From an optimization exercise on the open Yosys and OpenROAD flow, aimed at small area, a short achievable clock period and few clock cycles per item; shortcuts taken in it are not production practice.
RTL that was checked went through simulation tests only; none was proved equivalent to the original.
The series may have gaps, and a smaller design here may also do less where the tests do not look.
The RTL of runs 6 to 9 was laid out without a check of its function.
Power is estimated from default activity; no workload was simulated.

**Run 1: metal layers overlaid**

Only two layers are drawn.
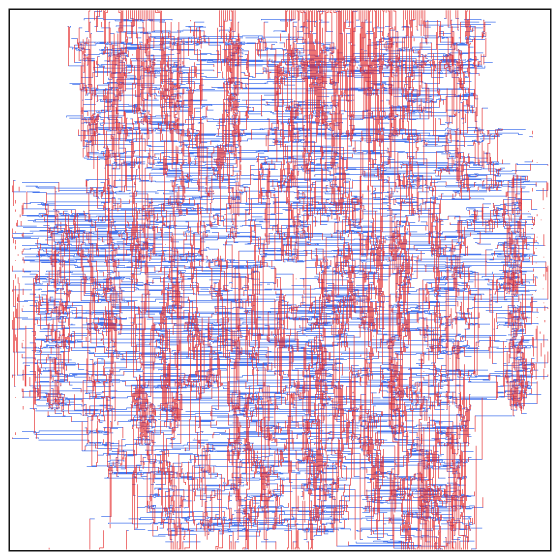
**Run 1: static IR drop**

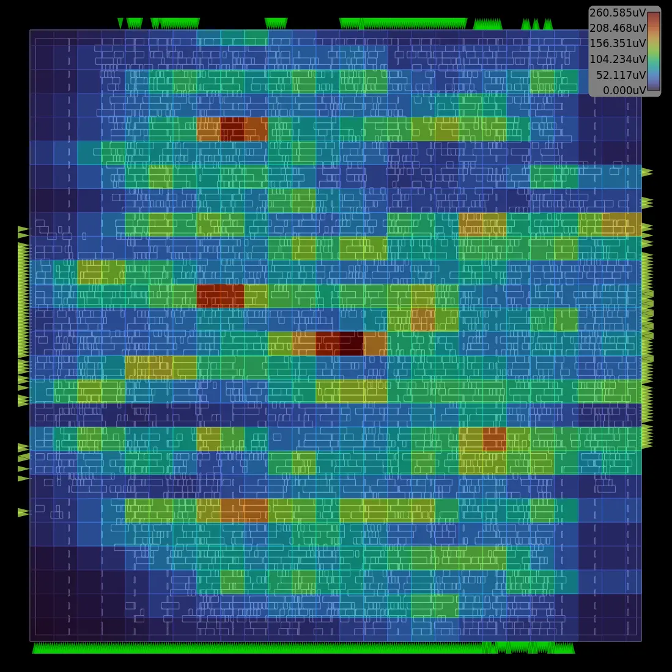
**Run 1: clock nets**

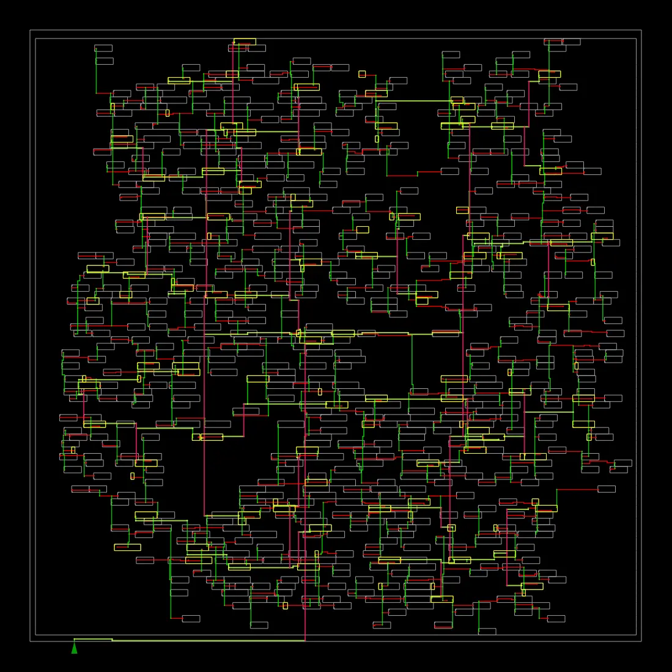
**Run 1: placement density heat map**

The bar under the picture is 100 microns long. The die is cut into 26 by 26 equal tiles; dark purple is low, yellow is high, 0 to 100% covered.
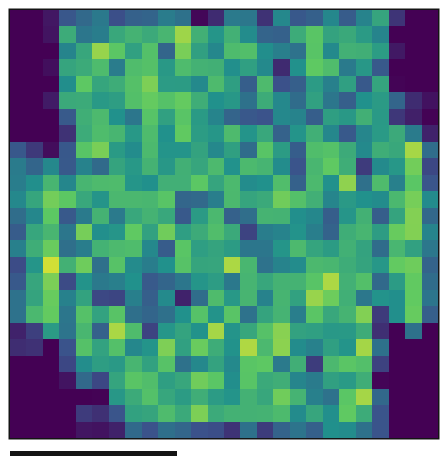
==> flow/design.v <==
`default_nettype none
`timescale 1 ns / 1 ps
module ll_udp_skidbuffer #(
    parameter   REG_OUTPUT = 1,
    parameter   DATA_WIDTH = 64
)(
    input   wire                       i_clk,
    input   wire                       i_reset,
    input   wire                       i_valid,
    output  reg                        o_ready,    
    input   wire      [DATA_WIDTH-1:0] i_data,
	input   wire  [(DATA_WIDTH/8)-1:0] i_keep,
	input   wire                       i_last,
	input   wire                       i_user,
    output  reg                        o_valid,
	input   wire                       i_ready,
    output  reg       [DATA_WIDTH-1:0] o_data,
	output  reg   [(DATA_WIDTH/8)-1:0] o_keep,
	output  reg                        o_last,
	output  reg                        o_user
);
logic                      r_valid;
logic     [DATA_WIDTH-1:0] r_data;
logic [(DATA_WIDTH/8)-1:0] r_keep;
logic                      r_last;
logic                      r_user;
always_ff @(posedge i_clk) begin
    if (i_reset) begin
        r_valid <= 0;
    end
    else if ((i_valid && o_ready) && (o_valid && !i_ready)) begin
        r_valid <= 1;
    end
    else if (i_ready) begin
        r_valid <= 0;
    end
end
always_ff @(posedge i_clk) begin
    if (i_reset) begin
        r_data <= '0;
		r_keep <= '0;
		r_last <= 1'b0;
		r_user <= 1'b0;
	end
    else if((!REG_OUTPUT || i_valid) && o_ready) begin
        r_data <= i_data;
		r_keep <= i_keep;
		r_last <= i_last;
		r_user <= i_user;
    end
end
always_comb begin
    o_ready = !r_valid;
end
if (!REG_OUTPUT) begin : NET_OUTPUT
    always_comb begin
        o_valid = !i_reset && (i_valid || r_valid);
    end
    always_comb begin
        if (r_valid) begin
            o_data = r_data;
			o_keep = r_keep;
			o_last = r_last;
			o_user = r_user;
        end
        else if (i_valid) begin
            o_data = i_data;
			o_keep = i_keep;
			o_last = i_last;
			o_user = i_user;
        end
        else begin
            o_data = '0;
			o_keep = '0;
			o_last = 1'b0;
			o_user = 1'b0;
        end
    end
end
else begin : REG_OUT
    always @(posedge i_clk) begin
        if (i_reset) begin
            o_valid <= 0;
        end
        else if (!o_valid || i_ready) begin
            o_valid <= (i_valid || r_valid);
        end
    end
    always @(posedge i_clk) begin
        if (i_reset) begin
            o_data <= '0;
			o_keep <= '0;
			o_last <= 1'b0;
			o_user <= 1'b0;
        end
        else if (!o_valid || i_ready) begin
            if (r_valid) begin
                o_data <= r_data;
				o_keep <= r_keep;
				o_last <= r_last;
				o_user <= r_user;
            end
            else if (i_valid) begin
                o_data <= i_data;
				o_keep <= i_keep;
				o_last <= i_last;
				o_user <= i_user;
            end
            else begin
                o_data <= '0;
				o_keep <= '0;
				o_last <= 1'b0;
				o_user <= 1'b0;
            end
        end
    end
end
endmodule
`timescale 1 ns / 1 ps
module udp_ll_axis_reg_slice_64 (
  input  wire          aclk,
  input  wire          aresetn,
  input  wire          s_axis_tvalid,
  output wire          s_axis_tready,
  input  wire  [63:0]  s_axis_tdata,
  input  wire   [7:0]  s_axis_tkeep,
  input  wire          s_axis_tlast,
  input  wire          s_axis_tuser,
  output wire          m_axis_tvalid,
  input  wire          m_axis_tready,
  output wire  [63:0]  m_axis_tdata,
  output wire   [7:0]  m_axis_tkeep,
  output wire          m_axis_tlast,
  output wire          m_axis_tuser
);
ll_udp_skidbuffer #(
    .REG_OUTPUT (1),
    .DATA_WIDTH (64)
) slice_i (
    .i_clk   (aclk),
    .i_reset (!aresetn),
    .i_valid (s_axis_tvalid),
    .o_ready (s_axis_tready),
    .i_data  (s_axis_tdata),
    .i_keep  (s_axis_tkeep),
    .i_last  (s_axis_tlast),
    .i_user  (s_axis_tuser),
    .o_valid (m_axis_tvalid),
    .i_ready (m_axis_tready),
    .o_data  (m_axis_tdata),
    .o_keep  (m_axis_tkeep),
    .o_last  (m_axis_tlast),
    .o_user  (m_axis_tuser)
);
endmodule
module udp_ll_reg_slice_256 (
  input  wire          aclk,
  input  wire          aresetn,
  input  wire          s_axis_tvalid,
  output wire          s_axis_tready,
  input  wire [255:0]  s_axis_tdata,
  input  wire  [31:0]  s_axis_tkeep,
  input  wire          s_axis_tlast,
  input  wire          s_axis_tuser,
  output wire          m_axis_tvalid,
  input  wire          m_axis_tready,
  output wire [255:0]  m_axis_tdata,
  output wire  [31:0]  m_axis_tkeep,
  output wire          m_axis_tlast,
  output wire          m_axis_tuser
);
wire [79:0] used_q;
wire  [9:0] unused_keep;
wire        unused_last;
wire        unused_user;
ll_udp_skidbuffer #(
    .REG_OUTPUT (1),
    .DATA_WIDTH (80)
) slice_i (
    .i_clk   (aclk),
    .i_reset (!aresetn),
    .i_valid (s_axis_tvalid),
    .o_ready (s_axis_tready),
    .i_data  ({s_axis_tdata[80+:32], s_axis_tdata[0+:48]}),
    .i_keep  (10'd0),
    .i_last  (1'b0),
    .i_user  (1'b0),
    .o_valid (m_axis_tvalid),
    .i_ready (m_axis_tready),
    .o_data  (used_q),
    .o_keep  (unused_keep),
    .o_last  (unused_last),
    .o_user  (unused_user)
);
assign m_axis_tdata = {144'd0, used_q[48+:32], 32'd0, used_q[0+:48]};
assign m_axis_tkeep = 32'd0;
assign m_axis_tlast = 1'b0;
assign m_axis_tuser = 1'b0;
endmodule
`default_nettype none
`timescale 1 ns / 1 ps
module udp_tx (
    input  wire           ap_clk,
    input  wire           ap_rst_n,
    input  wire           s_axis_tx_data_tvalid,
    output logic          s_axis_tx_data_tready,
    input  wire   [63:0]  s_axis_tx_data_tdata,
    input  wire    [7:0]  s_axis_tx_data_tkeep,
    input  wire    [7:0]  s_axis_tx_data_tstrb,
    input  wire           s_axis_tx_data_tlast,
    input  wire           s_axis_tx_meta_tvalid,
    output wire           s_axis_tx_meta_tready,
    input  wire  [255:0]  s_axis_tx_meta_tdata,
    input  wire   [31:0]  s_axis_tx_meta_tkeep,
    input  wire   [31:0]  s_axis_tx_meta_tstrb,
    input  wire           s_axis_tx_meta_tlast,
    output logic          m_axis_iph_data_tvalid,
    input  wire           m_axis_iph_data_tready,
    output logic  [63:0]  m_axis_iph_data_tdata,
    output logic   [7:0]  m_axis_iph_data_tkeep,
    output logic          m_axis_iph_data_tlast,
    output logic          m_axis_iph_meta_tvalid,
    input  wire           m_axis_iph_meta_tready,
    output logic  [63:0]  m_axis_iph_meta_tdata,  
    output logic  [31:0]  datagrams_transmitted
);
typedef enum logic[1:0] {IDLE           = 2'b00,
                         WAIT_RDY       = 2'b01,
                         PROCESS_DATA   = 2'b10} udp_stateCoding_t;
udp_stateCoding_t state;
udp_stateCoding_t next_state;
logic             eof;
logic  [31:0]     dst_addr;
logic  [15:0]     dst_port;
logic  [31:0]     src_addr;
logic  [15:0]     src_port;
logic  [15:0]     length;
logic  [63:0]     store_header;
logic             axis_data_tvalid;
logic             axis_data_tready;
logic  [63:0]     axis_data_tdata;
logic   [7:0]     axis_data_tkeep;
logic             axis_data_tlast;
logic             axis_tx_meta_tready;
logic             axis_tx_meta_tvalid;
logic [255:0]     axis_tx_meta_tdata;
udp_ll_axis_reg_slice_64 tx_data_reg_slice (
  .aclk          (ap_clk),                  
  .aresetn       (ap_rst_n),             
  .s_axis_tvalid (s_axis_tx_data_tvalid), 
  .s_axis_tready (s_axis_tx_data_tready),
  .s_axis_tdata  (s_axis_tx_data_tdata),
  .s_axis_tkeep  (s_axis_tx_data_tkeep),
  .s_axis_tlast  (s_axis_tx_data_tlast),
  .s_axis_tuser  (1'b0),
  .m_axis_tvalid (axis_data_tvalid),
  .m_axis_tready (axis_data_tready),
  .m_axis_tdata  (axis_data_tdata),
  .m_axis_tkeep  (axis_data_tkeep),
  .m_axis_tlast  (axis_data_tlast),
  .m_axis_tuser  ()
);
udp_ll_reg_slice_256 tx_meta_reg_slice (
  .aclk          (ap_clk),                  
  .aresetn       (ap_rst_n),             
  .s_axis_tvalid (s_axis_tx_meta_tvalid), 
  .s_axis_tready (s_axis_tx_meta_tready),
  .s_axis_tdata  (s_axis_tx_meta_tdata),
  .s_axis_tkeep  (s_axis_tx_meta_tkeep),
  .s_axis_tlast  (s_axis_tx_meta_tlast),
  .s_axis_tuser  (1'b0),
  .m_axis_tvalid (axis_tx_meta_tvalid),
  .m_axis_tready (axis_tx_meta_tready),
  .m_axis_tdata  (axis_tx_meta_tdata),
  .m_axis_tkeep  (),
  .m_axis_tlast  (),
  .m_axis_tuser  ()
);
assign eof = axis_data_tlast && axis_data_tvalid && m_axis_iph_data_tready;
assign axis_tx_meta_tready = (state == IDLE) && m_axis_iph_meta_tready;
always_comb begin
    if (state == PROCESS_DATA) begin
        axis_data_tready = m_axis_iph_data_tready;
    end    
    else begin
        axis_data_tready = 1'b0;
    end
end
always_comb
begin
    next_state = state;
    case(state)
        IDLE: begin
            if (axis_tx_meta_tvalid && m_axis_iph_meta_tready) begin
                if (m_axis_iph_data_tready) begin
                    next_state = PROCESS_DATA;
                end
                else begin
                    next_state = WAIT_RDY;
                end
            end
        end
        WAIT_RDY: begin
            if ((store_header[32+:16] == 16'h0800) && m_axis_iph_data_tready) begin
                next_state = IDLE;
            end            
            else if (m_axis_iph_data_tready) begin
                next_state = PROCESS_DATA;
            end
        end
        PROCESS_DATA: begin
            if (eof) begin
                next_state = IDLE;
            end
        end        
        default : next_state  = IDLE;
    endcase
end
always_ff @(posedge ap_clk) begin
    if(!ap_rst_n) begin
        state <= IDLE;
    end
    else begin
        state <= next_state;
    end
end
assign dst_addr = axis_tx_meta_tdata[0+:32];
assign dst_port = {axis_tx_meta_tdata[32+:8], axis_tx_meta_tdata[40+:8]};
assign src_addr = axis_tx_meta_tdata[48+:32];
assign src_port = {axis_tx_meta_tdata[80+:8], axis_tx_meta_tdata[88+:8]};
assign length   = axis_tx_meta_tdata[96+:16] + 8;
assign m_axis_iph_meta_tdata  = {length, dst_addr};
assign m_axis_iph_meta_tvalid = axis_tx_meta_tvalid;
always_ff @(posedge ap_clk) begin
    if (axis_tx_meta_tvalid && (state == IDLE)) begin
        store_header <= {16'h0000, length[0+:8], length[8+:8], dst_port, src_port};
    end
end
always_comb
begin
    m_axis_iph_data_tdata = 32'd0;
    case (state)
        IDLE: begin
            m_axis_iph_data_tdata = {16'h0000, length[0+:8], length[8+:8], dst_port, src_port};            
        end
        WAIT_RDY: begin
            m_axis_iph_data_tdata = store_header;        
        end
        PROCESS_DATA: begin
            m_axis_iph_data_tdata = axis_data_tdata;
        end
        default: m_axis_iph_data_tdata = 32'd0;
    endcase
end
always_comb begin
    if (state == IDLE && next_state == IDLE) begin
        m_axis_iph_data_tvalid = 1'b0;
        m_axis_iph_data_tkeep  = '0;        
    end
    else if (state == IDLE && (next_state == WAIT_RDY || next_state == PROCESS_DATA)) begin
        m_axis_iph_data_tvalid = 1'b1;
        m_axis_iph_data_tkeep  = '1;
    end
    else if (state == WAIT_RDY) begin
        m_axis_iph_data_tvalid = 1'b1;
        m_axis_iph_data_tkeep  = '1;
    end   
    else begin
        m_axis_iph_data_tvalid = axis_data_tvalid;
        m_axis_iph_data_tkeep  = axis_data_tkeep;
    end
end
always_comb begin
    if (state != IDLE && next_state == IDLE) begin
        m_axis_iph_data_tlast = 1'b1;
    end
    else begin
        m_axis_iph_data_tlast = 1'b0;
    end
end
always_ff @(posedge ap_clk) begin
    if(!ap_rst_n) begin
        datagrams_transmitted <= 32'd0;
    end
    else if (state != IDLE && next_state == IDLE) begin
        datagrams_transmitted <= datagrams_transmitted + 1;
    end
end
endmodule
`default_nettype none
`timescale 1 ns / 1 ps
module tx_ipv4 (
    input  wire             ap_clk,
    input  wire             ap_rst_n,
    input  wire  [31:0]     local_ipv4_addr,
    input  wire   [7:0]     protocol,
    input  wire             s_axis_udp_tvalid,
    output logic            s_axis_udp_tready,
    input  wire  [63:0]     s_axis_udp_tdata,
    input  wire   [7:0]     s_axis_udp_tkeep,
    input  wire             s_axis_udp_tlast,
    input wire              udp_meta_valid,
    output logic            udp_meta_ready,
    input wire   [47:0]     udp_meta_data,
    output logic            m_axis_ip_data_tvalid,
    input  wire             m_axis_ip_data_tready,
    output logic [63:0]     m_axis_ip_data_tdata,
    output logic  [7:0]     m_axis_ip_data_tkeep,
    output logic            m_axis_ip_data_tuser,
    output logic            m_axis_ip_data_tlast
);
localparam VERSION = 4'h4;
localparam IHL = 4'h5;  
localparam TTL = 8'h40;
localparam HEADER_W0 = 0;
localparam HEADER_W1 = 1;
localparam HEADER_W2 = 2;
typedef enum logic[2:0] {IDLE            = 3'b000,
                         WAIT_RDY        = 3'b001,
                         IP_HEADER       = 3'b010,
                         PAYLOAD         = 3'b011,
                         LOAD_LAST       = 3'b100} ip_stateCoding_t;
ip_stateCoding_t state;
ip_stateCoding_t next_state;
logic            axis_data_tvalid;
logic            axis_data_tready;
logic   [63:0]   axis_data_tdata;
logic    [7:0]   axis_data_tkeep;
logic            axis_data_tlast;
logic            udp_tvalid_r;
logic    [1:0]   hdr_cnt;
logic    [1:0]   hdr_cnt_next;
logic   [15:0]   ip_length;
logic   [15:0]   ip_length_r;
logic   [31:0]   dst_ip_addr_mangled;
logic   [95:0]   shift_ip_payload;
logic   [11:0]   shift_ip_keep;
logic   [95:0]   next_shift_ip_payload;
logic   [11:0]   next_shift_ip_keep;  
logic            eof;
logic            sop;
udp_ll_axis_reg_slice_64 tx_ipv4_reg_slice (
  .aclk          (ap_clk),                  
  .aresetn       (ap_rst_n),             
  .s_axis_tvalid (axis_data_tvalid), 
  .s_axis_tready (axis_data_tready),
  .s_axis_tdata  (axis_data_tdata),
  .s_axis_tkeep  (axis_data_tkeep),
  .s_axis_tlast  (axis_data_tlast),
  .s_axis_tuser  (1'b0),
  .m_axis_tvalid (m_axis_ip_data_tvalid),
  .m_axis_tready (m_axis_ip_data_tready),
  .m_axis_tdata  (m_axis_ip_data_tdata),
  .m_axis_tkeep  (m_axis_ip_data_tkeep),
  .m_axis_tlast  (m_axis_ip_data_tlast),
  .m_axis_tuser  (m_axis_ip_data_tuser)
);
always_ff @(posedge ap_clk) begin
    if ((state == IDLE) || (next_state == IDLE)) begin
        udp_meta_ready <= 1'b1;
    end
    else begin
        udp_meta_ready <= 1'b0;
    end
end
assign eof = s_axis_udp_tlast && s_axis_udp_tvalid && axis_data_tready;
assign ip_length = udp_meta_data[32+:16] + 20;
always_ff @(posedge ap_clk) begin
    if (udp_meta_valid && (state == IDLE)) begin
        ip_length_r <= ip_length;
        dst_ip_addr_mangled <= {udp_meta_data[0+:8], udp_meta_data[8+:8], udp_meta_data[16+:8], udp_meta_data[24+:8]};
    end
end
assign sop = (hdr_cnt == HEADER_W2) && (hdr_cnt_next == 2'h3);
always_comb
begin
    next_state = state;
    case(state)
        IDLE: begin
            if (udp_meta_valid) begin
                if (axis_data_tready) begin
                    next_state = IP_HEADER;
                end
                else begin
                    next_state = WAIT_RDY;
                end
            end
        end
        WAIT_RDY: begin
            if (axis_data_tready) begin
                next_state = IP_HEADER;
            end      
        end
        IP_HEADER: begin
            if (hdr_cnt_next == 2'h3 && s_axis_udp_tvalid && axis_data_tready) begin
                if (s_axis_udp_tlast) begin
                    next_state = LOAD_LAST;
                end
                else begin
                    next_state = PAYLOAD;
                end
            end
        end
        PAYLOAD: begin
            if (eof) begin
                if (s_axis_udp_tkeep[4] == 0) begin
                    next_state = IDLE;
                end
                else begin
                    next_state = LOAD_LAST;
                end
            end
        end
        LOAD_LAST: begin
            if (axis_data_tready) begin
                next_state = IDLE;
            end                   
        end
    default : next_state  = IDLE;
  endcase         
end
always_ff @(posedge ap_clk) begin
    if(!ap_rst_n) begin
        state <= IDLE;
    end
    else begin
        state <= next_state;
    end
end
always_ff @(posedge ap_clk) begin
    case (next_state)
        IDLE: begin
            hdr_cnt <= 2'b00;
        end    
        IP_HEADER: begin
            if (axis_data_tvalid && axis_data_tready) begin
                hdr_cnt <= hdr_cnt_next;
            end
        end
        PAYLOAD: begin
            hdr_cnt <= 2'b11;
        end
        LOAD_LAST: begin
            hdr_cnt <= 2'b11;
        end        
        default: hdr_cnt <= 2'b00;
    endcase    
end
assign hdr_cnt_next = hdr_cnt + 'd1;
always_ff @(posedge ap_clk) begin
    if (sop) begin
        shift_ip_payload[64+:32] <= s_axis_udp_tdata[32+:32];
        shift_ip_keep[8+:4]      <= s_axis_udp_tkeep[4+:4];
        udp_tvalid_r     <= s_axis_udp_tvalid;
    end
    else if (s_axis_udp_tvalid && axis_data_tready) begin
        shift_ip_payload[64+:32] <= next_shift_ip_payload[64+:32];
        shift_ip_keep[8+:4]      <= next_shift_ip_keep[8+:4];
        udp_tvalid_r     <= 1'b1;
    end
end
assign next_shift_ip_payload = {s_axis_udp_tdata, shift_ip_payload[64+:32]};
assign next_shift_ip_keep    = {s_axis_udp_tkeep, shift_ip_keep[8+:4]};
always_comb begin
    axis_data_tdata   = 32'd0;
    axis_data_tkeep   = 4'h0;
    s_axis_udp_tready = 1'b0;
    axis_data_tvalid  = 1'b0;       
    case (state)
        IDLE: begin
            axis_data_tdata   = {32'h00000000, ip_length[0+:8], ip_length[8+:8], 8'h00, VERSION, IHL};
            axis_data_tkeep   = 8'hFF;
            s_axis_udp_tready = 1'b0;
            axis_data_tvalid  =  udp_meta_valid;           
        end
        WAIT_RDY: begin
            axis_data_tdata   = {32'h00000000, ip_length_r[0+:8], ip_length_r[8+:8], 8'h00, VERSION, IHL};
            axis_data_tkeep   = 8'hFF;
            s_axis_udp_tready = 1'b0;
            axis_data_tvalid  =  1'b1;              
        end
        IP_HEADER: begin
            case (hdr_cnt)
                HEADER_W1: begin
                    axis_data_tdata   = {local_ipv4_addr, 16'h0000, protocol, TTL};
                    axis_data_tkeep   = 8'hFF;
                    s_axis_udp_tready = 1'b0;
                    axis_data_tvalid  =  1'b1;
                end
                HEADER_W2: begin
                    axis_data_tdata = {s_axis_udp_tdata[0+:32], dst_ip_addr_mangled};
                    axis_data_tkeep[0+:4] = 4'hF;
                    axis_data_tkeep[4+:4] = s_axis_udp_tkeep[0+:4];
                    s_axis_udp_tready     = axis_data_tready; 
                    axis_data_tvalid      = s_axis_udp_tvalid;
                end
            endcase
        end
        PAYLOAD: begin
            axis_data_tdata   = next_shift_ip_payload[0+:64];
            axis_data_tkeep   = next_shift_ip_keep[0+:8];
            s_axis_udp_tready = axis_data_tready;
            axis_data_tvalid  = udp_tvalid_r && s_axis_udp_tvalid;  
        end
        LOAD_LAST: begin
            axis_data_tdata[0+:32]  = shift_ip_payload[64+:32];
            axis_data_tdata[32+:32] = 32'h00000000;
            axis_data_tkeep[0+:4]   = shift_ip_keep[8+:4];
            axis_data_tkeep[4+:4]   = 4'h0;
            s_axis_udp_tready       = 1'b0;  
            axis_data_tvalid        = udp_tvalid_r;  
        end        
        default: begin
            axis_data_tdata   = 32'd0;
            axis_data_tkeep   = 4'h0;
            s_axis_udp_tready = 1'b0;
            axis_data_tvalid  = 1'b0;          
        end
    endcase
end
assign axis_data_tlast = (state != IDLE) && (next_state == IDLE);
endmodule
`default_nettype none
`timescale 1 ns / 1 ps
module udp_ipv4_tx (
    input  wire             ap_clk,
    input  wire             ap_rst_n,
    input  wire  [31:0]     my_ip_addr,
    input  wire   [7:0]     ip_protocol,
    input  wire             s_axis_tx_meta_tvalid,
    output wire             s_axis_tx_meta_tready,
    input  wire [255:0]     s_axis_tx_meta_tdata,
    input  wire             s_axis_tx_data_tvalid,
    output wire             s_axis_tx_data_tready,
    input  wire  [63:0]     s_axis_tx_data_tdata,
    input  wire   [7:0]     s_axis_tx_data_tkeep,
    input  wire             s_axis_tx_data_tlast,
    output wire             m_axis_tx_data_tvalid,
    input  wire             m_axis_tx_data_tready,
    output wire   [63:0]    m_axis_tx_data_tdata,
    output wire    [7:0]    m_axis_tx_data_tkeep,
    output wire             m_axis_tx_data_tlast,
    output wire   [31:0]    datagrams_transmitted
);
wire            tx_udp2ip_data_tvalid;
wire            tx_udp2ip_data_tready;
wire [63:0]     tx_udp2ip_data_tdata;
wire  [7:0]     tx_udp2ip_data_tkeep;
wire            tx_udp2ip_data_tlast;
wire            tx_udp2ip_meta_tvalid;
wire [63:0]     tx_udp2ip_meta_tdata;
wire            tx_udp2ip_meta_tready;
udp_tx udp_tx_i (
    .ap_clk                       (ap_clk),
    .ap_rst_n                     (ap_rst_n),
    .s_axis_tx_data_tvalid        (s_axis_tx_data_tvalid),
    .s_axis_tx_data_tready        (s_axis_tx_data_tready),
    .s_axis_tx_data_tdata         (s_axis_tx_data_tdata),
    .s_axis_tx_data_tkeep         (s_axis_tx_data_tkeep),
    .s_axis_tx_data_tstrb         (8'h00),
    .s_axis_tx_data_tlast         (s_axis_tx_data_tlast),
    .s_axis_tx_meta_tvalid        (s_axis_tx_meta_tvalid),
    .s_axis_tx_meta_tready        (s_axis_tx_meta_tready),
    .s_axis_tx_meta_tdata         (s_axis_tx_meta_tdata),
    .s_axis_tx_meta_tkeep         (32'h00000000),
    .s_axis_tx_meta_tstrb         (32'h00000000),
    .s_axis_tx_meta_tlast         (1'b0),
    .m_axis_iph_data_tvalid       (tx_udp2ip_data_tvalid),
    .m_axis_iph_data_tready       (tx_udp2ip_data_tready),
    .m_axis_iph_data_tdata        (tx_udp2ip_data_tdata),
    .m_axis_iph_data_tkeep        (tx_udp2ip_data_tkeep),
    .m_axis_iph_data_tlast        (tx_udp2ip_data_tlast),
    .m_axis_iph_meta_tvalid       (tx_udp2ip_meta_tvalid),
    .m_axis_iph_meta_tready       (tx_udp2ip_meta_tready),
    .m_axis_iph_meta_tdata        (tx_udp2ip_meta_tdata),
    .datagrams_transmitted        (datagrams_transmitted)
);
tx_ipv4 tx_ipv4_i (
    .ap_clk                  (ap_clk),
    .ap_rst_n                (ap_rst_n),
    .local_ipv4_addr         (my_ip_addr),
    .protocol                (ip_protocol),
    .s_axis_udp_tvalid       (tx_udp2ip_data_tvalid),
    .s_axis_udp_tready       (tx_udp2ip_data_tready),
    .s_axis_udp_tdata        (tx_udp2ip_data_tdata),
    .s_axis_udp_tkeep        (tx_udp2ip_data_tkeep),
    .s_axis_udp_tlast        (tx_udp2ip_data_tlast),
    .udp_meta_valid          (tx_udp2ip_meta_tvalid),
    .udp_meta_ready          (tx_udp2ip_meta_tready),
    .udp_meta_data           (tx_udp2ip_meta_tdata[47:0]),
    .m_axis_ip_data_tvalid   (m_axis_tx_data_tvalid),
    .m_axis_ip_data_tready   (m_axis_tx_data_tready),
    .m_axis_ip_data_tdata    (m_axis_tx_data_tdata),
    .m_axis_ip_data_tkeep    (m_axis_tx_data_tkeep),
    .m_axis_ip_data_tuser    (),
    .m_axis_ip_data_tlast    (m_axis_tx_data_tlast)
);
endmodule
==> flow/run.sh <==
#!/bin/bash
# synth_recipe.tcl (not shown) runs the flow's synth.tcl, then flattens the netlist and writes it again
# the make line also repeats each setting of config.mk as NAME=value (left out here)
make -C /OpenROAD-flow-scripts/flow DESIGN_CONFIG=/design/flow/config.mk WORK_HOME=/design/flow/orfs CLKGATE_MAP_FILE= SYNTH_SCRIPT=/design/flow/synth_recipe.tcl finish
==> flow/config.mk <==
export PLATFORM = sky130hd
export DESIGN_NAME = udp_ipv4_tx
export DESIGN_NICKNAME = udp_ipv4_tx
export VERILOG_FILES = /design/flow/design.v
export SDC_FILE = /design/flow/constraint.sdc
export NUM_CORES = 4
export LEC_CHECK = 0
export CAP_MARGIN = 20
export CORE_MARGIN = 2
export CORE_UTILIZATION = 40
export PLACE_DENSITY = 0.6
export SLEW_MARGIN = 20
==> flow/constraint.sdc <==
create_clock -name core_clock -period 5.0 [get_ports {ap_clk}]
set_input_delay 1.0000 -clock core_clock [delete_from_list [all_inputs] [get_ports {ap_clk}]]
set_output_delay 1.0000 -clock core_clock [all_outputs]
set_load 0.01 [all_outputs]
==> results.yml, run 1 <==
run_status:
  status: "timing/DRC/antenna clean"
min_path:
  min-delay-start: "udp_tx_i.tx_meta_reg_slice.slice_i.o_data[1]"
  min_path_cells: 0
  min_path_type: "flop to flop"
  holdPathEnd: "tx_ipv4_i.dst_ip_addr_mangled[25]"
sta:
  finalMaxSlewViolations: 0
  finalWorstSetupSlack_ns: 0.7748
  finalCritPeriodShare_pct: 84.50
  fin_crit_ns: 4.225
  whs_ns: 0.4319
  rsz0062_at_grt: "false"
  fmax_mhz: 236.7
  setup-tns-final_ns: 0
layout:
  non_clock_inverter_count: 24
  multi_input_area_sq_um: 10580
  buffers: 339
  syn_to_final_growth_pct: 23.07
  drive_gt1_share_pct: 5.789
  multi_input_area_share_pct: 33.69
  final-clk-cell-share_pct: 7.205
  nMultiInputCombCells: 1956
  layout_commonest_cell: "nand2_1"
  largest_class: "registers"
  diodes: 8
  nClkBuffers: 102
  seq_share_pct: 44.56
  register_area_sq_um: 13990
  bufAreaShareNonClock_pct: 10.80
floorplan:
  initial_core_util_pct: 40.44
  coreArea_sq_um: 63080
  dieWidth_microns: 256.5
  rows: 92
  die_h_microns: 256.5
  die-area_sq_um: 65820
  tap_cells: 846
clocking:
  cts-root-buf: "clkbuf_16"
  cts_buffer_depth: 3
  post_cts.resized_instances: 0
  h-tree-depth: 3
  cts_buffers: 69
  clkTransAtPathRegs_ns: 0.06
  clock_latency_ns: 0.61
  cts_tree: "yes"
  clock-sinks: 631
drt:
  ant_nets: 0
  routed-wl-met3_mm: 4.455
  wl_met2_mm: 35.29
  dr.pass1.iters: 7
  route.detailed.drc: 0
  vias: 21436
  drt_iter0_markers: 2016
  post_drt_via_cell_ratio: 5.456
  wl_per_cell_microns: 19.99
global_route:
  met1_usage_pct: 33.33
  gr-usage-met3_pct: 2.995
  grt_antenna_before_repair: 9
  grt_use_met2_pct: 35.28
  grt_pass1_vias: 19759
  busiest_layer: "met2"
  grt_pass1_wl_mm: 119.0
  grt_remaining_overflow: 0
worst_setup_path:
  crit_type: "flop to flop"
  end_kind: "flop"
  critPathSlowestCell: "or3b_2"
  setup.worst_path.end: "tx_ipv4_i.tx_ipv4_reg_slice.slice_i.r_data[45]"
  rrSetupSlack_ns: 0.77
  cp.arrival_ns: 4.75
  rr_worst_depth: 13
  crit_start: "tx_ipv4_i.state[2]"
  crit_family: "simple AND/OR/NAND/NOR gates"
  slowest_delay_ns: 0.53
  cp-start-kind: "flop"
  path_depth: 13
  worstPathRequired_ns: 5.53
  crit_buf_inv: 1
  cpMostUsedCell: "nor2_1"
pwr:
  p_leak_uw: 0.01088
  peakVddDrop_uv: 221.1
  clock_power_share_pct: 39.3
  power.switching_uw: 3498
  power_uw: 12950
  pwr-share-seq_pct: 46.7
synth:
  ys.flop_type: "dfxtp_1"
  synthAdderAreaFrac_pct: 0.3923
  ys_seq_elements: 631
  synthArstFlopShare_pct: 0
  synth-compound-area-share_pct: 20.47
  ys_types: 78
  syn_area_per_cell_sq_um: 8.977
  synth_area_sq_um: 25510
  syn-num-nets: 3224
  synthXorXnorAreaFrac_pct: 1.540
  muxShareOfSynthArea_pct: 1.932
  yosysWarnings: 4
  synth_top_family_by_area: "compound AO/OA/AOI/OAI gates"
run:
  cap_violations: 0
placed_design:
  dp.cells: 3795
  io_buffers: 305
  dpl_cell_area_sq_um: 29090
  place_ws_ns: 0.7836
  dp_hpwl_mm: 53.28
  gp_congestion: 0.9123
Testbench counts for the RTL of run 1, summed over its fixed seeds: cycles 92,928, packets 4,800.
About 'metal layers overlaid':
- red: metal 2 (wire length 35.3 mm)
- blue: metal 1 (wire length 36.8 mm)

About 'static IR drop':
Pwr Density: 412.4 nW/um^2
Pint: 9449 uW

About 'clock nets':
clock group power: 5080 uW
Clock Skew: 0.01904 ns

About 'placement density heat map':
- mean over tiles: 46%
- emptiest ninth of the die: south-west
- tiles over 75% full: 7.4%
- nearly empty tiles: 11%
- fullest tile: 93%

==> run 1: cells in the mapped netlist (all sizes together) (7+ instances only) <==
cell type / n / area, sq um
a311oi: 161 / 1410
nand2: 586 / 2202
o21ai: 149 / 749.5
and3: 12 / 75.07
nand3: 25 / 130.1
nand2b: 7 / 43.79
a222oi: 14 / 140.1
nor2b: 7 / 43.79
nand4: 10 / 68.81
nor3b: 33 / 247.7
clkbuf: 180 / 675.7
inv: 24 / 90.08
mux2i: 47 / 470.5
a21boi: 7 / 52.55
xor2: 18 / 165.2
nor2: 285 / 1072
a21oi: 383 / 1936
edfxtp: 135 / 4054
o211ai: 8 / 60.06
or3: 11 / 68.82
and2: 23 / 143.9
buf: 51 / 266.5
a22oi: 41 / 307.8
a211oi: 15 / 112.6
dfxtp: 496 / 9930
ha: 8 / 100.1
xnor2: 26 / 227.7
==> run 1: sequential cells by signal, indices dropped and copies added, names as in the netlist, 2 cells and up <==
register                                    cells
tx_ipv4_i.tx_ipv4_reg_slice.slice_i.o_data     64
tx_ipv4_i.dst_ip_addr_mangled                  32
udp_tx_i.tx_meta_reg_slice.slice_i.o_data      80
tx_ipv4_i.tx_ipv4_reg_slice.slice_i.o_keep      8
tx_ipv4_i.tx_ipv4_reg_slice.slice_i.r_keep      8
udp_tx_i.tx_data_reg_slice.slice_i.r_data      64
tx_ipv4_i.ip_length_r                          16
udp_tx_i.tx_data_reg_slice.slice_i.o_data      64
udp_tx_i.tx_data_reg_slice.slice_i.o_keep       8
udp_tx_i.state                                  2
tx_ipv4_i.hdr_cnt                               2
tx_ipv4_i.tx_ipv4_reg_slice.slice_i.r_data     64
tx_ipv4_i.state                                 3
udp_tx_i.tx_meta_reg_slice.slice_i.r_data      80
udp_tx_i.tx_data_reg_slice.slice_i.r_keep       8
udp_tx_i.store_header                          48
udp_tx_i.datagrams_transmitted                 32
tx_ipv4_i.shift_ip_keep                         4
tx_ipv4_i.shift_ip_payload                     32
==> run 1: power groups by stage <==
stage | logic (uW) | clock network, uW | registers [uW]
after CTS | 1810 | 5170 | 6050
after global placement | 1770 | 0 | 6140
after detailed placement | 1800 | 0 | 6160
final | 1810 | 5080 | 6050
after global routing | 1970 | 5380 | 6090
after floorplan | 1090 | 0 | 6050
**Run 1: clock network drawn from the DEF**

The bar under the picture is 100 microns long.
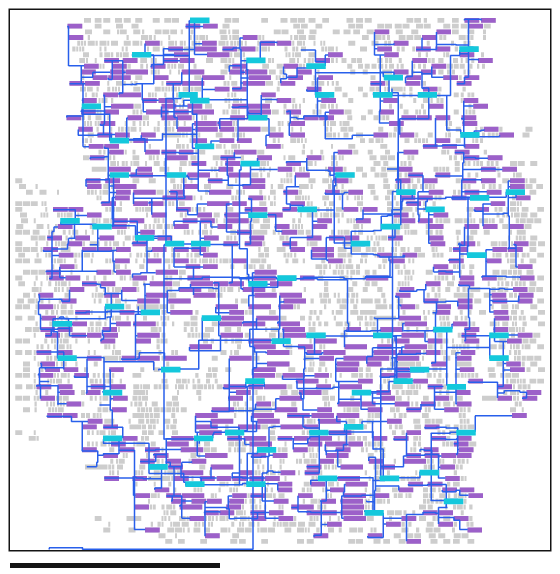

==> run 2: a larger rewrite; changed files in full <==
==> flow/design.v <==
`default_nettype none
`timescale 1 ns / 1 ps
module udp_ipv4_tx (
    input  wire             ap_clk,
    input  wire             ap_rst_n,
    input  wire  [31:0]     my_ip_addr,
    input  wire   [7:0]     ip_protocol,
    input  wire             s_axis_tx_meta_tvalid,
    output wire             s_axis_tx_meta_tready,
    input  wire [255:0]     s_axis_tx_meta_tdata,
    input  wire             s_axis_tx_data_tvalid,
    output wire             s_axis_tx_data_tready,
    input  wire  [63:0]     s_axis_tx_data_tdata,
    input  wire   [7:0]     s_axis_tx_data_tkeep,
    input  wire             s_axis_tx_data_tlast,
    output wire             m_axis_tx_data_tvalid,
    input  wire             m_axis_tx_data_tready,
    output wire   [63:0]    m_axis_tx_data_tdata,
    output wire    [7:0]    m_axis_tx_data_tkeep,
    output wire             m_axis_tx_data_tlast,
    output reg    [31:0]    datagrams_transmitted
);
reg st_h0, st_h1, st_h2, st_h3, st_pay, st_ext;
reg  [31:0] prev_data;    
reg   [3:1] prev_keep;    
reg         len_zero;     
reg  [15:0] udp_len;      
wire [31:0] m_dst_ip   = s_axis_tx_meta_tdata[31:0];
wire [15:0] m_dst_port = s_axis_tx_meta_tdata[47:32];
wire [15:0] m_src_port = s_axis_tx_meta_tdata[95:80];
wire [15:0] m_len      = s_axis_tx_meta_tdata[111:96];
wire [15:0] tot_len    = m_len + 16'd28;
wire in_v    = s_axis_tx_data_tvalid;
wire in_last = s_axis_tx_data_tlast;
wire in_k4   = s_axis_tx_data_tkeep[4];
wire rdy     = m_axis_tx_data_tready;
wire data_beat = (st_h3 & ~len_zero) | st_pay;
assign m_axis_tx_data_tvalid = (st_h0 & s_axis_tx_meta_tvalid) | st_h1 | st_h2 |
                               (st_h3 & len_zero) | st_ext | (data_beat & in_v);
wire out_hs  = m_axis_tx_data_tvalid & rdy;
wire data_hs = data_beat & in_v & rdy;
assign s_axis_tx_data_tready = data_beat & rdy;
assign s_axis_tx_meta_tready = st_h3 & rdy & (len_zero | in_v);
assign m_axis_tx_data_tlast = st_ext | (st_h3 & len_zero) | (data_beat & in_last & ~in_k4);
assign m_axis_tx_data_tkeep[0]   = 1'b1;
assign m_axis_tx_data_tkeep[3:1] = st_ext ? prev_keep : 3'b111;
assign m_axis_tx_data_tkeep[7:4] = (st_h0 | st_h1 | st_h2) ? 4'hF :
                                   data_beat ? s_axis_tx_data_tkeep[3:0] : 4'h0;
assign m_axis_tx_data_tdata[31:0] =
      ({32{st_h0}} & {tot_len[7:0], tot_len[15:8], 8'h00, 8'h45})
    | ({32{st_h1}} & {16'h0000, ip_protocol, 8'h40})
    | ({32{st_h2}} & {m_dst_ip[7:0], m_dst_ip[15:8], m_dst_ip[23:16], m_dst_ip[31:24]})
    | ({32{st_h3}} & {16'h0000, udp_len[7:0], udp_len[15:8]})
    | ({32{st_pay | st_ext}} & prev_data);
assign m_axis_tx_data_tdata[63:32] =
      ({32{st_h1}} & my_ip_addr)
    | ({32{st_h2}} & {m_dst_port[7:0], m_dst_port[15:8], m_src_port[7:0], m_src_port[15:8]})
    | ({32{data_beat}} & s_axis_tx_data_tdata[31:0]);
wire last_hs = out_hs & m_axis_tx_data_tlast;
always @(posedge ap_clk) begin
    if (!ap_rst_n) begin
        st_h0  <= 1'b1;
        st_h1  <= 1'b0;
        st_h2  <= 1'b0;
        st_h3  <= 1'b0;
        st_pay <= 1'b0;
        st_ext <= 1'b0;
    end else if (out_hs) begin
        st_h0  <= m_axis_tx_data_tlast;
        st_h1  <= st_h0;
        st_h2  <= st_h1;
        st_h3  <= st_h2;
        st_pay <= data_beat & ~in_last;
        st_ext <= data_beat & in_last & in_k4;
    end
end
always @(posedge ap_clk) begin
    if (data_hs) begin
        prev_data <= s_axis_tx_data_tdata[63:32];
        prev_keep <= s_axis_tx_data_tkeep[7:5];
    end
end
always @(posedge ap_clk) begin
    len_zero <= (m_len == 16'd0);
    udp_len  <= m_len + 16'd8;
end
always @(posedge ap_clk) begin
    if (!ap_rst_n)
        datagrams_transmitted <= 32'd0;
    else if (last_hs)
        datagrams_transmitted <= datagrams_transmitted + 32'd1;
end
endmodule
==> flow/config.mk <==
export PLATFORM = sky130hd
export DESIGN_NAME = udp_ipv4_tx
export DESIGN_NICKNAME = udp_ipv4_tx
export VERILOG_FILES = /design/flow/design.v
export SDC_FILE = /design/flow/constraint.sdc
export NUM_CORES = 4
export LEC_CHECK = 0
export CAP_MARGIN = 20
export CORE_AREA = 2.5 2.5 167.5 167.5
export DIE_AREA = 0 0 170 170
export PLACE_DENSITY = 0.6
export SLEW_MARGIN = 20
**Run 2: clock network drawn from the DEF**

The bar under the picture is 50 microns long.
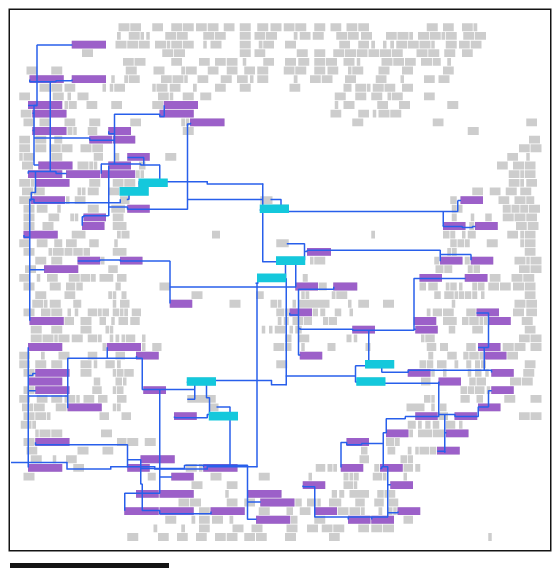
- cyan: clock drivers (count 9)
- blue: clock wires (length 1,720 microns)
- purple: flip-flops (count 90)
- routed clock nets: 10
Clock Skew: 0.01038 ns
clock group power: 729 uW
latest clock arrival within the worst-skew pair: 0.35 ns
clock share of power: 36.7%

**Run 2: static IR drop**

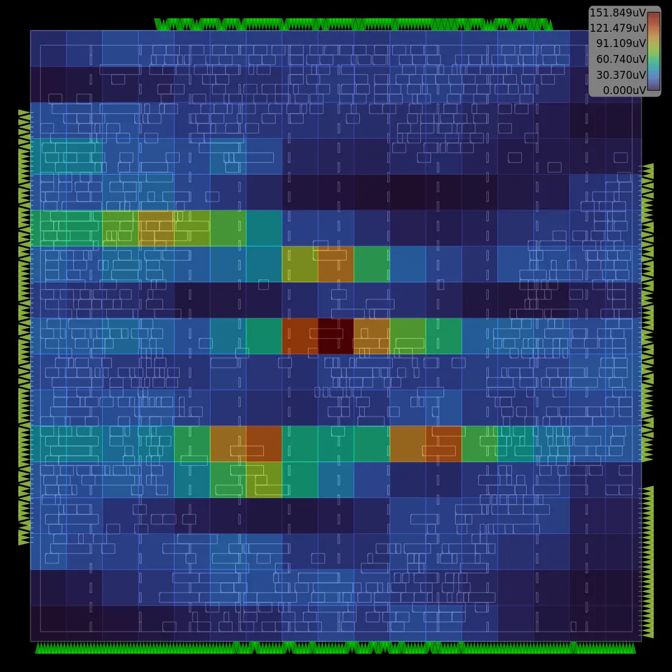
Pint: 1445 uW
Final Power: 1986 uW
Pwr Density: 233.2 nW/um^2
Net Switching: 541.1 uW

==> run 2 against run 1 <==
  * Still clean
  * First-iteration DRC count fell by 77%
  * Synthesized area fell by 81%
  * Clock skew fell by 0.0087 ns
  * Cell area fell by 73%
  * Power fell by 85%
  * Maximum frequency fell by 6.1%
  * Sequential power fell by 87%
  * Critical endpoint is now m_axis_tx_data_tdata[23]
  * Largest power group unchanged
==> results.yml, run 2 <==
run_status:
  status: "timing/DRC/antenna clean"
sta:
  fmax_mhz: 222.3
  whs_ns: 0.4811
  slew_headroom_pct: 30.75
  finalWorstSetupSlack_ns: 0.5021
  setup-tns-final_ns: 0
  fin_crit_ns: 4.498
  rsz0062_at_grt: "false"
  hold_violations: 0
  setup_violations: 0
  finalCritPeriodShare_pct: 89.96
  worstMarginPinSlew_ns: 1.039
  finalMaxSlewViolations: 0
worst_setup_path:
  end_kind: "output port"
  cp_max_fo: 7
  crit_type: "input port to output port"
  cp.arrival_ns: 3.50
  worstPathRequired_ns: 4.00
  cp-start-kind: "input port"
layout:
  fin_cells: 1152
  nets: 1186
  fin_util_pct: 31.68
  drive_gt1_share_pct: 4.809
  layout_commonest_cell: "clkdlybuf4s50_1"
  final_cell_mix: "304 x clkdlybuf4s50_1, 60 x inv_1, 58 x a222oi_1, 55 x nand2_1, 53 x dfxtp_1"
  diodes: 0
  syn_to_final_growth_pct: 77.68
  final_area_sq_um: 8514
  reg_top3: "datagrams_transmitted (32), prev_data (32), udp_len (16)"
synth:
  ys_types: 51
  synthArstFlopShare_pct: 0
  synthXorXnorAreaFrac_pct: 8.407
  synth_area_sq_um: 4792
  synth-compound-area-share_pct: 17.39
  synthAdderAreaFrac_pct: 1.567
  syn_inst: 517
  ys.flop_type: "dfxtp_1"
  yosysMostFrequentCell: "inv_1"
  ys_seq_elements: 90
  syn-num-nets: 897
  synth_commonest_cells: "60 x inv_1, 58 x a222oi_1, 55 x dfxtp_1, 55 x nand2_1, 39 x nor2_1"
  muxShareOfSynthArea_pct: 0.8355
  synthSimpleGateAreaFrac_pct: 19.19
  post-synth-top-area-fraction_pct: 22.98
  seq_area_frac_synth_pct: 44.91
  syn_area_per_cell_sq_um: 9.269
  synth_edf_count: 35
  yosys.area.top_type: "dfxtp_1"
  yosysWarnings: 1
  synth_area_leaders: "dfxtp_1 23%, edfxtp_1 22%, a222oi_1 12%"
  synth_top_family_by_area: "simple AND/OR/NAND/NOR gates"
clocking:
  cts_tree: "yes"
  post-cts-setup-buffers: 0
  clkTransAtPathRegs_ns: 0.08
  cts-root-buf: "clkbuf_16"
  post_cts.resized_instances: 0
  cts_buffer_depth: 2
  h-tree-depth: 3
  ctsHoldBuffers: 0
placed_design:
  gp_congestion: 0.7464
  io_buffers: 304
  dp_hpwl_mm: 15.37
  dpl_cell_area_sq_um: 8213
  place_ws_ns: 0.4463
  dp.cells: 1136
global_route:
  busiest_layer: "met2"
  grt_use_met2_pct: 23.15
  grt_antenna_before_repair: 0
  grt_pass1_vias: 5158
  grt_pass1_wl_mm: 29.49
  grt_max_degree: 47
  gr-usage-met3_pct: 3.744
  grt_remaining_overflow: 0
  met1_usage_pct: 16.40
pwr:
  peakVddDrop_uv: 191.2
  power_switching_share_pct: 27.25
  pwr-share-seq_pct: 40.4
  p_leak_uw: 0.003322
  power_frac_comb_pct: 22.9
floorplan:
  boundaryPins: 482
  coreArea_sq_um: 26880
  die-area_sq_um: 28900
  die_h_microns: 170
  initial_core_util_pct: 17.83
  rows: 60
  dieWidth_microns: 170
drt:
  route.detailed.drc: 0
  ant_nets: 0
  drt_iter0_markers: 467
  post_drt_via_cell_ratio: 4.461
  dr.pass1.iters: 7
min_path:
  min_path_type: "flop to flop"
run:
  cap_violations: 0
Testbench counts for the RTL of run 2, summed over its fixed seeds: cycles 92,912, packets 4,800.
**Run 2: metal layers overlaid**

Only two layers are drawn.
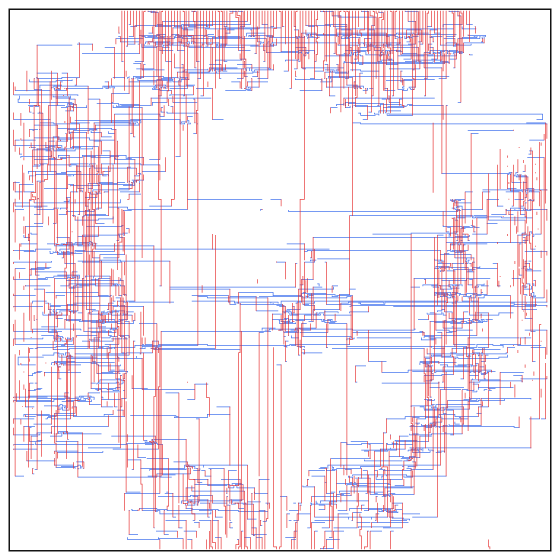
- red: metal 2 (wire length 9,850 microns)
- blue: metal 1 (wire length 8,520 microns)
GRT Overall Usage: 13.30%
via count: 5,139
drt wl/cell: 17.54 microns
total wire length: 20.21 mm

**Run 2: clock nets**

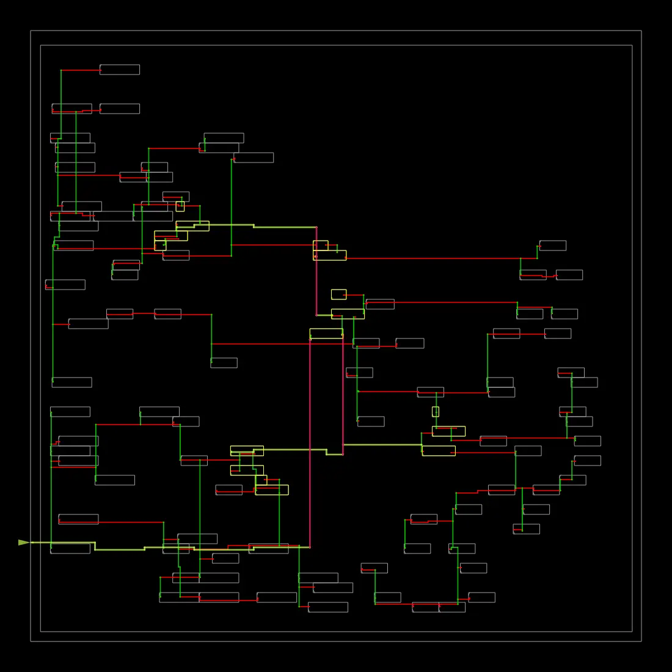
clkbuf count: 10
CTS buffer count: 9
Clock Sinks: 90

run 2: cell count changes after synthesis, moves of 37 or more:
cell      previous run  this run
a311oi_1           161         0
dfxtp_1            496        55
nand2_1            585        55
mux2i_1             47         4
a21oi_1            380         8
a222oi_1            14        58
inv_1               23        60
o21ai_0            146         9
a22oi_1             41         2
edfxtp_1           135        35
nor2_1             284        39
clkbuf_1           180        24
run 2: final timing paths:
kind | startpoint | endpoint | slack, ns | cells after the start
min reg2reg | datagrams_transmitted[31] | datagrams_transmitted[31] | 0.48 | 2
max reg2reg | st_h2 | datagrams_transmitted[31] | 2.19 | 6
min | datagrams_transmitted[31] | datagrams_transmitted[31] | 0.48 | 2
max | s_axis_tx_meta_tdata[100] | m_axis_tx_data_tdata[23] | 0.50 | 9
run 2: metal layers:
metal | routed length, microns | vias to the layer above | share of wire (%)
li1 | - | 2482 | -
met1 | 8520 | 2434 | 42
met2 | 9849 | 209 | 49
met3 | 1602 | 14 | 7.9
met4 | 239 | 0 | 1.2
met5 | 0 | - | 0
run 2: cell type report:
| cell class | count | area [sq um] |
|---|---|---|
| clock buffer | 10 | 250.2 |
| clock inverter | 6 | 51.30 |
| fill | 2778 | 18360 |
| inverter | 60 | 225.2 |
| multi-input combinational | 332 | 2276 |
| sequential | 90 | 2155 |
| tap | 341 | 426.7 |
| timing repair buffer | 313 | 3131 |
run 2: kinds of logic (layout without fill, tap and decap cells):
group	count (synthesis)	after routing
xor gates and xnor gates	46	46
muxes	4	4
DFF	90	90
adders and majority gates	6	6
other	1	1
AOI/OAI and AO/OA	96	96
and+or+nand+nor	179	179
buffers and inverters	95	389
run 2: power groups by stage:
stage	clock network (uW)	logic, uW	registers, uW
5_1_grt	791	488	805
6_report	729	455	802
2_1_floorplan	0	160	793
3_5_place_dp	0	456	819
4_1_cts	765	460	802
3_3_place_gp	0	453	820
run 2: worst max-delay path, cell delays in order:
cell and delay, ns:
clkdlybuf4s50_1 0.62, inv_1 0.11, ha_1 0.19, a21boi_0 0.16, or2_2 0.36, nor2_1 0.14
xnor2_1 0.13, o21ai_0 0.21, clkdlybuf4s50_1 0.58
==> run 3: changes to the inputs <==
--- a/flow/config.mk
+++ b/flow/config.mk
@@ -6,7 +6,7 @@
 export NUM_CORES = 4
 export LEC_CHECK = 0
 export CAP_MARGIN = 20
-export CORE_AREA = 2.5 2.5 167.5 167.5
-export DIE_AREA = 0 0 170 170
+export CORE_MARGIN = 2
+export CORE_UTILIZATION = 40
 export PLACE_DENSITY = 0.6
 export SLEW_MARGIN = 20
==> run 3 against run 2 <==
  * The run now fails in 3_2_place_iop
  * Synthesized cell count unchanged
  * Synthesized area unchanged
==> results.yml, run 3 <==
floorplan:
  initial_core_util_pct: 41.44
  die_h_microns: 113.5
  rows: 39
  dieWidth_microns: 113.5
synth:
  syn_inst: 517
  synth_area_leaders: "dfxtp_1 23%, edfxtp_1 22%, a222oi_1 12%"
  yosysWarnings: 1
  ys_seq_elements: 90
  ys_types: 51
  synth_commonest_cells: "60 x inv_1, 58 x a222oi_1, 55 x dfxtp_1, 55 x nand2_1, 39 x nor2_1"
  seq_area_frac_synth_pct: 44.91
  yosysMostFrequentCell: "inv_1"
  synth_area_sq_um: 4792
  ys.flop_type: "dfxtp_1"
  syn-num-nets: 897
  yosys.area.top_type: "dfxtp_1"
  synth_edf_count: 35
  syn_area_per_cell_sq_um: 9.269
  synthArstFlopShare_pct: 0
  post-synth-top-area-fraction_pct: 22.98
run_status:
  error: "[ERROR PPL-0024] Number of IO pins (482) exceeds maximum number of available positions (402). Increase the die perimeter from 453.82um to 655.52um."
  failed_stage: "3_2_place_iop"
  status: "aborted with a tool error"
run 3: cell counts after synthesis:
Identical to the previous run, type by type.
run 3: cells by family after synthesis:
logic type               Yosys count  share of synthesized area, %
AND/OR/NAND/NOR                  179                         19.19
AO/OA/AOI/OAI                     96                         17.39
buffers and inverters             95                         7.624
flip-flops                        90                         44.91
XOR/XNOR                          46                         8.407
adder cells (fa/ha/maj)            6                         1.567
multiplexers                       4                        0.8355
other                              1                       0.07825
==> run 4: changes to the inputs <==
==> flow/flow/run.sh (new file) <==
#!/bin/bash
# Standard ORFS layout (standard.sh, unchanged synthesis), with the
# port buffers made from the smallest buffer instead of the default choice.
set -euo pipefail
export BUFFER_PORTS_ARGS="-buffer_cell sky130_fd_sc_hd__buf_1"
bash standard.sh synth > synth.log 2>&1
bash standard.sh finish > layout.log 2>&1
==> flow/standard.sh (new file) <==
#!/bin/bash
# synth_recipe.tcl (not shown) runs the flow's synth.tcl, then flattens the netlist and writes it again
# the make line also repeats each setting of config.mk as NAME=value (left out here)
make -C /OpenROAD-flow-scripts/flow DESIGN_CONFIG=/design/flow/config.mk WORK_HOME=/design/flow/orfs CLKGATE_MAP_FILE= SYNTH_SCRIPT=/design/flow/synth_recipe.tcl "${@:-finish}"
--- a/flow/config.mk
+++ b/flow/config.mk
@@ -6,7 +6,7 @@
 export NUM_CORES = 4
 export LEC_CHECK = 0
 export CAP_MARGIN = 20
-export CORE_MARGIN = 2
-export CORE_UTILIZATION = 40
+export CORE_AREA = 2.5 2.5 167.5 167.5
+export DIE_AREA = 0 0 170 170
 export PLACE_DENSITY = 0.6
 export SLEW_MARGIN = 20
removed: flow/run.sh
**Run 4: placement density heat map**

The bar under the picture is 50 microns long. The die is cut into 17 by 17 equal tiles; dark purple is low, yellow is high, 0 to 100% covered.
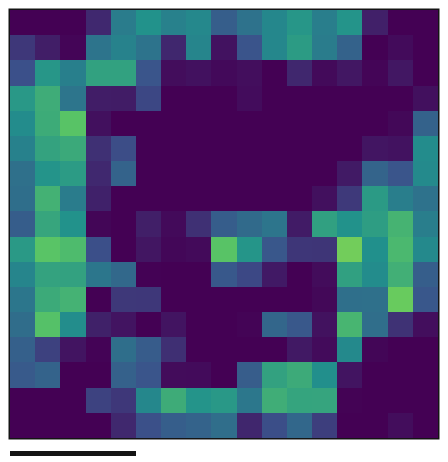
- mean over tiles: 21%
- nearly empty tiles: 36%
- tiles over 75% full: 0.70%
- fullest tile: 78%
core area: 26,880 sq um
Finished Core Util: 24.37%
initial core utilization: 17.83%

**Run 4: met2 routing**

The bar under the picture is 50 microns long.
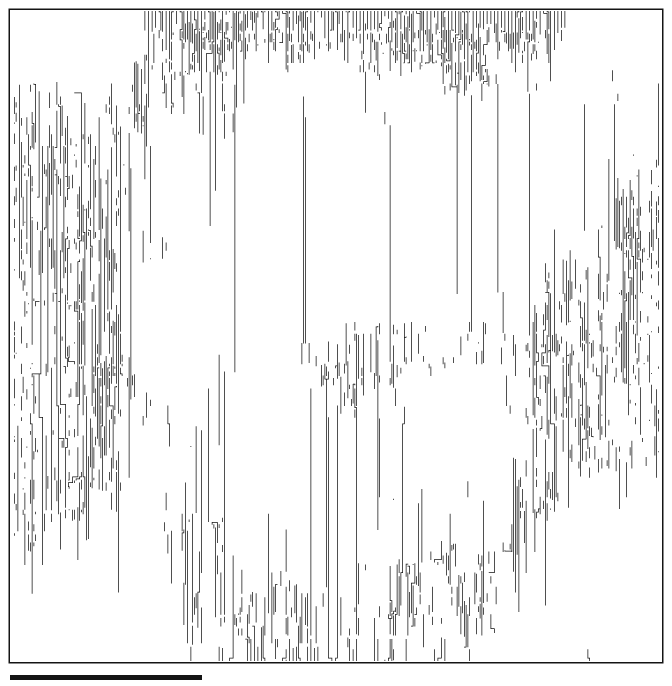
- nets with wire on the layer: 851
- wire length on this layer: 9,040 microns
- main direction: vertical
met2 usage: 20.35%
total wire length: 18.33 mm
via count: 5,188

**Run 4: static IR drop**

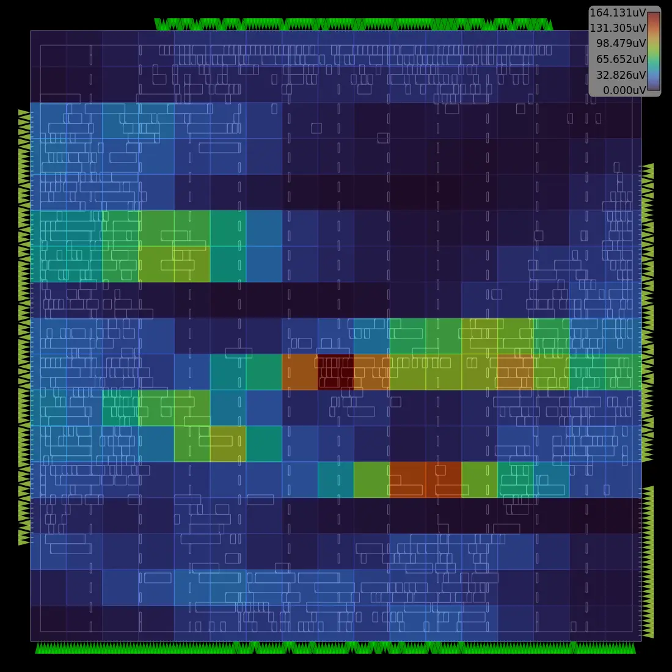
Net Switching: 505.0 uW
Pwr Density: 265.2 nW/um^2
Final Power: 1736 uW
Pint: 1231 uW

**Run 4: metal layers overlaid**

Only two layers are drawn.
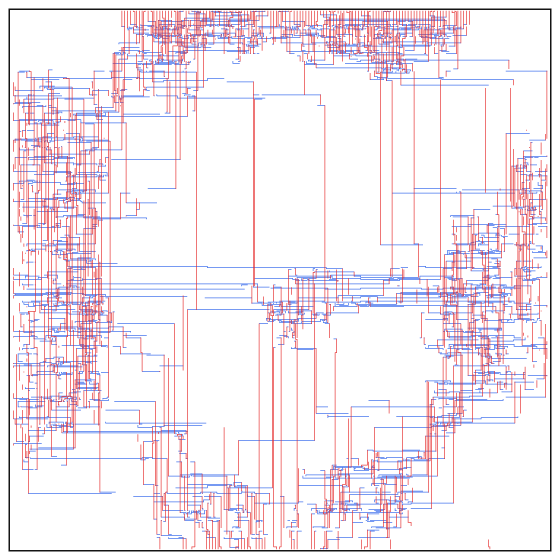
- red: metal 2 (wire length 9,040 microns)
- blue: metal 1 (wire length 7,510 microns)

==> run 4 against run 3 <==
  * Synthesized area did not move
  * Synthesized cell count unchanged
  * Now clean on timing, DRC and antenna
==> results.yml, run 4 <==
run_status:
  status: "timing/DRC/antenna clean"
synth:
  muxShareOfSynthArea_pct: 0.8355
  ys.flop_type: "dfxtp_1"
  synth_area_sq_um: 4792
  post-synth-top-area-fraction_pct: 22.98
  syn_area_per_cell_sq_um: 9.269
  synth_top_family_by_area: "simple AND/OR/NAND/NOR gates"
  synthXorXnorAreaFrac_pct: 8.407
  synthArstFlopShare_pct: 0
  synth_edf_count: 35
  ys_seq_elements: 90
  ys_types: 51
  syn-num-nets: 897
  seq_area_frac_synth_pct: 44.91
  synthSimpleGateAreaFrac_pct: 19.19
  synth_area_leaders: "dfxtp_1 23%, edfxtp_1 22%, a222oi_1 12%"
  synthAdderAreaFrac_pct: 1.567
  synth_commonest_cells: "60 x inv_1, 58 x a222oi_1, 55 x dfxtp_1, 55 x nand2_1, 39 x nor2_1"
  yosys.area.top_type: "dfxtp_1"
  synth-compound-area-share_pct: 17.39
  yosysMostFrequentCell: "inv_1"
  syn_inst: 517
  yosysWarnings: 1
worst_setup_path:
  cp_max_fo: 7
  rr_worst_depth: 6
  r2r_end: "datagrams_transmitted[31]"
  cp-start-kind: "input port"
  rr_startpoint: "st_h1"
  critPathSlowestCell: "a21boi_0"
  worstPathRequired_ns: 4.00
  crit_type: "input port to output port"
  rrSetupSlack_ns: 2.22
  crit_chain: "buf_1 -> inv_1 -> ha_1 -> a21boi_0 -> or2_2 -> nor2_1 -> xnor2_1 -> a222oi_1 -> inv_1 -> buf_1"
  cp.arrival_ns: 2.94
drt:
  post_drt_via_cell_ratio: 4.515
  dr.pass1.iters: 8
  route.detailed.drc: 0
  drt_iter0_markers: 546
global_route:
  grt_pass1_wl_mm: 26.28
  grt_antenna_before_repair: 0
  grt_remaining_overflow: 0
  grt_pass1_vias: 4628
  grt_max_degree: 52
layout:
  diodes: 0
  nets: 1183
  syn_to_final_growth_pct: 36.66
  final_cell_mix: "304 x buf_1, 60 x inv_1, 58 x a222oi_1, 55 x nand2_1, 53 x dfxtp_1"
  drive_gt1_share_pct: 4.455
  reg_top3: "datagrams_transmitted (32), prev_data (32), udp_len (16)"
min_path:
  holdPathEnd: "datagrams_transmitted[31]"
  min-delay-start: "datagrams_transmitted[31]"
  min_path_type: "flop to flop"
sta:
  worstMarginPinSlew_ns: 1.019
  finalCritPeriodShare_pct: 78.86
  fmax_mhz: 253.6
  setup-tns-final_ns: 0
  finalMaxSlewViolations: 0
  fin_worst_skew_ns: 0.01513
  rsz0062_at_grt: "false"
  fin_crit_ns: 3.943
clocking:
  ctsHoldBuffers: 0
  post-cts-setup-buffers: 0
  cts_buffers: 9
  cts_buffer_depth: 2
  cts_tree: "yes"
  clock_latency_ns: 0.35
  h-tree-depth: 3
  post_cts.resized_instances: 0
floorplan:
  boundaryPins: 482
  rows: 60
  dieWidth_microns: 170
  die-area_sq_um: 28900
  die_h_microns: 170
placed_design:
  dp_hpwl_mm: 14.16
  io_buffers: 304
  gp_congestion: 0.7388
run:
  cap_violations: 0
pwr:
  peakVddDrop_uv: 124.1
-- run 4: cell counts after synthesis --
No cell type changed its count.
-- run 4: worst max-delay path by stage --
| stage | from | endpoint | depth (start not counted) |
|---|---|---|---|
| floorplan | s_axis_tx_meta_tdata[101] | m_axis_tx_data_tdata[19] | 7 |
| CTS | s_axis_tx_meta_tdata[100] | m_axis_tx_data_tdata[21] | 10 |
| global placement | s_axis_tx_meta_tdata[100] | m_axis_tx_data_tdata[21] | 10 |
| finish | s_axis_tx_meta_tdata[100] | m_axis_tx_data_tdata[21] | 10 |
| global route | s_axis_tx_meta_tdata[100] | m_axis_tx_data_tdata[21] | 10 |
| detailed placement | s_axis_tx_meta_tdata[100] | m_axis_tx_data_tdata[21] | 10 |
-- run 4: cell families after synthesis --
group                      count (synthesis)
adders and majority gates                  6
other                                      1
xor gates and xnor gates                  46
and+or+nand+nor                          179
buffers and inverters                     95
AOI/OAI and AO/OA                         96
muxes                                      4
DFF                                       90
-- run 4: power by group --
group	switching, uW	leakage [uW]	total (uW)	internal, uW
registers	19.6	0.000765	793	774
clock network	317	0.000120	657	340
logic	169	0.00159	287	118
-- run 4: layout make-up --
type / count / area, sq um / area share [%]
inverter: 60 / 225.2 / 3.439
clock buffer: 9 / 225.2 / 3.439
clock inverter: 7 / 55.05 / 0.8407
tap: 341 / 426.7 / 6.515
timing repair buffer: 310 / 1186 / 18.11
sequential: 90 / 2155 / 32.90
multi-input combinational: 332 / 2276 / 34.75
-- run 4: worst register-to-register path: cells and delay by family (launching register included) --
family	cells	cell delay, ns
simple gates	4	1.14
flops	1	0.93
compound gates	2	0.65
-- run 4: metal layers --
layer | track usage, % | routed length, microns | vias up
met3 | 3.326 | 1635 | 11
li1 | - | - | 2463
met4 | 2.264 | 141 | 0
met1 | 14.75 | 7510 | 2438
met2 | 20.35 | 9042 | 276
met5 | 0 | 0 | -
-- run 4: through the flow --
stage / worst slack [ns] / std cells / hold WS, ns / instance area [sq um] / power [uW]
5_1_grt: 0.9399 / 1149 / 0.4968 / 6549 / 1823
4_1_cts: 1.046 / 1149 / 0.4875 / 6549 / 1770
3_3_place_gp: 1.070 / 1133 / 0.4618 / 6269 / 1097
3_5_place_dp: 1.051 / 1133 / 0.4776 / 6269 / 1098
2_1_floorplan: 1.703 / 517 / 0.4874 / 4792 / 952.9
6_report: 1.057 / 1149 / 0.4810 / 6549 / 1736
**Run 4: clock network drawn from the DEF**

The bar under the picture is 50 microns long.
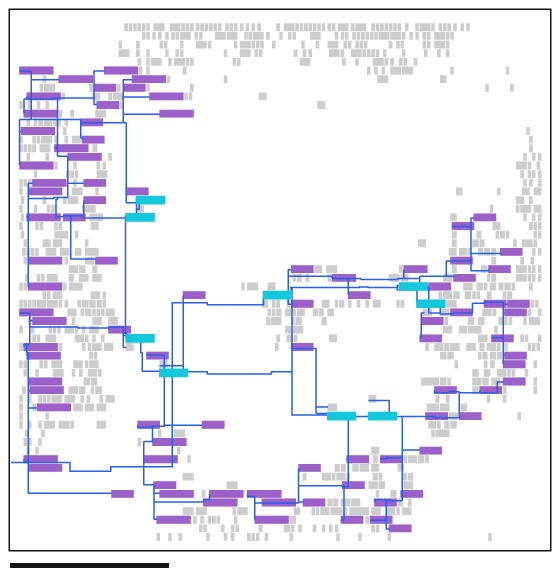

==> run 5: changes to the inputs <==
--- a/flow/config.mk
+++ b/flow/config.mk
@@ -6,7 +6,7 @@
 export NUM_CORES = 4
 export LEC_CHECK = 0
 export CAP_MARGIN = 20
-export CORE_AREA = 2.5 2.5 167.5 167.5
-export DIE_AREA = 0 0 170 170
+export CORE_AREA = 2.5 2.5 267.5 59.5
+export DIE_AREA = 0 0 270 62
 export PLACE_DENSITY = 0.6
 export SLEW_MARGIN = 20
**Run 5: clock network drawn from the DEF**

The bar under the picture is 100 microns long.
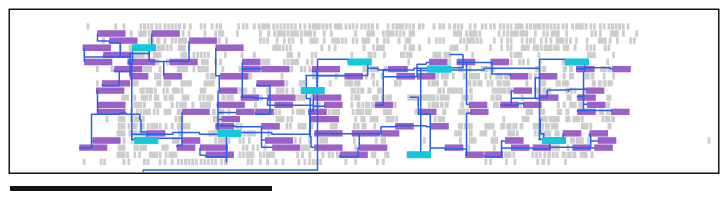
- blue: clock wires (length 1,300 microns)
- cyan: clock drivers (count 9)
- purple: flip-flops (count 90)
- routed clock nets: 10

**Run 5: metal layers overlaid**

Only two layers are drawn.
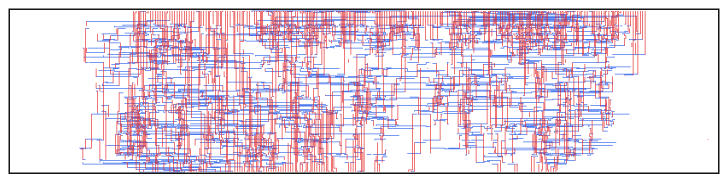
- red: metal 2 (wire length 8,060 microns)
- blue: metal 1 (wire length 8,320 microns)
total wire length: 18.14 mm
GRT Overall Usage: 20.18%
via count: 5,221

==> run 5 against run 4 <==
  * Still clean on timing, DRC and antenna
  * Critical path depth up 1
  * Synthesized cell count unchanged
  * Non-clock buffer count up 3
  * First-iteration DRC count up 69%
  * Final cell count down 11%
  * Routed wire length down 1.1%
  * Synthesized area unchanged
  * Clock skew down 0.0080 ns
  * Critical path type unchanged
==> results.yml, run 5 <==
clocking:
  clock-sinks: 90
  h-tree-depth: 3
  post-cts-setup-buffers: 0
  clock_latency_ns: 0.36
  cts_tree: "yes"
  ctsHoldBuffers: 0
  post_cts.resized_instances: 0
  clkTransAtPathRegs_ns: 0.06
  cts-root-buf: "clkbuf_16"
  cts_buffers: 9
  cts_buffer_depth: 2
layout:
  diodes: 0
  layout_commonest_cell: "buf_1"
  syn_to_final_growth_pct: 34.18
  drive_gt1_share_pct: 4.686
  nets: 1186
  final_cell_mix: "304 x buf_1, 60 x inv_1, 58 x a222oi_1, 55 x nand2_1, 54 x dfxtp_1"
  num-fill-cells: 1456
  fin_cells: 1020
  reg_top3: "datagrams_transmitted (32), prev_data (32), udp_len (16)"
worst_setup_path:
  slowest_delay_ns: 0.32
  crit_buf_inv: 5
  crit_family: "buffers and inverters"
  crit_type: "input port to output port"
  cp.arrival_ns: 2.86
  rrSetupSlack_ns: 2.12
  rr_worst_depth: 6
  worstPathRequired_ns: 4.00
  critPathSlowestCell: "or2_2"
  crit_chain: "buf_1 -> inv_1 -> ha_1 -> a21boi_0 -> buf_4 -> or2_2 -> nor2_1 -> xor2_1 -> a222oi_1 -> inv_1 -> buf_1"
  end_kind: "output port"
  cp-start-kind: "input port"
  path_depth: 11
  cp_max_fo: 7
synth:
  synth_area_leaders: "dfxtp_1 23%, edfxtp_1 22%, a222oi_1 12%"
  synthArstFlopShare_pct: 0
  yosys.area.top_type: "dfxtp_1"
  post-synth-top-area-fraction_pct: 22.98
  ys_types: 51
  syn-num-nets: 897
  synth_area_sq_um: 4792
  syn_inst: 517
  yosysWarnings: 1
  synth_commonest_cells: "60 x inv_1, 58 x a222oi_1, 55 x dfxtp_1, 55 x nand2_1, 39 x nor2_1"
  seq_area_frac_synth_pct: 44.91
  syn_area_per_cell_sq_um: 9.269
  yosysMostFrequentCell: "inv_1"
  ys.flop_type: "dfxtp_1"
  ys_seq_elements: 90
  synth_edf_count: 35
placed_design:
  gp_congestion: 0.8254
  io_buffers: 304
  dp.cells: 1004
  dp_hpwl_mm: 14.18
sta:
  finalCritPeriodShare_pct: 77.22
  hold_violations: 0
  fmax_mhz: 259.0
  rsz0062_at_grt: "false"
  worstMarginPinSlew_ns: 1.125
  slew_headroom_pct: 24.87
  finalMaxSlewViolations: 0
  setup-tns-final_ns: 0
  setup_violations: 0
  fin_crit_ns: 3.861
  fin_worst_skew_ns: 0.007120
pwr:
  p_leak_uw: 0.002519
  peakVddDrop_uv: 137.6
  p_per_area_nw_per_um2: 278.3
floorplan:
  rows: 20
  die_h_microns: 62
  dieWidth_microns: 270
  die-area_sq_um: 16740
  boundaryPins: 482
run_status:
  status: "timing/DRC/antenna clean"
global_route:
  grt_pass1_vias: 4287
  grt_remaining_overflow: 0
  grt_antenna_before_repair: 0
  grt_max_degree: 46
  grt_pass1_wl_mm: 25.09
drt:
  dr.pass1.iters: 9
  top_layer: "met4"
  wl_per_cell_microns: 17.78
  post_drt_via_cell_ratio: 5.119
  wl_met2_mm: 8.061
  ant_nets: 0
  drt_iter0_markers: 921
  route.detailed.drc: 0
  routed-wl-met3_mm: 1.518
  wl_met1_mm: 8.319
min_path:
  min_path_cells: 2
  min_path_type: "flop to flop"
run:
  cap_violations: 0
**Run 5: met2 routing**

The bar under the picture is 100 microns long.
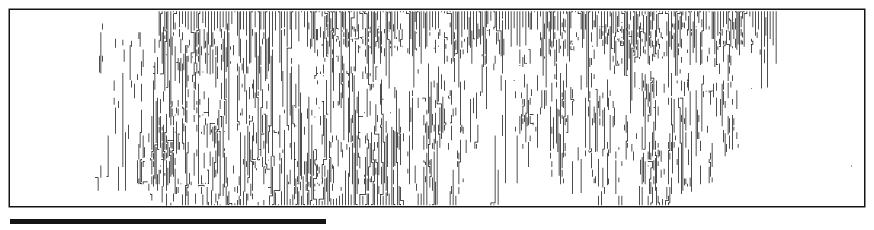
- longest straight run: 38.1 microns
- share of all routed wire: 44%
- wire length on this layer: 8,060 microns
- main direction: vertical
met2 usage: 28.06%

**Run 5: placement density heat map**

The bar under the picture is 100 microns long. The die is cut into 27 by 6 equal tiles; dark purple is low, yellow is high, 0 to 100% covered.
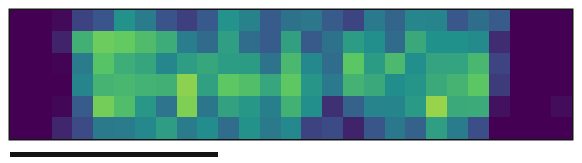
- fullest tile: 84%
- nearly empty tiles: 20%
- mean over tiles: 37%
- tiles over 75% full: 3.7%
core area: 14,390 sq um
initial core utilization: 33.30%
Finished Core Util: 44.69%

## run 5: cell types whose count changed in the layout (fill, tap and decap cells not counted), moves of 2 or more
cell | previous run | this run
clkinv_2 | 0 | 2
clkinvlp_4 | 5 | 0
clkinv_4 | 1 | 3
buf_4 | 6 | 9
## run 5: cell families (layout without fill, tap and decap cells)
family / Yosys count / after routing / share of synthesized area (%)
flops: 90 / 90 / 44.91
buf+inv: 95 / 389 / 7.624
compound gates: 96 / 96 / 17.39
mux: 4 / 4 / 0.8355
other cells: 1 / 1 / 0.07825
fa+ha+maj: 6 / 6 / 1.567
simple gates: 179 / 179 / 19.19
xor+xnor: 46 / 46 / 8.407
## run 5: final cells by class
type	count	area, sq um	area share (%)
Multi-Input combinational cell	332	2276	35.40
Tap cell	209	261.5	4.067
Clock buffer	10	239.0	3.717
Inverter	60	225.2	3.503
Clock inverter	6	66.31	1.031
Timing Repair Buffer	313	1209	18.80
Sequential cell	90	2153	33.49
## run 5: final timing paths
kind,from,end
max,s_axis_tx_meta_tdata[100],m_axis_tx_data_tdata[19]
min,datagrams_transmitted[31],datagrams_transmitted[31]
max reg2reg,st_h1,datagrams_transmitted[31]
min reg2reg,datagrams_transmitted[31],datagrams_transmitted[31]
## run 5: per-stage QoR
stage	power, uW	instance area [sq um]	setup slack [ns]	hold WS [ns]	utilization, %
after floorplan	952.9	4792	1.703	0.4874	-
after global placement	1097	6125	1.186	0.4641	42.57
after detailed placement	1096	6125	1.147	0.4810	42.57
after CTS	1798	6430	1.141	0.4909	44.69
after global routing	1865	6430	0.9864	0.5297	44.69
final	1790	6430	1.139	0.4883	44.69
## run 5: layer usage
metal  global-route usage (%)  up-vias
li1                         -     2475
met1                    29.92     2509
met2                    28.06      213
met3                    5.609       24
met4                    6.515        0
met5                        0        -
## run 5: worst min-delay path: stages (launching register included)
cell and delay (ns):
dfxtp_1 0.33, nand2_1 0.06, o21ai_0 0.06
## run 5: power by group
group          total (uW)  switching [uW]  leakage, uW  internal (uW)
Clock                 704             302     0.000152            402
Sequential            798            24.6     0.000765            774
Combinational         287             167      0.00160            120
Total                1790             494      0.00252           1300
==> run 6: changes to the inputs <==
==> flow/design.v (replaced) <==
`default_nettype none
`timescale 1 ns / 1 ps
module udp_ipv4_tx (
    input  wire             ap_clk,
    input  wire             ap_rst_n,
    input  wire  [31:0]     my_ip_addr,
    input  wire   [7:0]     ip_protocol,
    input  wire             s_axis_tx_meta_tvalid,
    output wire             s_axis_tx_meta_tready,
    input  wire [255:0]     s_axis_tx_meta_tdata,
    input  wire             s_axis_tx_data_tvalid,
    output wire             s_axis_tx_data_tready,
    input  wire  [63:0]     s_axis_tx_data_tdata,
    input  wire   [7:0]     s_axis_tx_data_tkeep,
    input  wire             s_axis_tx_data_tlast,
    output wire             m_axis_tx_data_tvalid,
    input  wire             m_axis_tx_data_tready,
    output wire   [63:0]    m_axis_tx_data_tdata,
    output wire    [7:0]    m_axis_tx_data_tkeep,
    output wire             m_axis_tx_data_tlast,
    output reg    [31:0]    datagrams_transmitted
);
reg st_h0, st_h1, st_h2, st_h3, st_dat, st_prv, st_ext;
reg  [31:0] prev_data;    
reg   [3:1] prev_keep;    
reg         len_zero;     
reg  [15:2] tot_len_r;    
reg  [15:3] udp_len_r;    
reg         meta_seen;    
wire [31:0] m_dst_ip   = s_axis_tx_meta_tdata[31:0];
wire [15:0] m_dst_port = s_axis_tx_meta_tdata[47:32];
wire [15:0] m_src_port = s_axis_tx_meta_tdata[95:80];
wire [15:0] m_len      = s_axis_tx_meta_tdata[111:96];
wire [15:0] tot_len    = {tot_len_r, m_len[1:0]};
wire [15:0] udp_len    = {udp_len_r, m_len[2:0]};
wire in_v    = s_axis_tx_data_tvalid;
wire in_last = s_axis_tx_data_tlast;
wire in_k4   = s_axis_tx_data_tkeep[4];
wire rdy     = m_axis_tx_data_tready;
assign m_axis_tx_data_tvalid = (st_h0 & s_axis_tx_meta_tvalid & meta_seen) | st_h1 | st_h2 |
                               (st_h3 & len_zero) | st_ext | (st_dat & in_v);
wire out_hs  = m_axis_tx_data_tvalid & rdy;
wire data_hs = st_dat & in_v & rdy;
assign s_axis_tx_data_tready = st_dat & rdy;
assign s_axis_tx_meta_tready = st_h3 & rdy & (len_zero | in_v);
assign m_axis_tx_data_tlast = st_ext | (st_h3 & len_zero) | (st_dat & in_last & ~in_k4);
assign m_axis_tx_data_tkeep[0]   = 1'b1;
assign m_axis_tx_data_tkeep[3:1] = st_ext ? prev_keep : 3'b111;
assign m_axis_tx_data_tkeep[7:4] = (st_h0 | st_h1 | st_h2) ? 4'hF :
                                   st_dat ? s_axis_tx_data_tkeep[3:0] : 4'h0;
assign m_axis_tx_data_tdata[31:0] =
      ({32{st_h0}} & {tot_len[7:0], tot_len[15:8], 8'h00, 8'h45})
    | ({32{st_h1}} & {16'h0000, ip_protocol, 8'h40})
    | ({32{st_h2}} & {m_dst_ip[7:0], m_dst_ip[15:8], m_dst_ip[23:16], m_dst_ip[31:24]})
    | ({32{st_h3}} & {16'h0000, udp_len[7:0], udp_len[15:8]})
    | ({32{st_prv}} & prev_data);
assign m_axis_tx_data_tdata[63:32] =
      ({32{st_h1}} & my_ip_addr)
    | ({32{st_h2}} & {m_dst_port[7:0], m_dst_port[15:8], m_src_port[7:0], m_src_port[15:8]})
    | ({32{st_dat}} & s_axis_tx_data_tdata[31:0]);
always @(posedge ap_clk) begin
    if (!ap_rst_n) begin
        st_h0  <= 1'b1;
        st_h1  <= 1'b0;
        st_h2  <= 1'b0;
        st_h3  <= 1'b0;
        st_dat <= 1'b0;
        st_prv <= 1'b0;
        st_ext <= 1'b0;
    end else if (out_hs) begin
        st_h0  <= m_axis_tx_data_tlast;
        st_h1  <= st_h0;
        st_h2  <= st_h1;
        st_h3  <= st_h2;
        st_dat <= (st_h2 & ~len_zero) | (st_dat & ~in_last);
        st_prv <= st_dat & (~in_last | in_k4);
        st_ext <= st_dat & in_last & in_k4;
    end
end
always @(posedge ap_clk) begin
    if (data_hs) begin
        prev_data <= s_axis_tx_data_tdata[63:32];
        prev_keep <= s_axis_tx_data_tkeep[7:5];
    end
end
always @(posedge ap_clk) begin
    len_zero  <= (m_len == 16'd0);
    tot_len_r <= m_len[15:2] + 14'd7;
    udp_len_r <= m_len[15:3] + 13'd1;
    meta_seen <= ap_rst_n & s_axis_tx_meta_tvalid & ~s_axis_tx_meta_tready;
end
always @(posedge ap_clk) begin
    if (!ap_rst_n)
        datagrams_transmitted <= 32'd0;
    else if (out_hs & m_axis_tx_data_tlast)
        datagrams_transmitted <= datagrams_transmitted + 32'd1;
end
endmodule
--- a/flow/config.mk
+++ b/flow/config.mk
@@ -6,7 +6,7 @@
 export NUM_CORES = 4
 export LEC_CHECK = 0
 export CAP_MARGIN = 20
-export CORE_AREA = 2.5 2.5 267.5 59.5
-export DIE_AREA = 0 0 270 62
+export CORE_AREA = 2.5 2.5 167.5 167.5
+export DIE_AREA = 0 0 170 170
 export PLACE_DENSITY = 0.6
 export SLEW_MARGIN = 20
**Run 6: placement density heat map**

The bar under the picture is 50 microns long. The die is cut into 17 by 17 equal tiles; dark purple is low, yellow is high, 0 to 100% covered.
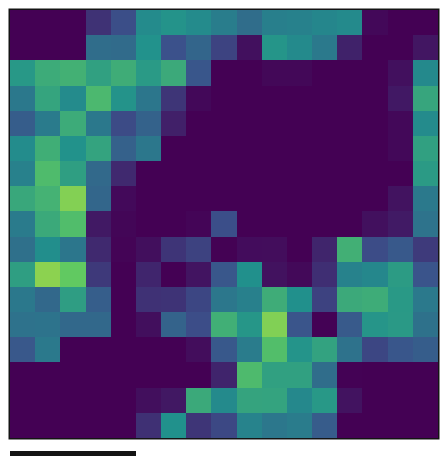
- tiles over 75% full: 1.4%
- mean over tiles: 22%
- nearly empty tiles: 38%
initial core utilization: 19.14%
core area: 26,880 sq um
Finished Core Util: 25.68%

**Run 6: static IR drop**

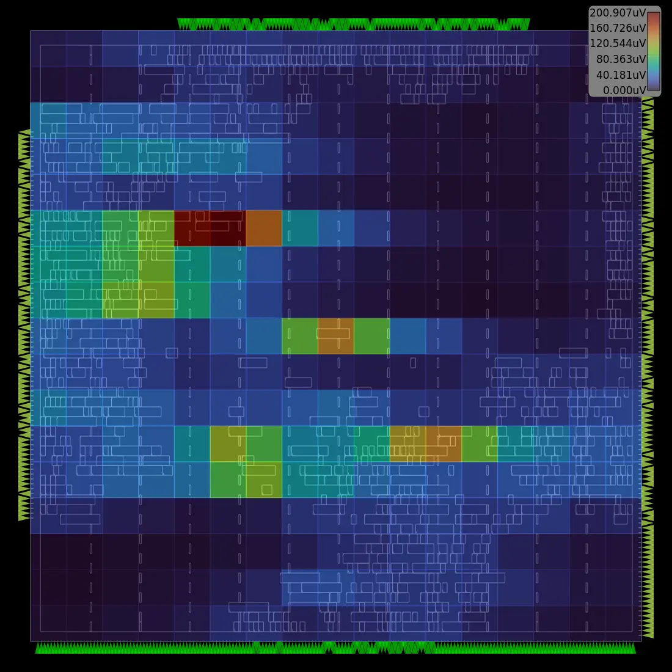
Pint: 1341 uW
Pwr Density: 271.3 nW/um^2

**Run 6: clock nets**

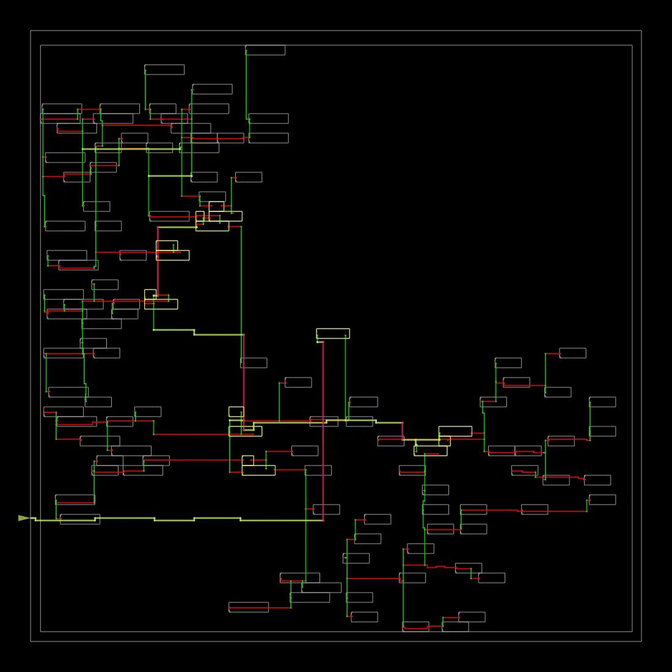
latest clock arrival within the worst-skew pair: 0.36 ns
Clock Sinks: 103
Clock Skew: 0.01088 ns
clock group power: 732 uW

**Run 6: met2 routing**

The bar under the picture is 50 microns long.
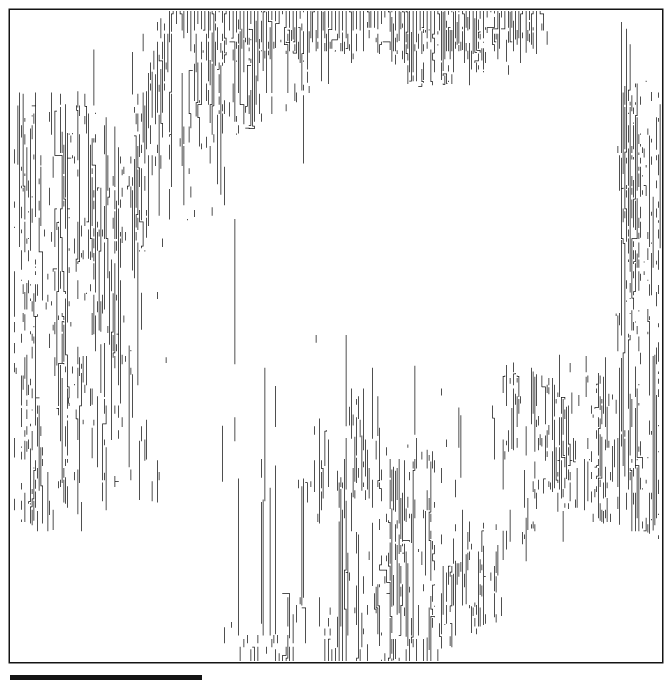
- wire length on this layer: 8,520 microns
- nets with wire on the layer: 879

==> run 6 against run 5 <==
  * Synthesized area grew 7.3%
  * Critical endpoint is now m_axis_tx_data_tvalid
  * Routed wire length is 1.0% higher
  * Register-to-register slack lost 0.07 ns
  * Still clean on timing, DRC and antenna
==> results.yml, run 6 <==
run_status:
  status: "timing/DRC/antenna clean"
synth:
  post-synth-top-area-fraction_pct: 26.47
  yosysMostFrequentCell: "dfxtp_1"
  synth_edf_count: 35
  ys_seq_elements: 103
  syn_area_per_cell_sq_um: 9.455
  yosysWarnings: 1
  synth_area_leaders: "dfxtp_1 26%, edfxtp_1 20%, a222oi_1 10%"
  synthArstFlopShare_pct: 0
  syn_inst: 544
  synth_area_sq_um: 5144
  syn-num-nets: 923
  yosys.area.top_type: "dfxtp_1"
  seq_area_frac_synth_pct: 46.90
  ys.flop_type: "dfxtp_1"
  ys_types: 46
  synth_commonest_cells: "68 x dfxtp_1, 62 x inv_1, 53 x a222oi_1"
floorplan:
  dieWidth_microns: 170
  rows: 60
  boundaryPins: 482
  die_h_microns: 170
  die-area_sq_um: 28900
drt:
  vias: 5417
  route.detailed.drc: 0
  wirelength_mm: 18.32
  ant_nets: 0
  drt_iter0_markers: 464
  dr.pass1.iters: 6
  post_drt_via_cell_ratio: 4.634
  wl_per_cell_microns: 15.67
worst_setup_path:
  rr_startpoint: "st_h1"
  crit_start: "st_h1"
  crit_buf_inv: 1
  critPathSlowestCell: "a211oi_1"
  cp-start-kind: "flop"
  worstPathRequired_ns: 4.00
  cp.arrival_ns: 2.23
  crit_family: "compound AO/OA/AOI/OAI gates"
  end_kind: "output port"
  crit_type: "flop to output port"
  cp_max_fo: 45
  crit_chain: "a211oi_1 -> nand3_1 -> buf_1"
  slowest_delay_ns: 0.72
placed_design:
  gp_congestion: 0.7952
  dpl_cell_area_sq_um: 6579
  dp.cells: 1152
  dp_hpwl_mm: 13.72
  io_buffers: 304
  place_ws_ns: 1.808
global_route:
  grt_remaining_overflow: 0
  grt_pass1_vias: 5217
  grt_max_degree: 46
  grt_antenna_before_repair: 1
  track_usage_pct: 12.04
  grt_pass1_wl_mm: 27.30
sta:
  hold_violations: 0
  finalCritPeriodShare_pct: 64.69
  fin_crit_ns: 3.234
  setup-tns-final_ns: 0
  setup_violations: 0
  slew_headroom_pct: 28.73
  finalWorstSetupSlack_ns: 1.766
  finalMaxSlewViolations: 0
  fmax_mhz: 309.2
  worstMarginPinSlew_ns: 1.069
  rsz0062_at_grt: "false"
clocking:
  cts_buffers: 9
  cts_buffer_depth: 2
  ctsHoldBuffers: 0
  clkTransAtPathRegs_ns: 0.09
  cts-root-buf: "clkbuf_16"
  h-tree-depth: 3
  cts_tree: "yes"
  post-cts-setup-buffers: 0
  post_cts.resized_instances: 0
min_path:
  min_path_type: "flop to flop"
  min-delay-start: "datagrams_transmitted[1]"
layout:
  syn_to_final_growth_pct: 34.20
  layout_commonest_cell: "buf_1"
  final_cell_mix: "304 x buf_1, 66 x dfxtp_1, 62 x inv_1, 53 x a222oi_1, 44 x nand2_1"
  diodes: 0
  fin_cells: 1169
  final_area_sq_um: 6903
  reg_top3: "datagrams_transmitted (32), prev_data (32), tot_len_r (14)"
  nets: 1202
  drive_gt1_share_pct: 4.227
pwr:
  peakVddDrop_uv: 159.2
  power_uw: 1873
  p_leak_uw: 0.002559
run:
  cap_violations: 0
[run 6: cell families (layout without fill, tap and decap cells)]
family	after synthesis	count (layout)	synth area share [%]
muxes	4	4	0.7784
buffers and inverters	105	389	7.978
AOI/OAI and AO/OA	134	134	20.92
and+or+nand+nor	156	156	16.01
DFF	103	103	46.90
xor gates and xnor gates	36	36	6.130
other	1	1	0.07290
adders and majority gates	5	5	1.216
[run 6: layer usage]
layer	up-vias	part of all wire, %	GRT usage, %	routed length (microns)
li1	2584	-	-	-
met1	2535	42	14.69	7727
met2	270	47	20.19	8522
met3	26	9.4	3.860	1714
met4	2	1.9	3.845	339
met5	-	0.071	0	13
[run 6: report_power, final]
group | switching [uW] | internal [uW]
sequential | 20.6 | 883
clock | 376 | 356
combinational | 135 | 103
total | 532 | 1340
[run 6: layout make-up]
cell class                      count  area, sq um
Sequential cell                   103         2415
Fill cell                        2953        19970
Multi-Input combinational cell    336         2322
Tap cell                          341        426.7
Inverter                           63        236.5
Timing Repair Buffer              310         1206
Clock buffer                        9        225.2
Clock inverter                      7        71.32
[run 6: path summary, 6_finish.rpt]
kind / slack [ns] / depth (start not counted) / endpoint
hold reg to reg: 0.48 / 2 / datagrams_transmitted[1]
hold / removal: 0.48 / 2 / datagrams_transmitted[1]
setup reg to reg: 2.05 / 5 / datagrams_transmitted[31]
setup / recovery: 1.77 / 3 / m_axis_tx_data_tvalid
[run 6: worst register-to-register path: stages (launching register included)]
cell      delay (ns)
dfxtp_2         1.01
a211oi_1        0.28
a211oi_2        0.51
o21ai_2         0.37
or4_1           0.57
a21oi_1         0.15
[run 6: through the flow]
stage | utilization [%] | hold WS [ns]
6_report | 25.68 | 0.4844
5_1_grt | 25.68 | 0.5212
4_1_cts | 25.58 | 0.4854
3_5_place_dp | 24.48 | 0.4721
3_3_place_gp | 24.48 | 0.4615
2_1_floorplan | - | 0.4959
**Run 6: metal layers overlaid**

Only two layers are drawn.
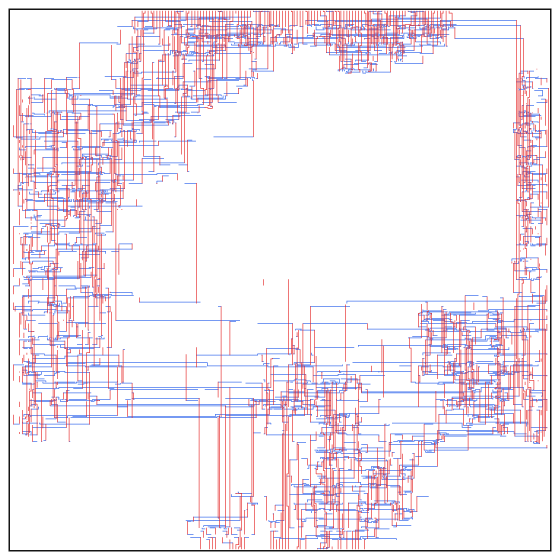

==> run 7: changes to the inputs <==
--- a/flow/config.mk
+++ b/flow/config.mk
@@ -9,4 +9,5 @@
 export CORE_AREA = 2.5 2.5 167.5 167.5
 export DIE_AREA = 0 0 170 170
 export PLACE_DENSITY = 0.6
+export SETUP_SLACK_MARGIN = 2.3
 export SLEW_MARGIN = 20
**Run 7: metal layers overlaid**

Only two layers are drawn.
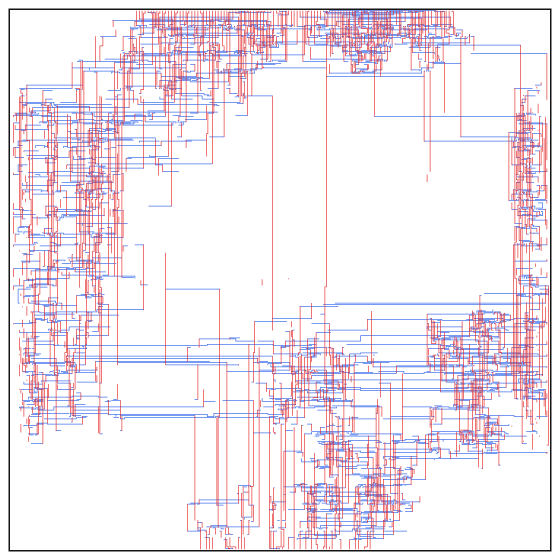
- blue: metal 1 (wire length 8,460 microns)
- red: metal 2 (wire length 9,060 microns)
total wire length: 19.28 mm
drt wl/cell: 16.42 microns

**Run 7: placement density heat map**

The bar under the picture is 50 microns long. The die is cut into 17 by 17 equal tiles; dark purple is low, yellow is high, 0 to 100% covered.
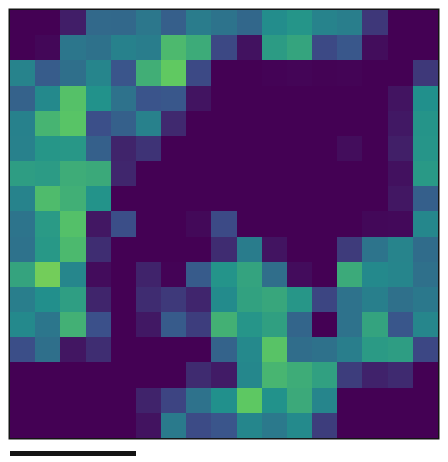
- emptiest ninth of the die: centre
- fullest tile: 78%
- nearly empty tiles: 38%
Finished Core Util: 26.22%

==> run 7 against run 6 <==
  * Still clean
  * Power increased by 0.88%
  * Setup slack improved by 0.49 ns
  * Cell area increased by 2.1%
  * Synthesized cell count unchanged
  * Combinational power increased by 6%
  * First-iteration DRC count increased by 6.9%
  * Sequential power about the same
  * Flip-flop and latch count unchanged
  * Routed wire length increased by 5.2%
  * Largest cell class unchanged
  * Largest power group unchanged
==> results.yml, run 7 <==
floorplan:
  coreArea_sq_um: 26880
  boundaryPins: 482
  die-area_sq_um: 28900
  dieWidth_microns: 170
  die_h_microns: 170
  rows: 60
  initial_core_util_pct: 19.14
sta:
  setup_violations: 0
  fmax_mhz: 364.3
  finalMaxSlewViolations: 0
  rsz0062_at_grt: "true"
  hold_violations: 0
  fin_crit_ns: 2.745
  worstMarginPinSlew_ns: 0.9351
  finalCritPeriodShare_pct: 54.90
  slew_headroom_pct: 37.66
worst_setup_path:
  worstPathRequired_ns: 4.00
  crit_start: "my_ip_addr[19]"
  crit_chain: "buf_1 -> a222oi_1 -> inv_1 -> clkbuf_2"
  cp_max_fo: 1
  slowest_delay_ns: 0.46
  rr_startpoint: "st_h3"
  cp.arrival_ns: 1.74
  cp-start-kind: "input port"
  critPathSlowestCell: "a222oi_1"
  end_kind: "output port"
clocking:
  cts-root-buf: "clkbuf_16"
  cts_buffers: 9
  clock-sinks: 103
  ctsHoldBuffers: 0
  cts_buffer_depth: 2
  clock_latency_ns: 0.36
  cts_tree: "yes"
  clkTransAtPathRegs_ns: 0.08
  h-tree-depth: 3
global_route:
  grt_remaining_overflow: 0
  grt_pass1_vias: 4986
  grt_pass1_wl_mm: 26.99
  grt_antenna_before_repair: 1
  track_usage_pct: 12.06
  grt_max_degree: 46
synth:
  syn-num-nets: 923
  ys_types: 46
  seq_area_frac_synth_pct: 46.90
  syn_area_per_cell_sq_um: 9.455
  synth_area_sq_um: 5144
  yosysMostFrequentCell: "dfxtp_1"
  syn_inst: 544
  synth_area_leaders: "dfxtp_1 26%, edfxtp_1 20%, a222oi_1 10%"
  synth_commonest_cells: "68 x dfxtp_1, 62 x inv_1, 53 x a222oi_1"
  synthArstFlopShare_pct: 0
  ys.flop_type: "dfxtp_1"
  post-synth-top-area-fraction_pct: 26.47
  yosysWarnings: 1
  ys_seq_elements: 103
  synth_edf_count: 35
  yosys.area.top_type: "dfxtp_1"
run_status:
  status: "timing/DRC/antenna clean"
layout:
  drive_gt1_share_pct: 6.611
  final_area_sq_um: 7047
  num-fill-cells: 2915
  final_cell_mix: "293 x buf_1, 64 x dfxtp_1, 62 x inv_1, 53 x a222oi_1, 44 x nand2_1"
  multi_input_area_sq_um: 2366
  layout_commonest_cell: "buf_1"
  register_area_sq_um: 2425
  syn_to_final_growth_pct: 37.00
  nets: 1206
  reg_top3: "datagrams_transmitted (32), prev_data (32), tot_len_r (14)"
pwr:
  power_uw: 1889
  peakVddDrop_uv: 142.6
  p_leak_uw: 0.002643
  p_per_area_nw_per_um2: 268.1
drt:
  dr.pass1.iters: 9
  route.detailed.drc: 0
  vias: 5469
  ant_nets: 0
placed_design:
  gp_congestion: 0.7925
  dp_hpwl_mm: 13.79
  io_buffers: 304
  dpl_cell_area_sq_um: 6584
min_path:
  min-delay-start: "datagrams_transmitted[31]"
  min_path_type: "flop to flop"
run:
  cap_violations: 0
**Run 7: clock nets**

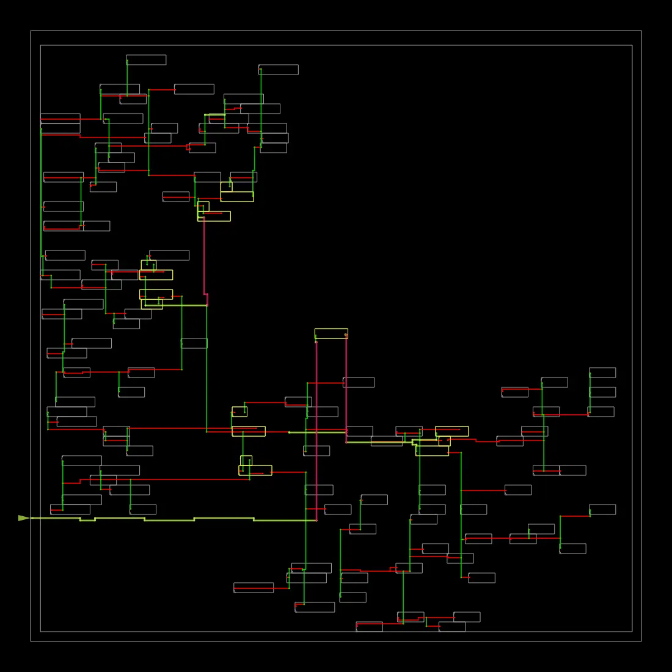
clkbuf count: 9
clock group power: 733 uW
Seq Cell Count: 103
Clock Skew: 0.01047 ns

**Run 7: clock network drawn from the DEF**

The bar under the picture is 50 microns long.
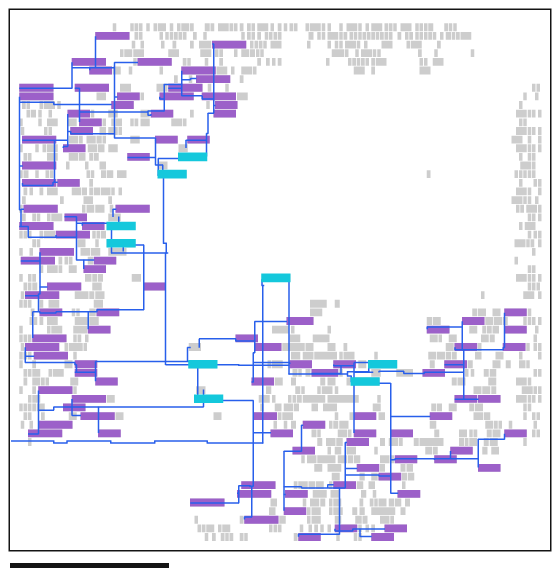
- purple: flip-flops (count 103)
- cyan: clock drivers (count 9)
- blue: clock wires (length 1,640 microns)
- routed clock nets: 10
clock share of power: 38.8%

## run 7: cell counts after synthesis
Identical to the previous run, type by type.
## run 7: through the flow
step	std cells	utilization (%)	worst slack, ns	hold slack (ns)
2_1_floorplan	544	-	2.356	0.4959
3_3_place_gp	1150	24.44	1.825	0.4685
3_5_place_dp	1151	24.50	1.823	0.4744
4_1_cts	1171	25.89	2.296	0.4873
5_1_grt	1173	26.21	2.217	0.4916
6_report	1174	26.22	2.255	0.4928
## run 7: worst paths after layout
| check | to | slack, ns | depth (start not counted) |
|---|---|---|---|
| setup / recovery | m_axis_tx_data_tdata[51] | 2.26 | 4 |
| hold / removal | datagrams_transmitted[31] | 0.49 | 2 |
| hold reg to reg | datagrams_transmitted[31] | 0.49 | 2 |
| setup reg to reg | datagrams_transmitted[26] | 2.55 | 5 |
## run 7: kinds of logic (layout without fill, tap and decap cells)
| kind of cell | after synthesis | count (layout) | share of synthesized area (%) |
|---|---|---|---|
| and+or+nand+nor | 156 | 156 | 16.01 |
| AOI/OAI and AO/OA | 134 | 134 | 20.92 |
| buffers and inverters | 105 | 393 | 7.978 |
| DFF | 103 | 103 | 46.90 |
| xor gates and xnor gates | 36 | 36 | 6.130 |
| adders and majority gates | 5 | 5 | 1.216 |
| muxes | 4 | 4 | 0.7784 |
| other | 1 | 2 | 0.07290 |
## run 7: final cells by class
| cell class | instances | share of cell area, % |
|---|---|---|
| well taps | 341 | 6.055 |
| flip-flops and latches | 103 | 34.41 |
| diodes | 1 | 0.03551 |
| multi-input cells | 336 | 33.58 |
| inverters | 63 | 3.356 |
| clock buffers | 9 | 3.196 |
| repair buffers | 314 | 18.32 |
| clock inverters | 7 | 1.048 |
## run 7: per-layer routing
layer / track usage [%] / vias to the layer above / part of all wire (%)
met5: 0 / - / 0.067
li1: - / 2587 / -
met3: 3.581 / 20 / 7.9
met4: 2.695 / 2 / 1.2
met1: 15.55 / 2586 / 44
met2: 20.00 / 274 / 47
## run 7: power breakdown
group          internal (uW)  total [uW]  switching, uW
sequential               882         903           21.0
clock                    356         733            377
combinational            112         253            141
## run 7: critical path: cells and delay by family
family | cells | cell delay (ns)
AOI/OAI and AO/OA | 1 | 0.46
buffers and inverters | 3 | 0.29
## run 7: what timing repair did
item | CTS | global route
buffers inserted | 4 | 2
endpoints found under the setup margin | 90 | 32
resized for setup | 13 | 22
pin swaps | 4 | 9
**Run 7: static IR drop**

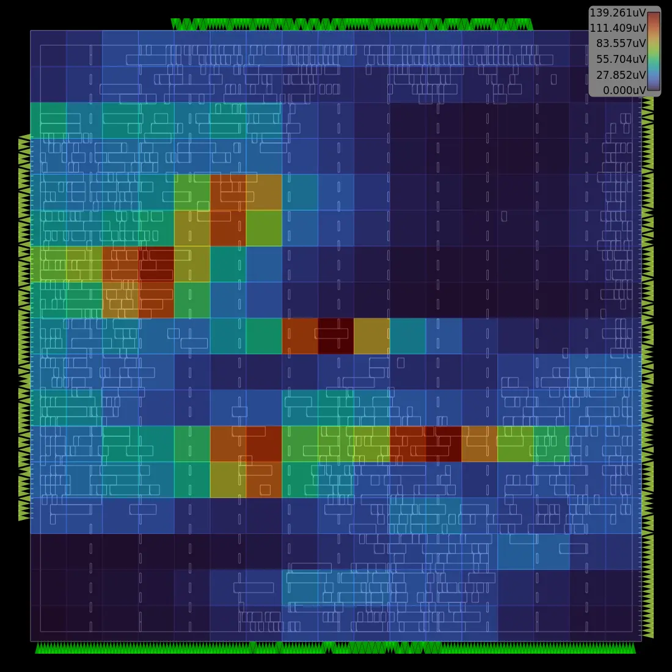

==> run 8: changes to the inputs <==
--- a/flow/design.v
+++ b/flow/design.v
@@ -25,14 +25,14 @@
 reg   [3:1] prev_keep;    
 reg         len_zero;     
 reg  [15:2] tot_len_r;    
-reg  [15:3] udp_len_r;    
 reg         meta_seen;    
 wire [31:0] m_dst_ip   = s_axis_tx_meta_tdata[31:0];
 wire [15:0] m_dst_port = s_axis_tx_meta_tdata[47:32];
 wire [15:0] m_src_port = s_axis_tx_meta_tdata[95:80];
 wire [15:0] m_len      = s_axis_tx_meta_tdata[111:96];
 wire [15:0] tot_len    = {tot_len_r, m_len[1:0]};
-wire [15:0] udp_len    = {udp_len_r, m_len[2:0]};
+wire [15:2] udp_len_q  = tot_len_r - 14'd5;      
+wire [15:0] udp_len    = {udp_len_q, m_len[1:0]};
 wire in_v    = s_axis_tx_data_tvalid;
 wire in_last = s_axis_tx_data_tlast;
 wire in_k4   = s_axis_tx_data_tkeep[4];
@@ -86,7 +86,6 @@
 always @(posedge ap_clk) begin
     len_zero  <= (m_len == 16'd0);
     tot_len_r <= m_len[15:2] + 14'd7;
-    udp_len_r <= m_len[15:3] + 13'd1;
     meta_seen <= ap_rst_n & s_axis_tx_meta_tvalid & ~s_axis_tx_meta_tready;
 end
 always @(posedge ap_clk) begin
**Run 8: static IR drop**

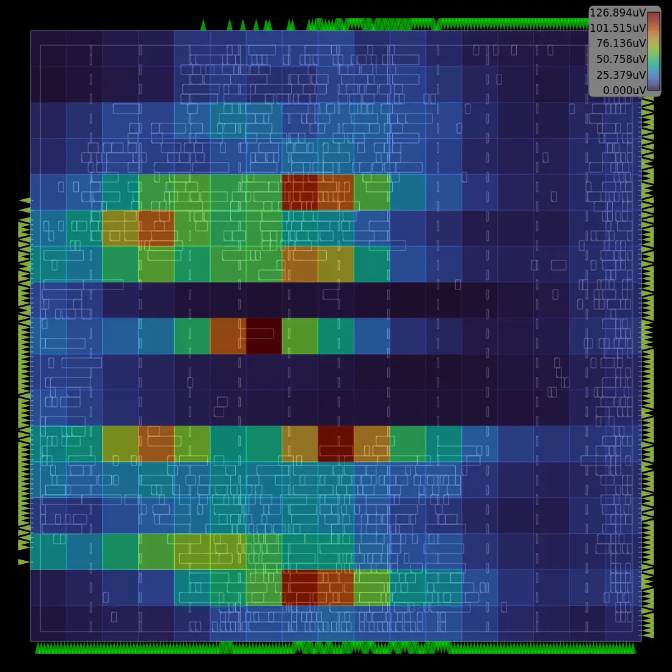
Final Power: 1788 uW
Net Switching: 505.6 uW

**Run 8: met2 routing**

The bar under the picture is 50 microns long.
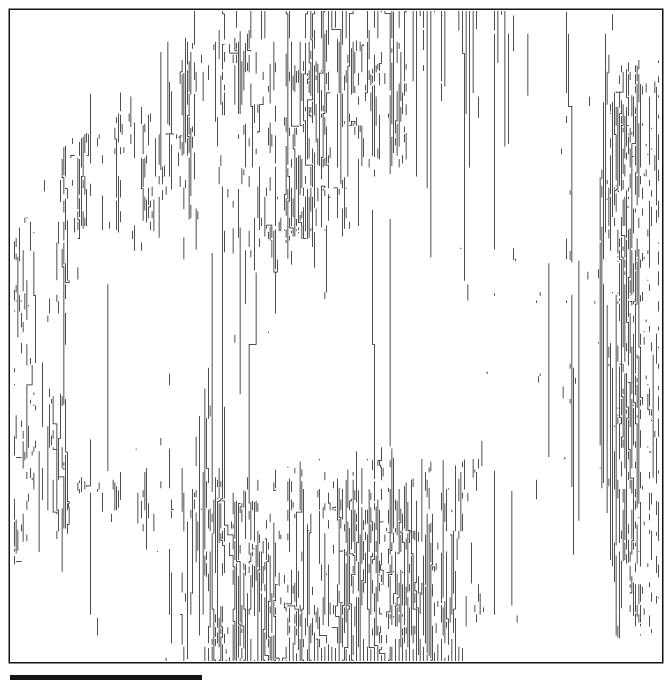
- main direction: vertical
- longest straight run: 81.4 microns
- nets with wire on the layer: 888
met2 usage: 25.66%
total wire length: 25.30 mm
via count: 5,620

**Run 8: metal layers overlaid**

Only two layers are drawn.
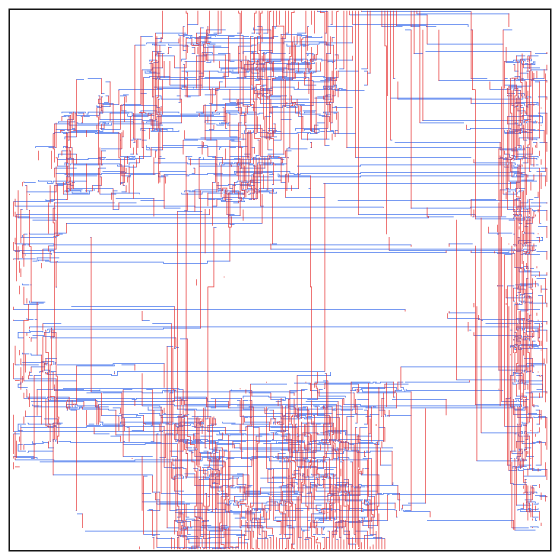
- red: metal 2 (wire length 10,700 microns)
- blue: metal 1 (wire length 10,200 microns)

**Run 8: clock nets**

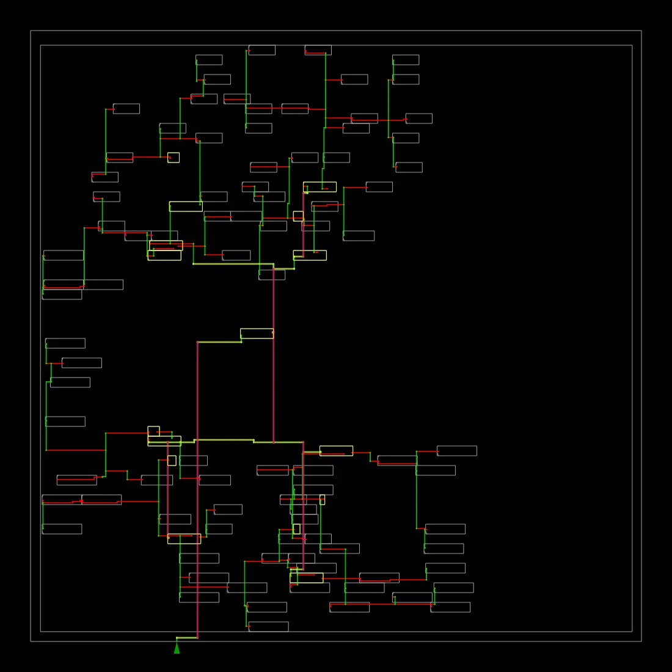
latest clock arrival within the worst-skew pair: 0.35 ns
clkbuf count: 11

==> run 8 against run 7 <==
  * Cell area increased by 3.8%
  * Synthesized cell count decreased by 3.3%
  * Hold slack improved by 0.049 ns
  * Critical path depth increased by 2
  * Sequential power decreased by 12%
  * Final cell count increased by 0.68%
==> results.yml, run 8 <==
sta:
  slew_headroom_pct: 38.03
  fin_crit_ns: 3.051
  worstMarginPinSlew_ns: 0.9296
  fin_worst_skew_ns: 0.01116
  setup_violations: 0
  finalMaxSlewViolations: 0
  fmax_mhz: 327.8
  finalWorstSetupSlack_ns: 1.949
  whs_ns: 0.5417
  hold_violations: 0
  setup-tns-final_ns: 0
  finalCritPeriodShare_pct: 61.02
  rsz0062_at_grt: "true"
pwr:
  p_leak_uw: 0.002715
  p_per_area_nw_per_um2: 244.5
  peakVddDrop_uv: 149.5
synth:
  muxShareOfSynthArea_pct: 0.5920
  ys_types: 48
  synth_area_leaders: "dfxtp_1 22%, edfxtp_1 21%, a222oi_1 11%"
  synth_commonest_cells: "65 x inv_1, 55 x dfxtp_1, 54 x a222oi_1"
  synthAdderAreaFrac_pct: 0.7400
  synth_top_family_by_area: "compound AO/OA/AOI/OAI gates"
  synthArstFlopShare_pct: 0
  synthXorXnorAreaFrac_pct: 8.288
  ys.flop_type: "dfxtp_1"
  synth_edf_count: 35
  synthSimpleGateAreaFrac_pct: 15.81
  syn_area_per_cell_sq_um: 9.643
  post-synth-top-area-fraction_pct: 21.71
  seq_area_frac_synth_pct: 42.43
  synth-compound-area-share_pct: 23.90
  ys_seq_elements: 90
  yosys.area.top_type: "dfxtp_1"
  syn_inst: 526
  syn-num-nets: 903
  synth_area_sq_um: 5072
  yosysMostFrequentCell: "inv_1"
  yosysWarnings: 1
floorplan:
  die-area_sq_um: 28900
  die_h_microns: 170
  boundaryPins: 482
  dieWidth_microns: 170
  coreArea_sq_um: 26880
  rows: 60
  initial_core_util_pct: 18.87
drt:
  ant_nets: 0
  drt_iter0_markers: 527
  post_drt_via_cell_ratio: 4.755
  wl_per_cell_microns: 21.41
  dr.pass1.iters: 5
  route.detailed.drc: 0
layout:
  layout_commonest_cell: "buf_1"
  num-fill-cells: 2944
  drive_gt1_share_pct: 13.22
  final_cell_mix: "278 x buf_1, 62 x inv_1, 54 x a222oi_1, 44 x dfxtp_1, 39 x nand2_1"
  fin_cells: 1182
  final_area_sq_um: 7312
  syn_to_final_growth_pct: 44.15
  nets: 1204
  reg_top3: "datagrams_transmitted (32), prev_data (32), tot_len_r (14)"
global_route:
  grt_remaining_overflow: 0
  track_usage_pct: 16.47
  grt_pass1_wl_mm: 33.80
  grt_max_degree: 47
  grt_antenna_before_repair: 27
  grt_pass1_vias: 5220
placed_design:
  dpl_cell_area_sq_um: 6526
  place_ws_ns: 1.903
  io_buffers: 304
  dp.cells: 1138
  gp_congestion: 0.8303
  dp_hpwl_mm: 19.56
clocking:
  cts_buffer_depth: 2
  h-tree-depth: 3
  cts_tree: "yes"
  cts_buffers: 9
  ctsHoldBuffers: 0
  clkTransAtPathRegs_ns: 0.07
  clock-sinks: 90
  cts-root-buf: "clkbuf_16"
min_path:
  min_path_type: "flop to flop"
  min-delay-start: "datagrams_transmitted[30]"
worst_setup_path:
  crit_chain: "nor4_4 -> nand2b_1 -> or4_4 -> xor2_2 -> o21ai_1 -> buf_2"
  rrSetupSlack_ns: 2.61
  cp_max_fo: 3
  cp-start-kind: "flop"
  worstPathRequired_ns: 4.00
  slowest_delay_ns: 0.44
  crit_start: "tot_len_r[5]"
  crit_type: "flop to output port"
  end_kind: "output port"
  cp.arrival_ns: 2.05
  rr_startpoint: "st_h0"
  critPathSlowestCell: "or4_4"
run_status:
  status: "timing/DRC/antenna clean"
run:
  cap_violations: 0
run 8: cell count changes in the layout (fill, tap and decap cells not counted), sizes merged, moves of 7 or more:
cell,previous run,this run
nor2,32,8
buf,311,325
a2111oi,1,15
a21oi,24,3
dfxtp,68,55
and2,6,25
diode,1,9
xnor2,12,23
or4,13,4
a22oi,19,7
o31ai,13,6
run 8: area by class of cell:
class	count	area, sq um	area share, %
diodes	9	22.52	0.3080
clock buffers	11	254.0	3.474
clock inverters	5	36.28	0.4962
inverters	65	247.7	3.388
multi-input cells	331	2650	36.24
flip-flops and latches	90	2183	29.86
well taps	341	426.7	5.835
repair buffers	330	1491	20.40
run 8: routing by layer:
layer	up-vias	wire length (microns)	track usage (%)
met4	26	583	4.599
met5	-	165	0
met3	53	3688	10.95
met2	309	10680	25.66
met1	2625	10180	18.47
li1	2607	-	-
run 8: through the flow:
step,util (%),power [uW]
6_report,27.21,1788
5_1_grt,27.12,1860
4_1_cts,26.24,1782
3_5_place_dp,24.28,1068
3_3_place_gp,24.28,1065
2_1_floorplan,-,930.6
run 8: cells by family after synthesis:
group / count (synthesis)
AND/OR/NAND/NOR: 147
adder cells (fa/ha/maj): 3
XOR/XNOR: 48
flip-flops: 90
buffers and inverters: 105
AO/OA/AOI/OAI: 129
other: 1
multiplexers: 3
run 8: worst max-delay path, delay by kind of cell, from the launching register on:
kind | cells | cell delay [ns]
AOI/OAI and AO/OA | 1 | 0.15
xor gates and xnor gates | 1 | 0.16
DFF | 1 | 0.36
and+or+nand+nor | 3 | 0.87
buffers and inverters | 1 | 0.15
run 8: final timing paths:
kind | end | depth (start not counted)
setup / recovery | m_axis_tx_data_tdata[4] | 6
hold / removal | datagrams_transmitted[30] | 2
setup reg to reg | datagrams_transmitted[15] | 7
hold reg to reg | datagrams_transmitted[30] | 2
run 8: repair_timing:
item,in CTS,in global routing
pin swaps,9,19
setup endpoints to repair,77,34
hold endpoints to repair,0,0
gates resized for setup,46,60
buffers inserted,11,8
run 8: where the power goes:
part           switching [uW]  internal [uW]
Combinational             162            140
Sequential               27.8            772
Clock                     316            370
**Run 8: clock network drawn from the DEF**

The bar under the picture is 50 microns long.
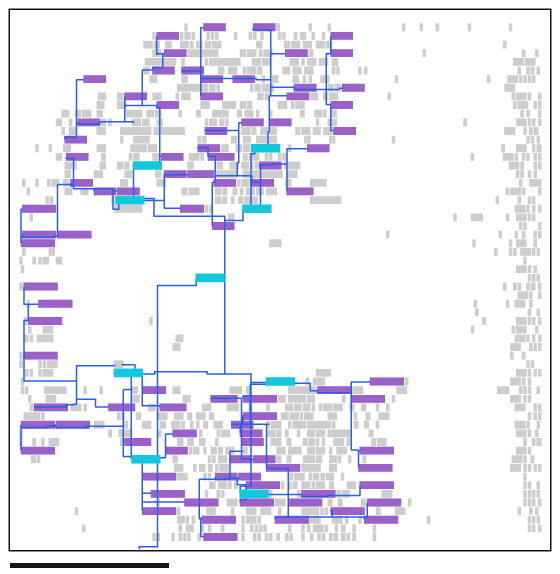

==> run 9: changes to the inputs <==
--- a/flow/config.mk
+++ b/flow/config.mk
@@ -7,6 +7,7 @@
 export LEC_CHECK = 0
 export CAP_MARGIN = 20
 export CORE_AREA = 2.5 2.5 167.5 167.5
+export CTS_BUF_LIST = sky130_fd_sc_hd__clkbuf_8
 export DIE_AREA = 0 0 170 170
 export PLACE_DENSITY = 0.6
 export SETUP_SLACK_MARGIN = 2.3
**Run 9: clock network drawn from the DEF**

The bar under the picture is 50 microns long.
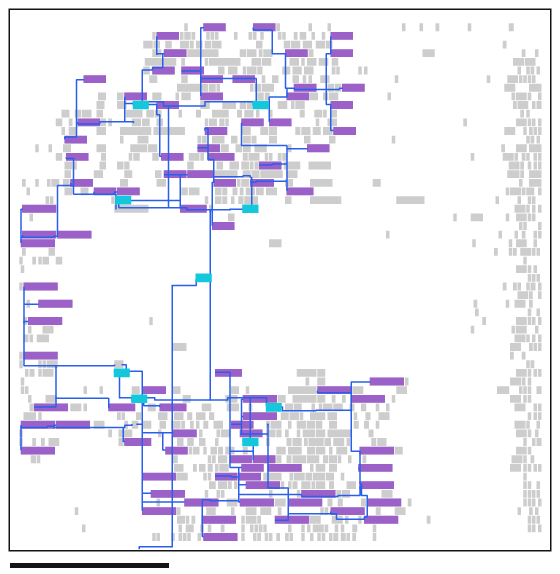
- cyan: clock drivers (count 9)
- purple: flip-flops (count 90)
- blue: clock wires (length 1,430 microns)
- routed clock nets: 10
latest clock arrival within the worst-skew pair: 0.40 ns
clock group power: 531 uW
Clock Skew: 0.01998 ns
clock share of power: 32.2%

**Run 9: metal layers overlaid**

Only two layers are drawn.
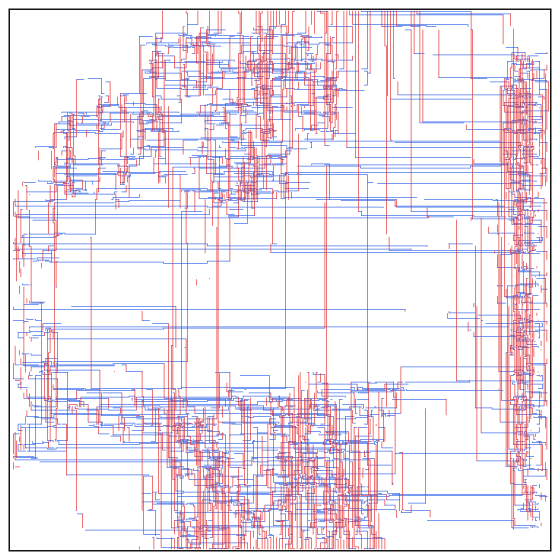
- red: metal 2 (wire length 11,200 microns)
- blue: metal 1 (wire length 10,400 microns)
total wire length: 26.01 mm
GRT Overall Usage: 16.77%

==> run 9 against run 8 <==
  * Clock power down 23%
  * Combinational power grew 7.0%
  * Register-to-register slack lost 0.07 ns
  * Global-route usage increased by 0.29 points
  * Still clean on timing, DRC and antenna
  * Setup slack got worse by 0.11 ns
==> results.yml, run 9 <==
synth:
  yosysWarnings: 1
  muxShareOfSynthArea_pct: 0.5920
  synth-compound-area-share_pct: 23.90
  synth_area_sq_um: 5072
  ys_seq_elements: 90
  ys.flop_type: "dfxtp_1"
  synthSimpleGateAreaFrac_pct: 15.81
  synthAdderAreaFrac_pct: 0.7400
  syn_inst: 526
  synthArstFlopShare_pct: 0
  yosys.area.top_type: "dfxtp_1"
  seq_area_frac_synth_pct: 42.43
  syn_area_per_cell_sq_um: 9.643
  yosysMostFrequentCell: "inv_1"
  synth_top_family_by_area: "compound AO/OA/AOI/OAI gates"
  synth_area_leaders: "dfxtp_1 22%, edfxtp_1 21%, a222oi_1 11%"
  synth_edf_count: 35
  syn-num-nets: 903
  synth_commonest_cells: "65 x inv_1, 55 x dfxtp_1, 54 x a222oi_1"
  synthXorXnorAreaFrac_pct: 8.288
  ys_types: 48
  post-synth-top-area-fraction_pct: 21.71
clocking:
  clkTransAtPathRegs_ns: 0.09
  cts_tree: "yes"
  cts_buffer_depth: 2
  h-tree-depth: 3
  cts_buffers: 9
  cts-root-buf: "clkbuf_8"
  clock-sinks: 90
worst_setup_path:
  critPathSlowestCell: "or4_4"
  crit_buf_inv: 2
  cp_max_fo: 2
  rr_startpoint: "st_h0"
  crit_chain: "nor4_4 -> buf_4 -> nand2b_4 -> or4_4 -> xor2_1 -> o21ai_1 -> buf_2"
  worstPathRequired_ns: 4.00
  crit_type: "flop to output port"
  cp-start-kind: "flop"
  cp.arrival_ns: 2.16
  rr_worst_depth: 7
  crit_family: "simple AND/OR/NAND/NOR gates"
  slowest_delay_ns: 0.42
  end_kind: "output port"
  rrSetupSlack_ns: 2.54
  r2r_end: "datagrams_transmitted[31]"
min_path:
  holdPathEnd: "datagrams_transmitted[30]"
  min-delay-start: "datagrams_transmitted[30]"
  min_path_cells: 2
  min_path_type: "flop to flop"
run_status:
  status: "timing/DRC/antenna clean"
floorplan:
  initial_core_util_pct: 18.87
  dieWidth_microns: 170
  coreArea_sq_um: 26880
  rows: 60
  die-area_sq_um: 28900
  die_h_microns: 170
  boundaryPins: 482
pwr:
  pwr-share-seq_pct: 48.2
  peakVddDrop_uv: 144.5
  power_switching_share_pct: 30.07
  power_frac_comb_pct: 19.6
  p_leak_uw: 0.002756
sta:
  hold_violations: 0
  fin_crit_ns: 3.156
  setup_violations: 0
  fmax_mhz: 316.8
  slew_headroom_pct: 38.30
  setup-tns-final_ns: 0
  rsz0062_at_grt: "true"
  whs_ns: 0.5461
  finalMaxSlewViolations: 0
  finalCritPeriodShare_pct: 63.13
  worstMarginPinSlew_ns: 0.9255
layout:
  layout_commonest_cell: "buf_1"
  num-fill-cells: 2943
  reg_top3: "datagrams_transmitted (32), prev_data (32), tot_len_r (14)"
  drive_gt1_share_pct: 15.00
  final_cell_mix: "271 x buf_1, 63 x inv_1, 54 x a222oi_1, 44 x dfxtp_1, 38 x nand2_1"
  fin_cells: 1191
  fin_util_pct: 27.34
  nets: 1212
  syn_to_final_growth_pct: 44.87
global_route:
  grt_pass1_vias: 5253
  grt_pass1_wl_mm: 34.36
  grt_remaining_overflow: 0
  grt_max_degree: 47
  grt_antenna_before_repair: 27
drt:
  wl_per_cell_microns: 21.84
  route.detailed.drc: 0
  vias: 5674
  dr.pass1.iters: 6
  ant_nets: 0
  drt_iter0_markers: 534
  post_drt_via_cell_ratio: 4.764
run:
  cap_violations: 0
placed_design:
  dp.cells: 1138
  dp_hpwl_mm: 19.56
  io_buffers: 304
  gp_congestion: 0.8303
**Run 9: clock nets**

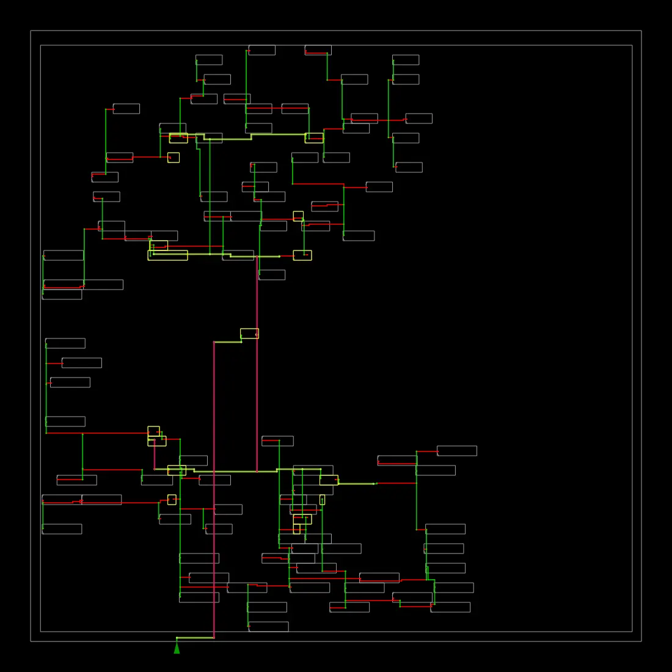
Seq Cell Count: 90
clkbuf count: 9

**Run 9: static IR drop**

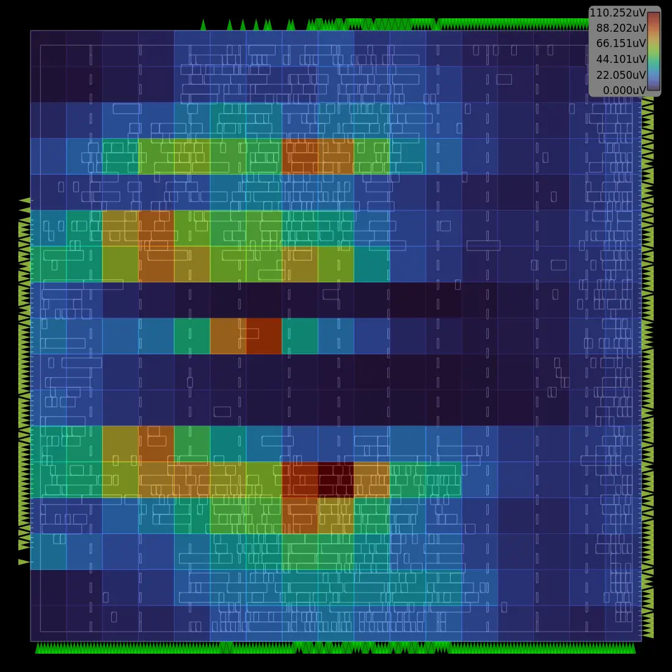
Pwr Density: 224.5 nW/um^2
Net Switching: 495.9 uW
Pint: 1153 uW
Final Power: 1649 uW

-- run 9: cell counts after synthesis --
No cell type changed its count.
-- run 9: how the worst max path moves through the flow --
stage	depth (start not counted)	slack, ns	start	to
6_report	7	1.84	tot_len_r[5]	m_axis_tx_data_tdata[4]
5_1_grt	7	1.72	tot_len_r[5]	m_axis_tx_data_tdata[4]
4_1_cts	6	1.90	tot_len_r[7]	m_axis_tx_data_tdata[3]
3_5_place_dp	6	1.90	m_axis_tx_data_tready	datagrams_transmitted[22]
3_3_place_gp	7	1.96	m_axis_tx_data_tready	datagrams_transmitted[31]
2_1_floorplan	5	2.30	tot_len_r[6]	m_axis_tx_data_tdata[4]
-- run 9: kinds of logic after synthesis --
family                     after synthesis
xor gates and xnor gates                48
muxes                                    3
other                                    1
adders and majority gates                3
buffers and inverters                  105
and+or+nand+nor                        147
DFF                                     90
AOI/OAI and AO/OA                      129
-- run 9: layout make-up --
class	instances	area, sq um	share of cell area, %
antenna	10	25.02	0.3405
clock buffer	9	123.9	1.686
clock inverter	7	70.07	0.9535
inverter	65	247.7	3.371
multi-input combinational	331	2659	36.18
sequential	90	2186	29.75
tap	341	426.7	5.806
timing repair buffer	338	1610	21.91
-- run 9: power groups by stage --
stage / Combinational (uW) / Sequential (uW) / Clock [uW]
3_5_place_dp: 249 / 819 / 0
4_1_cts: 290 / 795 / 545
6_report: 323 / 795 / 531
2_1_floorplan: 133 / 797 / 0
3_3_place_gp: 246 / 819 / 0
5_1_grt: 351 / 796 / 574
-- run 9: layer usage --
metal,share of wire [%],routed length [microns],vias to the layer above,track usage [%]
li1,-,-,2614,-
met2,43,11190,325,26.25
met5,0.61,158,-,0
met1,40,10430,2672,19.16
met3,15,3900,39,10.95
met4,1.3,342,24,3.845
-- run 9: repair_timing --
item	4_1_cts	5_1_grt
gates cloned	0	1
resized for setup	50	71
hold buffers	0	0
setup buffers	14	12
pin swaps	9	33
setup endpoints to repair	77	48
-- run 9: worst min-delay path, delay by kind of cell, from the launching register on --
kind | cells | cell delay, ns
flops | 1 | 0.34
compound gates | 2 | 0.17
-- run 9: per-stage QoR --
stage	cell area, sq um	worst slack (ns)
finish	7348	1.844
global route	7323	1.725
global placement	6526	1.962
floorplan	5072	2.304
CTS	7010	1.902
detailed placement	6526	1.903

## separate check: timing with driven ports
The flow's constraints put no driver on any port. The routed layouts listed below were extracted and timed again, unchanged, in two steps. Step 1 assumes that a clkbuf_16 drives the clock port and a buf_2 every other input. Step 2 times the ports against the registers' clock, not the clock port: input delays grow and output delays shrink by t, the midpoint of the rising clock arrivals with the driver on. Three values: ideal ports, drivers, drivers and shift; two values: the first two.
run | shift t [ns] | slack for setup (ns) | worst hold slack (ns) | clock arrival spread, ns
run 1 | 0.659 | 0.775 / 0.775 / 0.775 | 0.432 / 0.432 / 0.432 | 0.021 / 0.021
run 2 | 0.385 | 0.502 / 0.469 / 0.469 | 0.481 / 0.481 / 0.481 | 0.010 / 0.010
run 4 | 0.387 | 1.057 / 1.027 / 1.027 | 0.481 / 0.481 / 0.481 | 0.021 / 0.020
run 5 | 0.401 | 1.139 / 1.108 / 1.108 | 0.488 / 0.488 / 0.488 | 0.008 / 0.008
run 6 | 0.391 | 1.766 / 1.724 / 1.759 | 0.484 / 0.484 / 0.484 | 0.013 / 0.012
run 7 | 0.391 | 2.255 / 2.230 / 2.119 | 0.493 / 0.493 / 0.493 | 0.013 / 0.012
run 8 | 0.388 | 1.949 / 1.910 / 2.110 | 0.542 / 0.542 / 0.542 | 0.012 / 0.012
run 9 | 0.420 | 1.844 / 1.807 / 2.088 | 0.546 / 0.546 / 0.546 | 0.023 / 0.024
After both steps setup and hold are still met in every run listed. For run 7, which loses most, drivers alone change the setup slack by -0.025 ns; drivers and shift together by -0.136 ns.
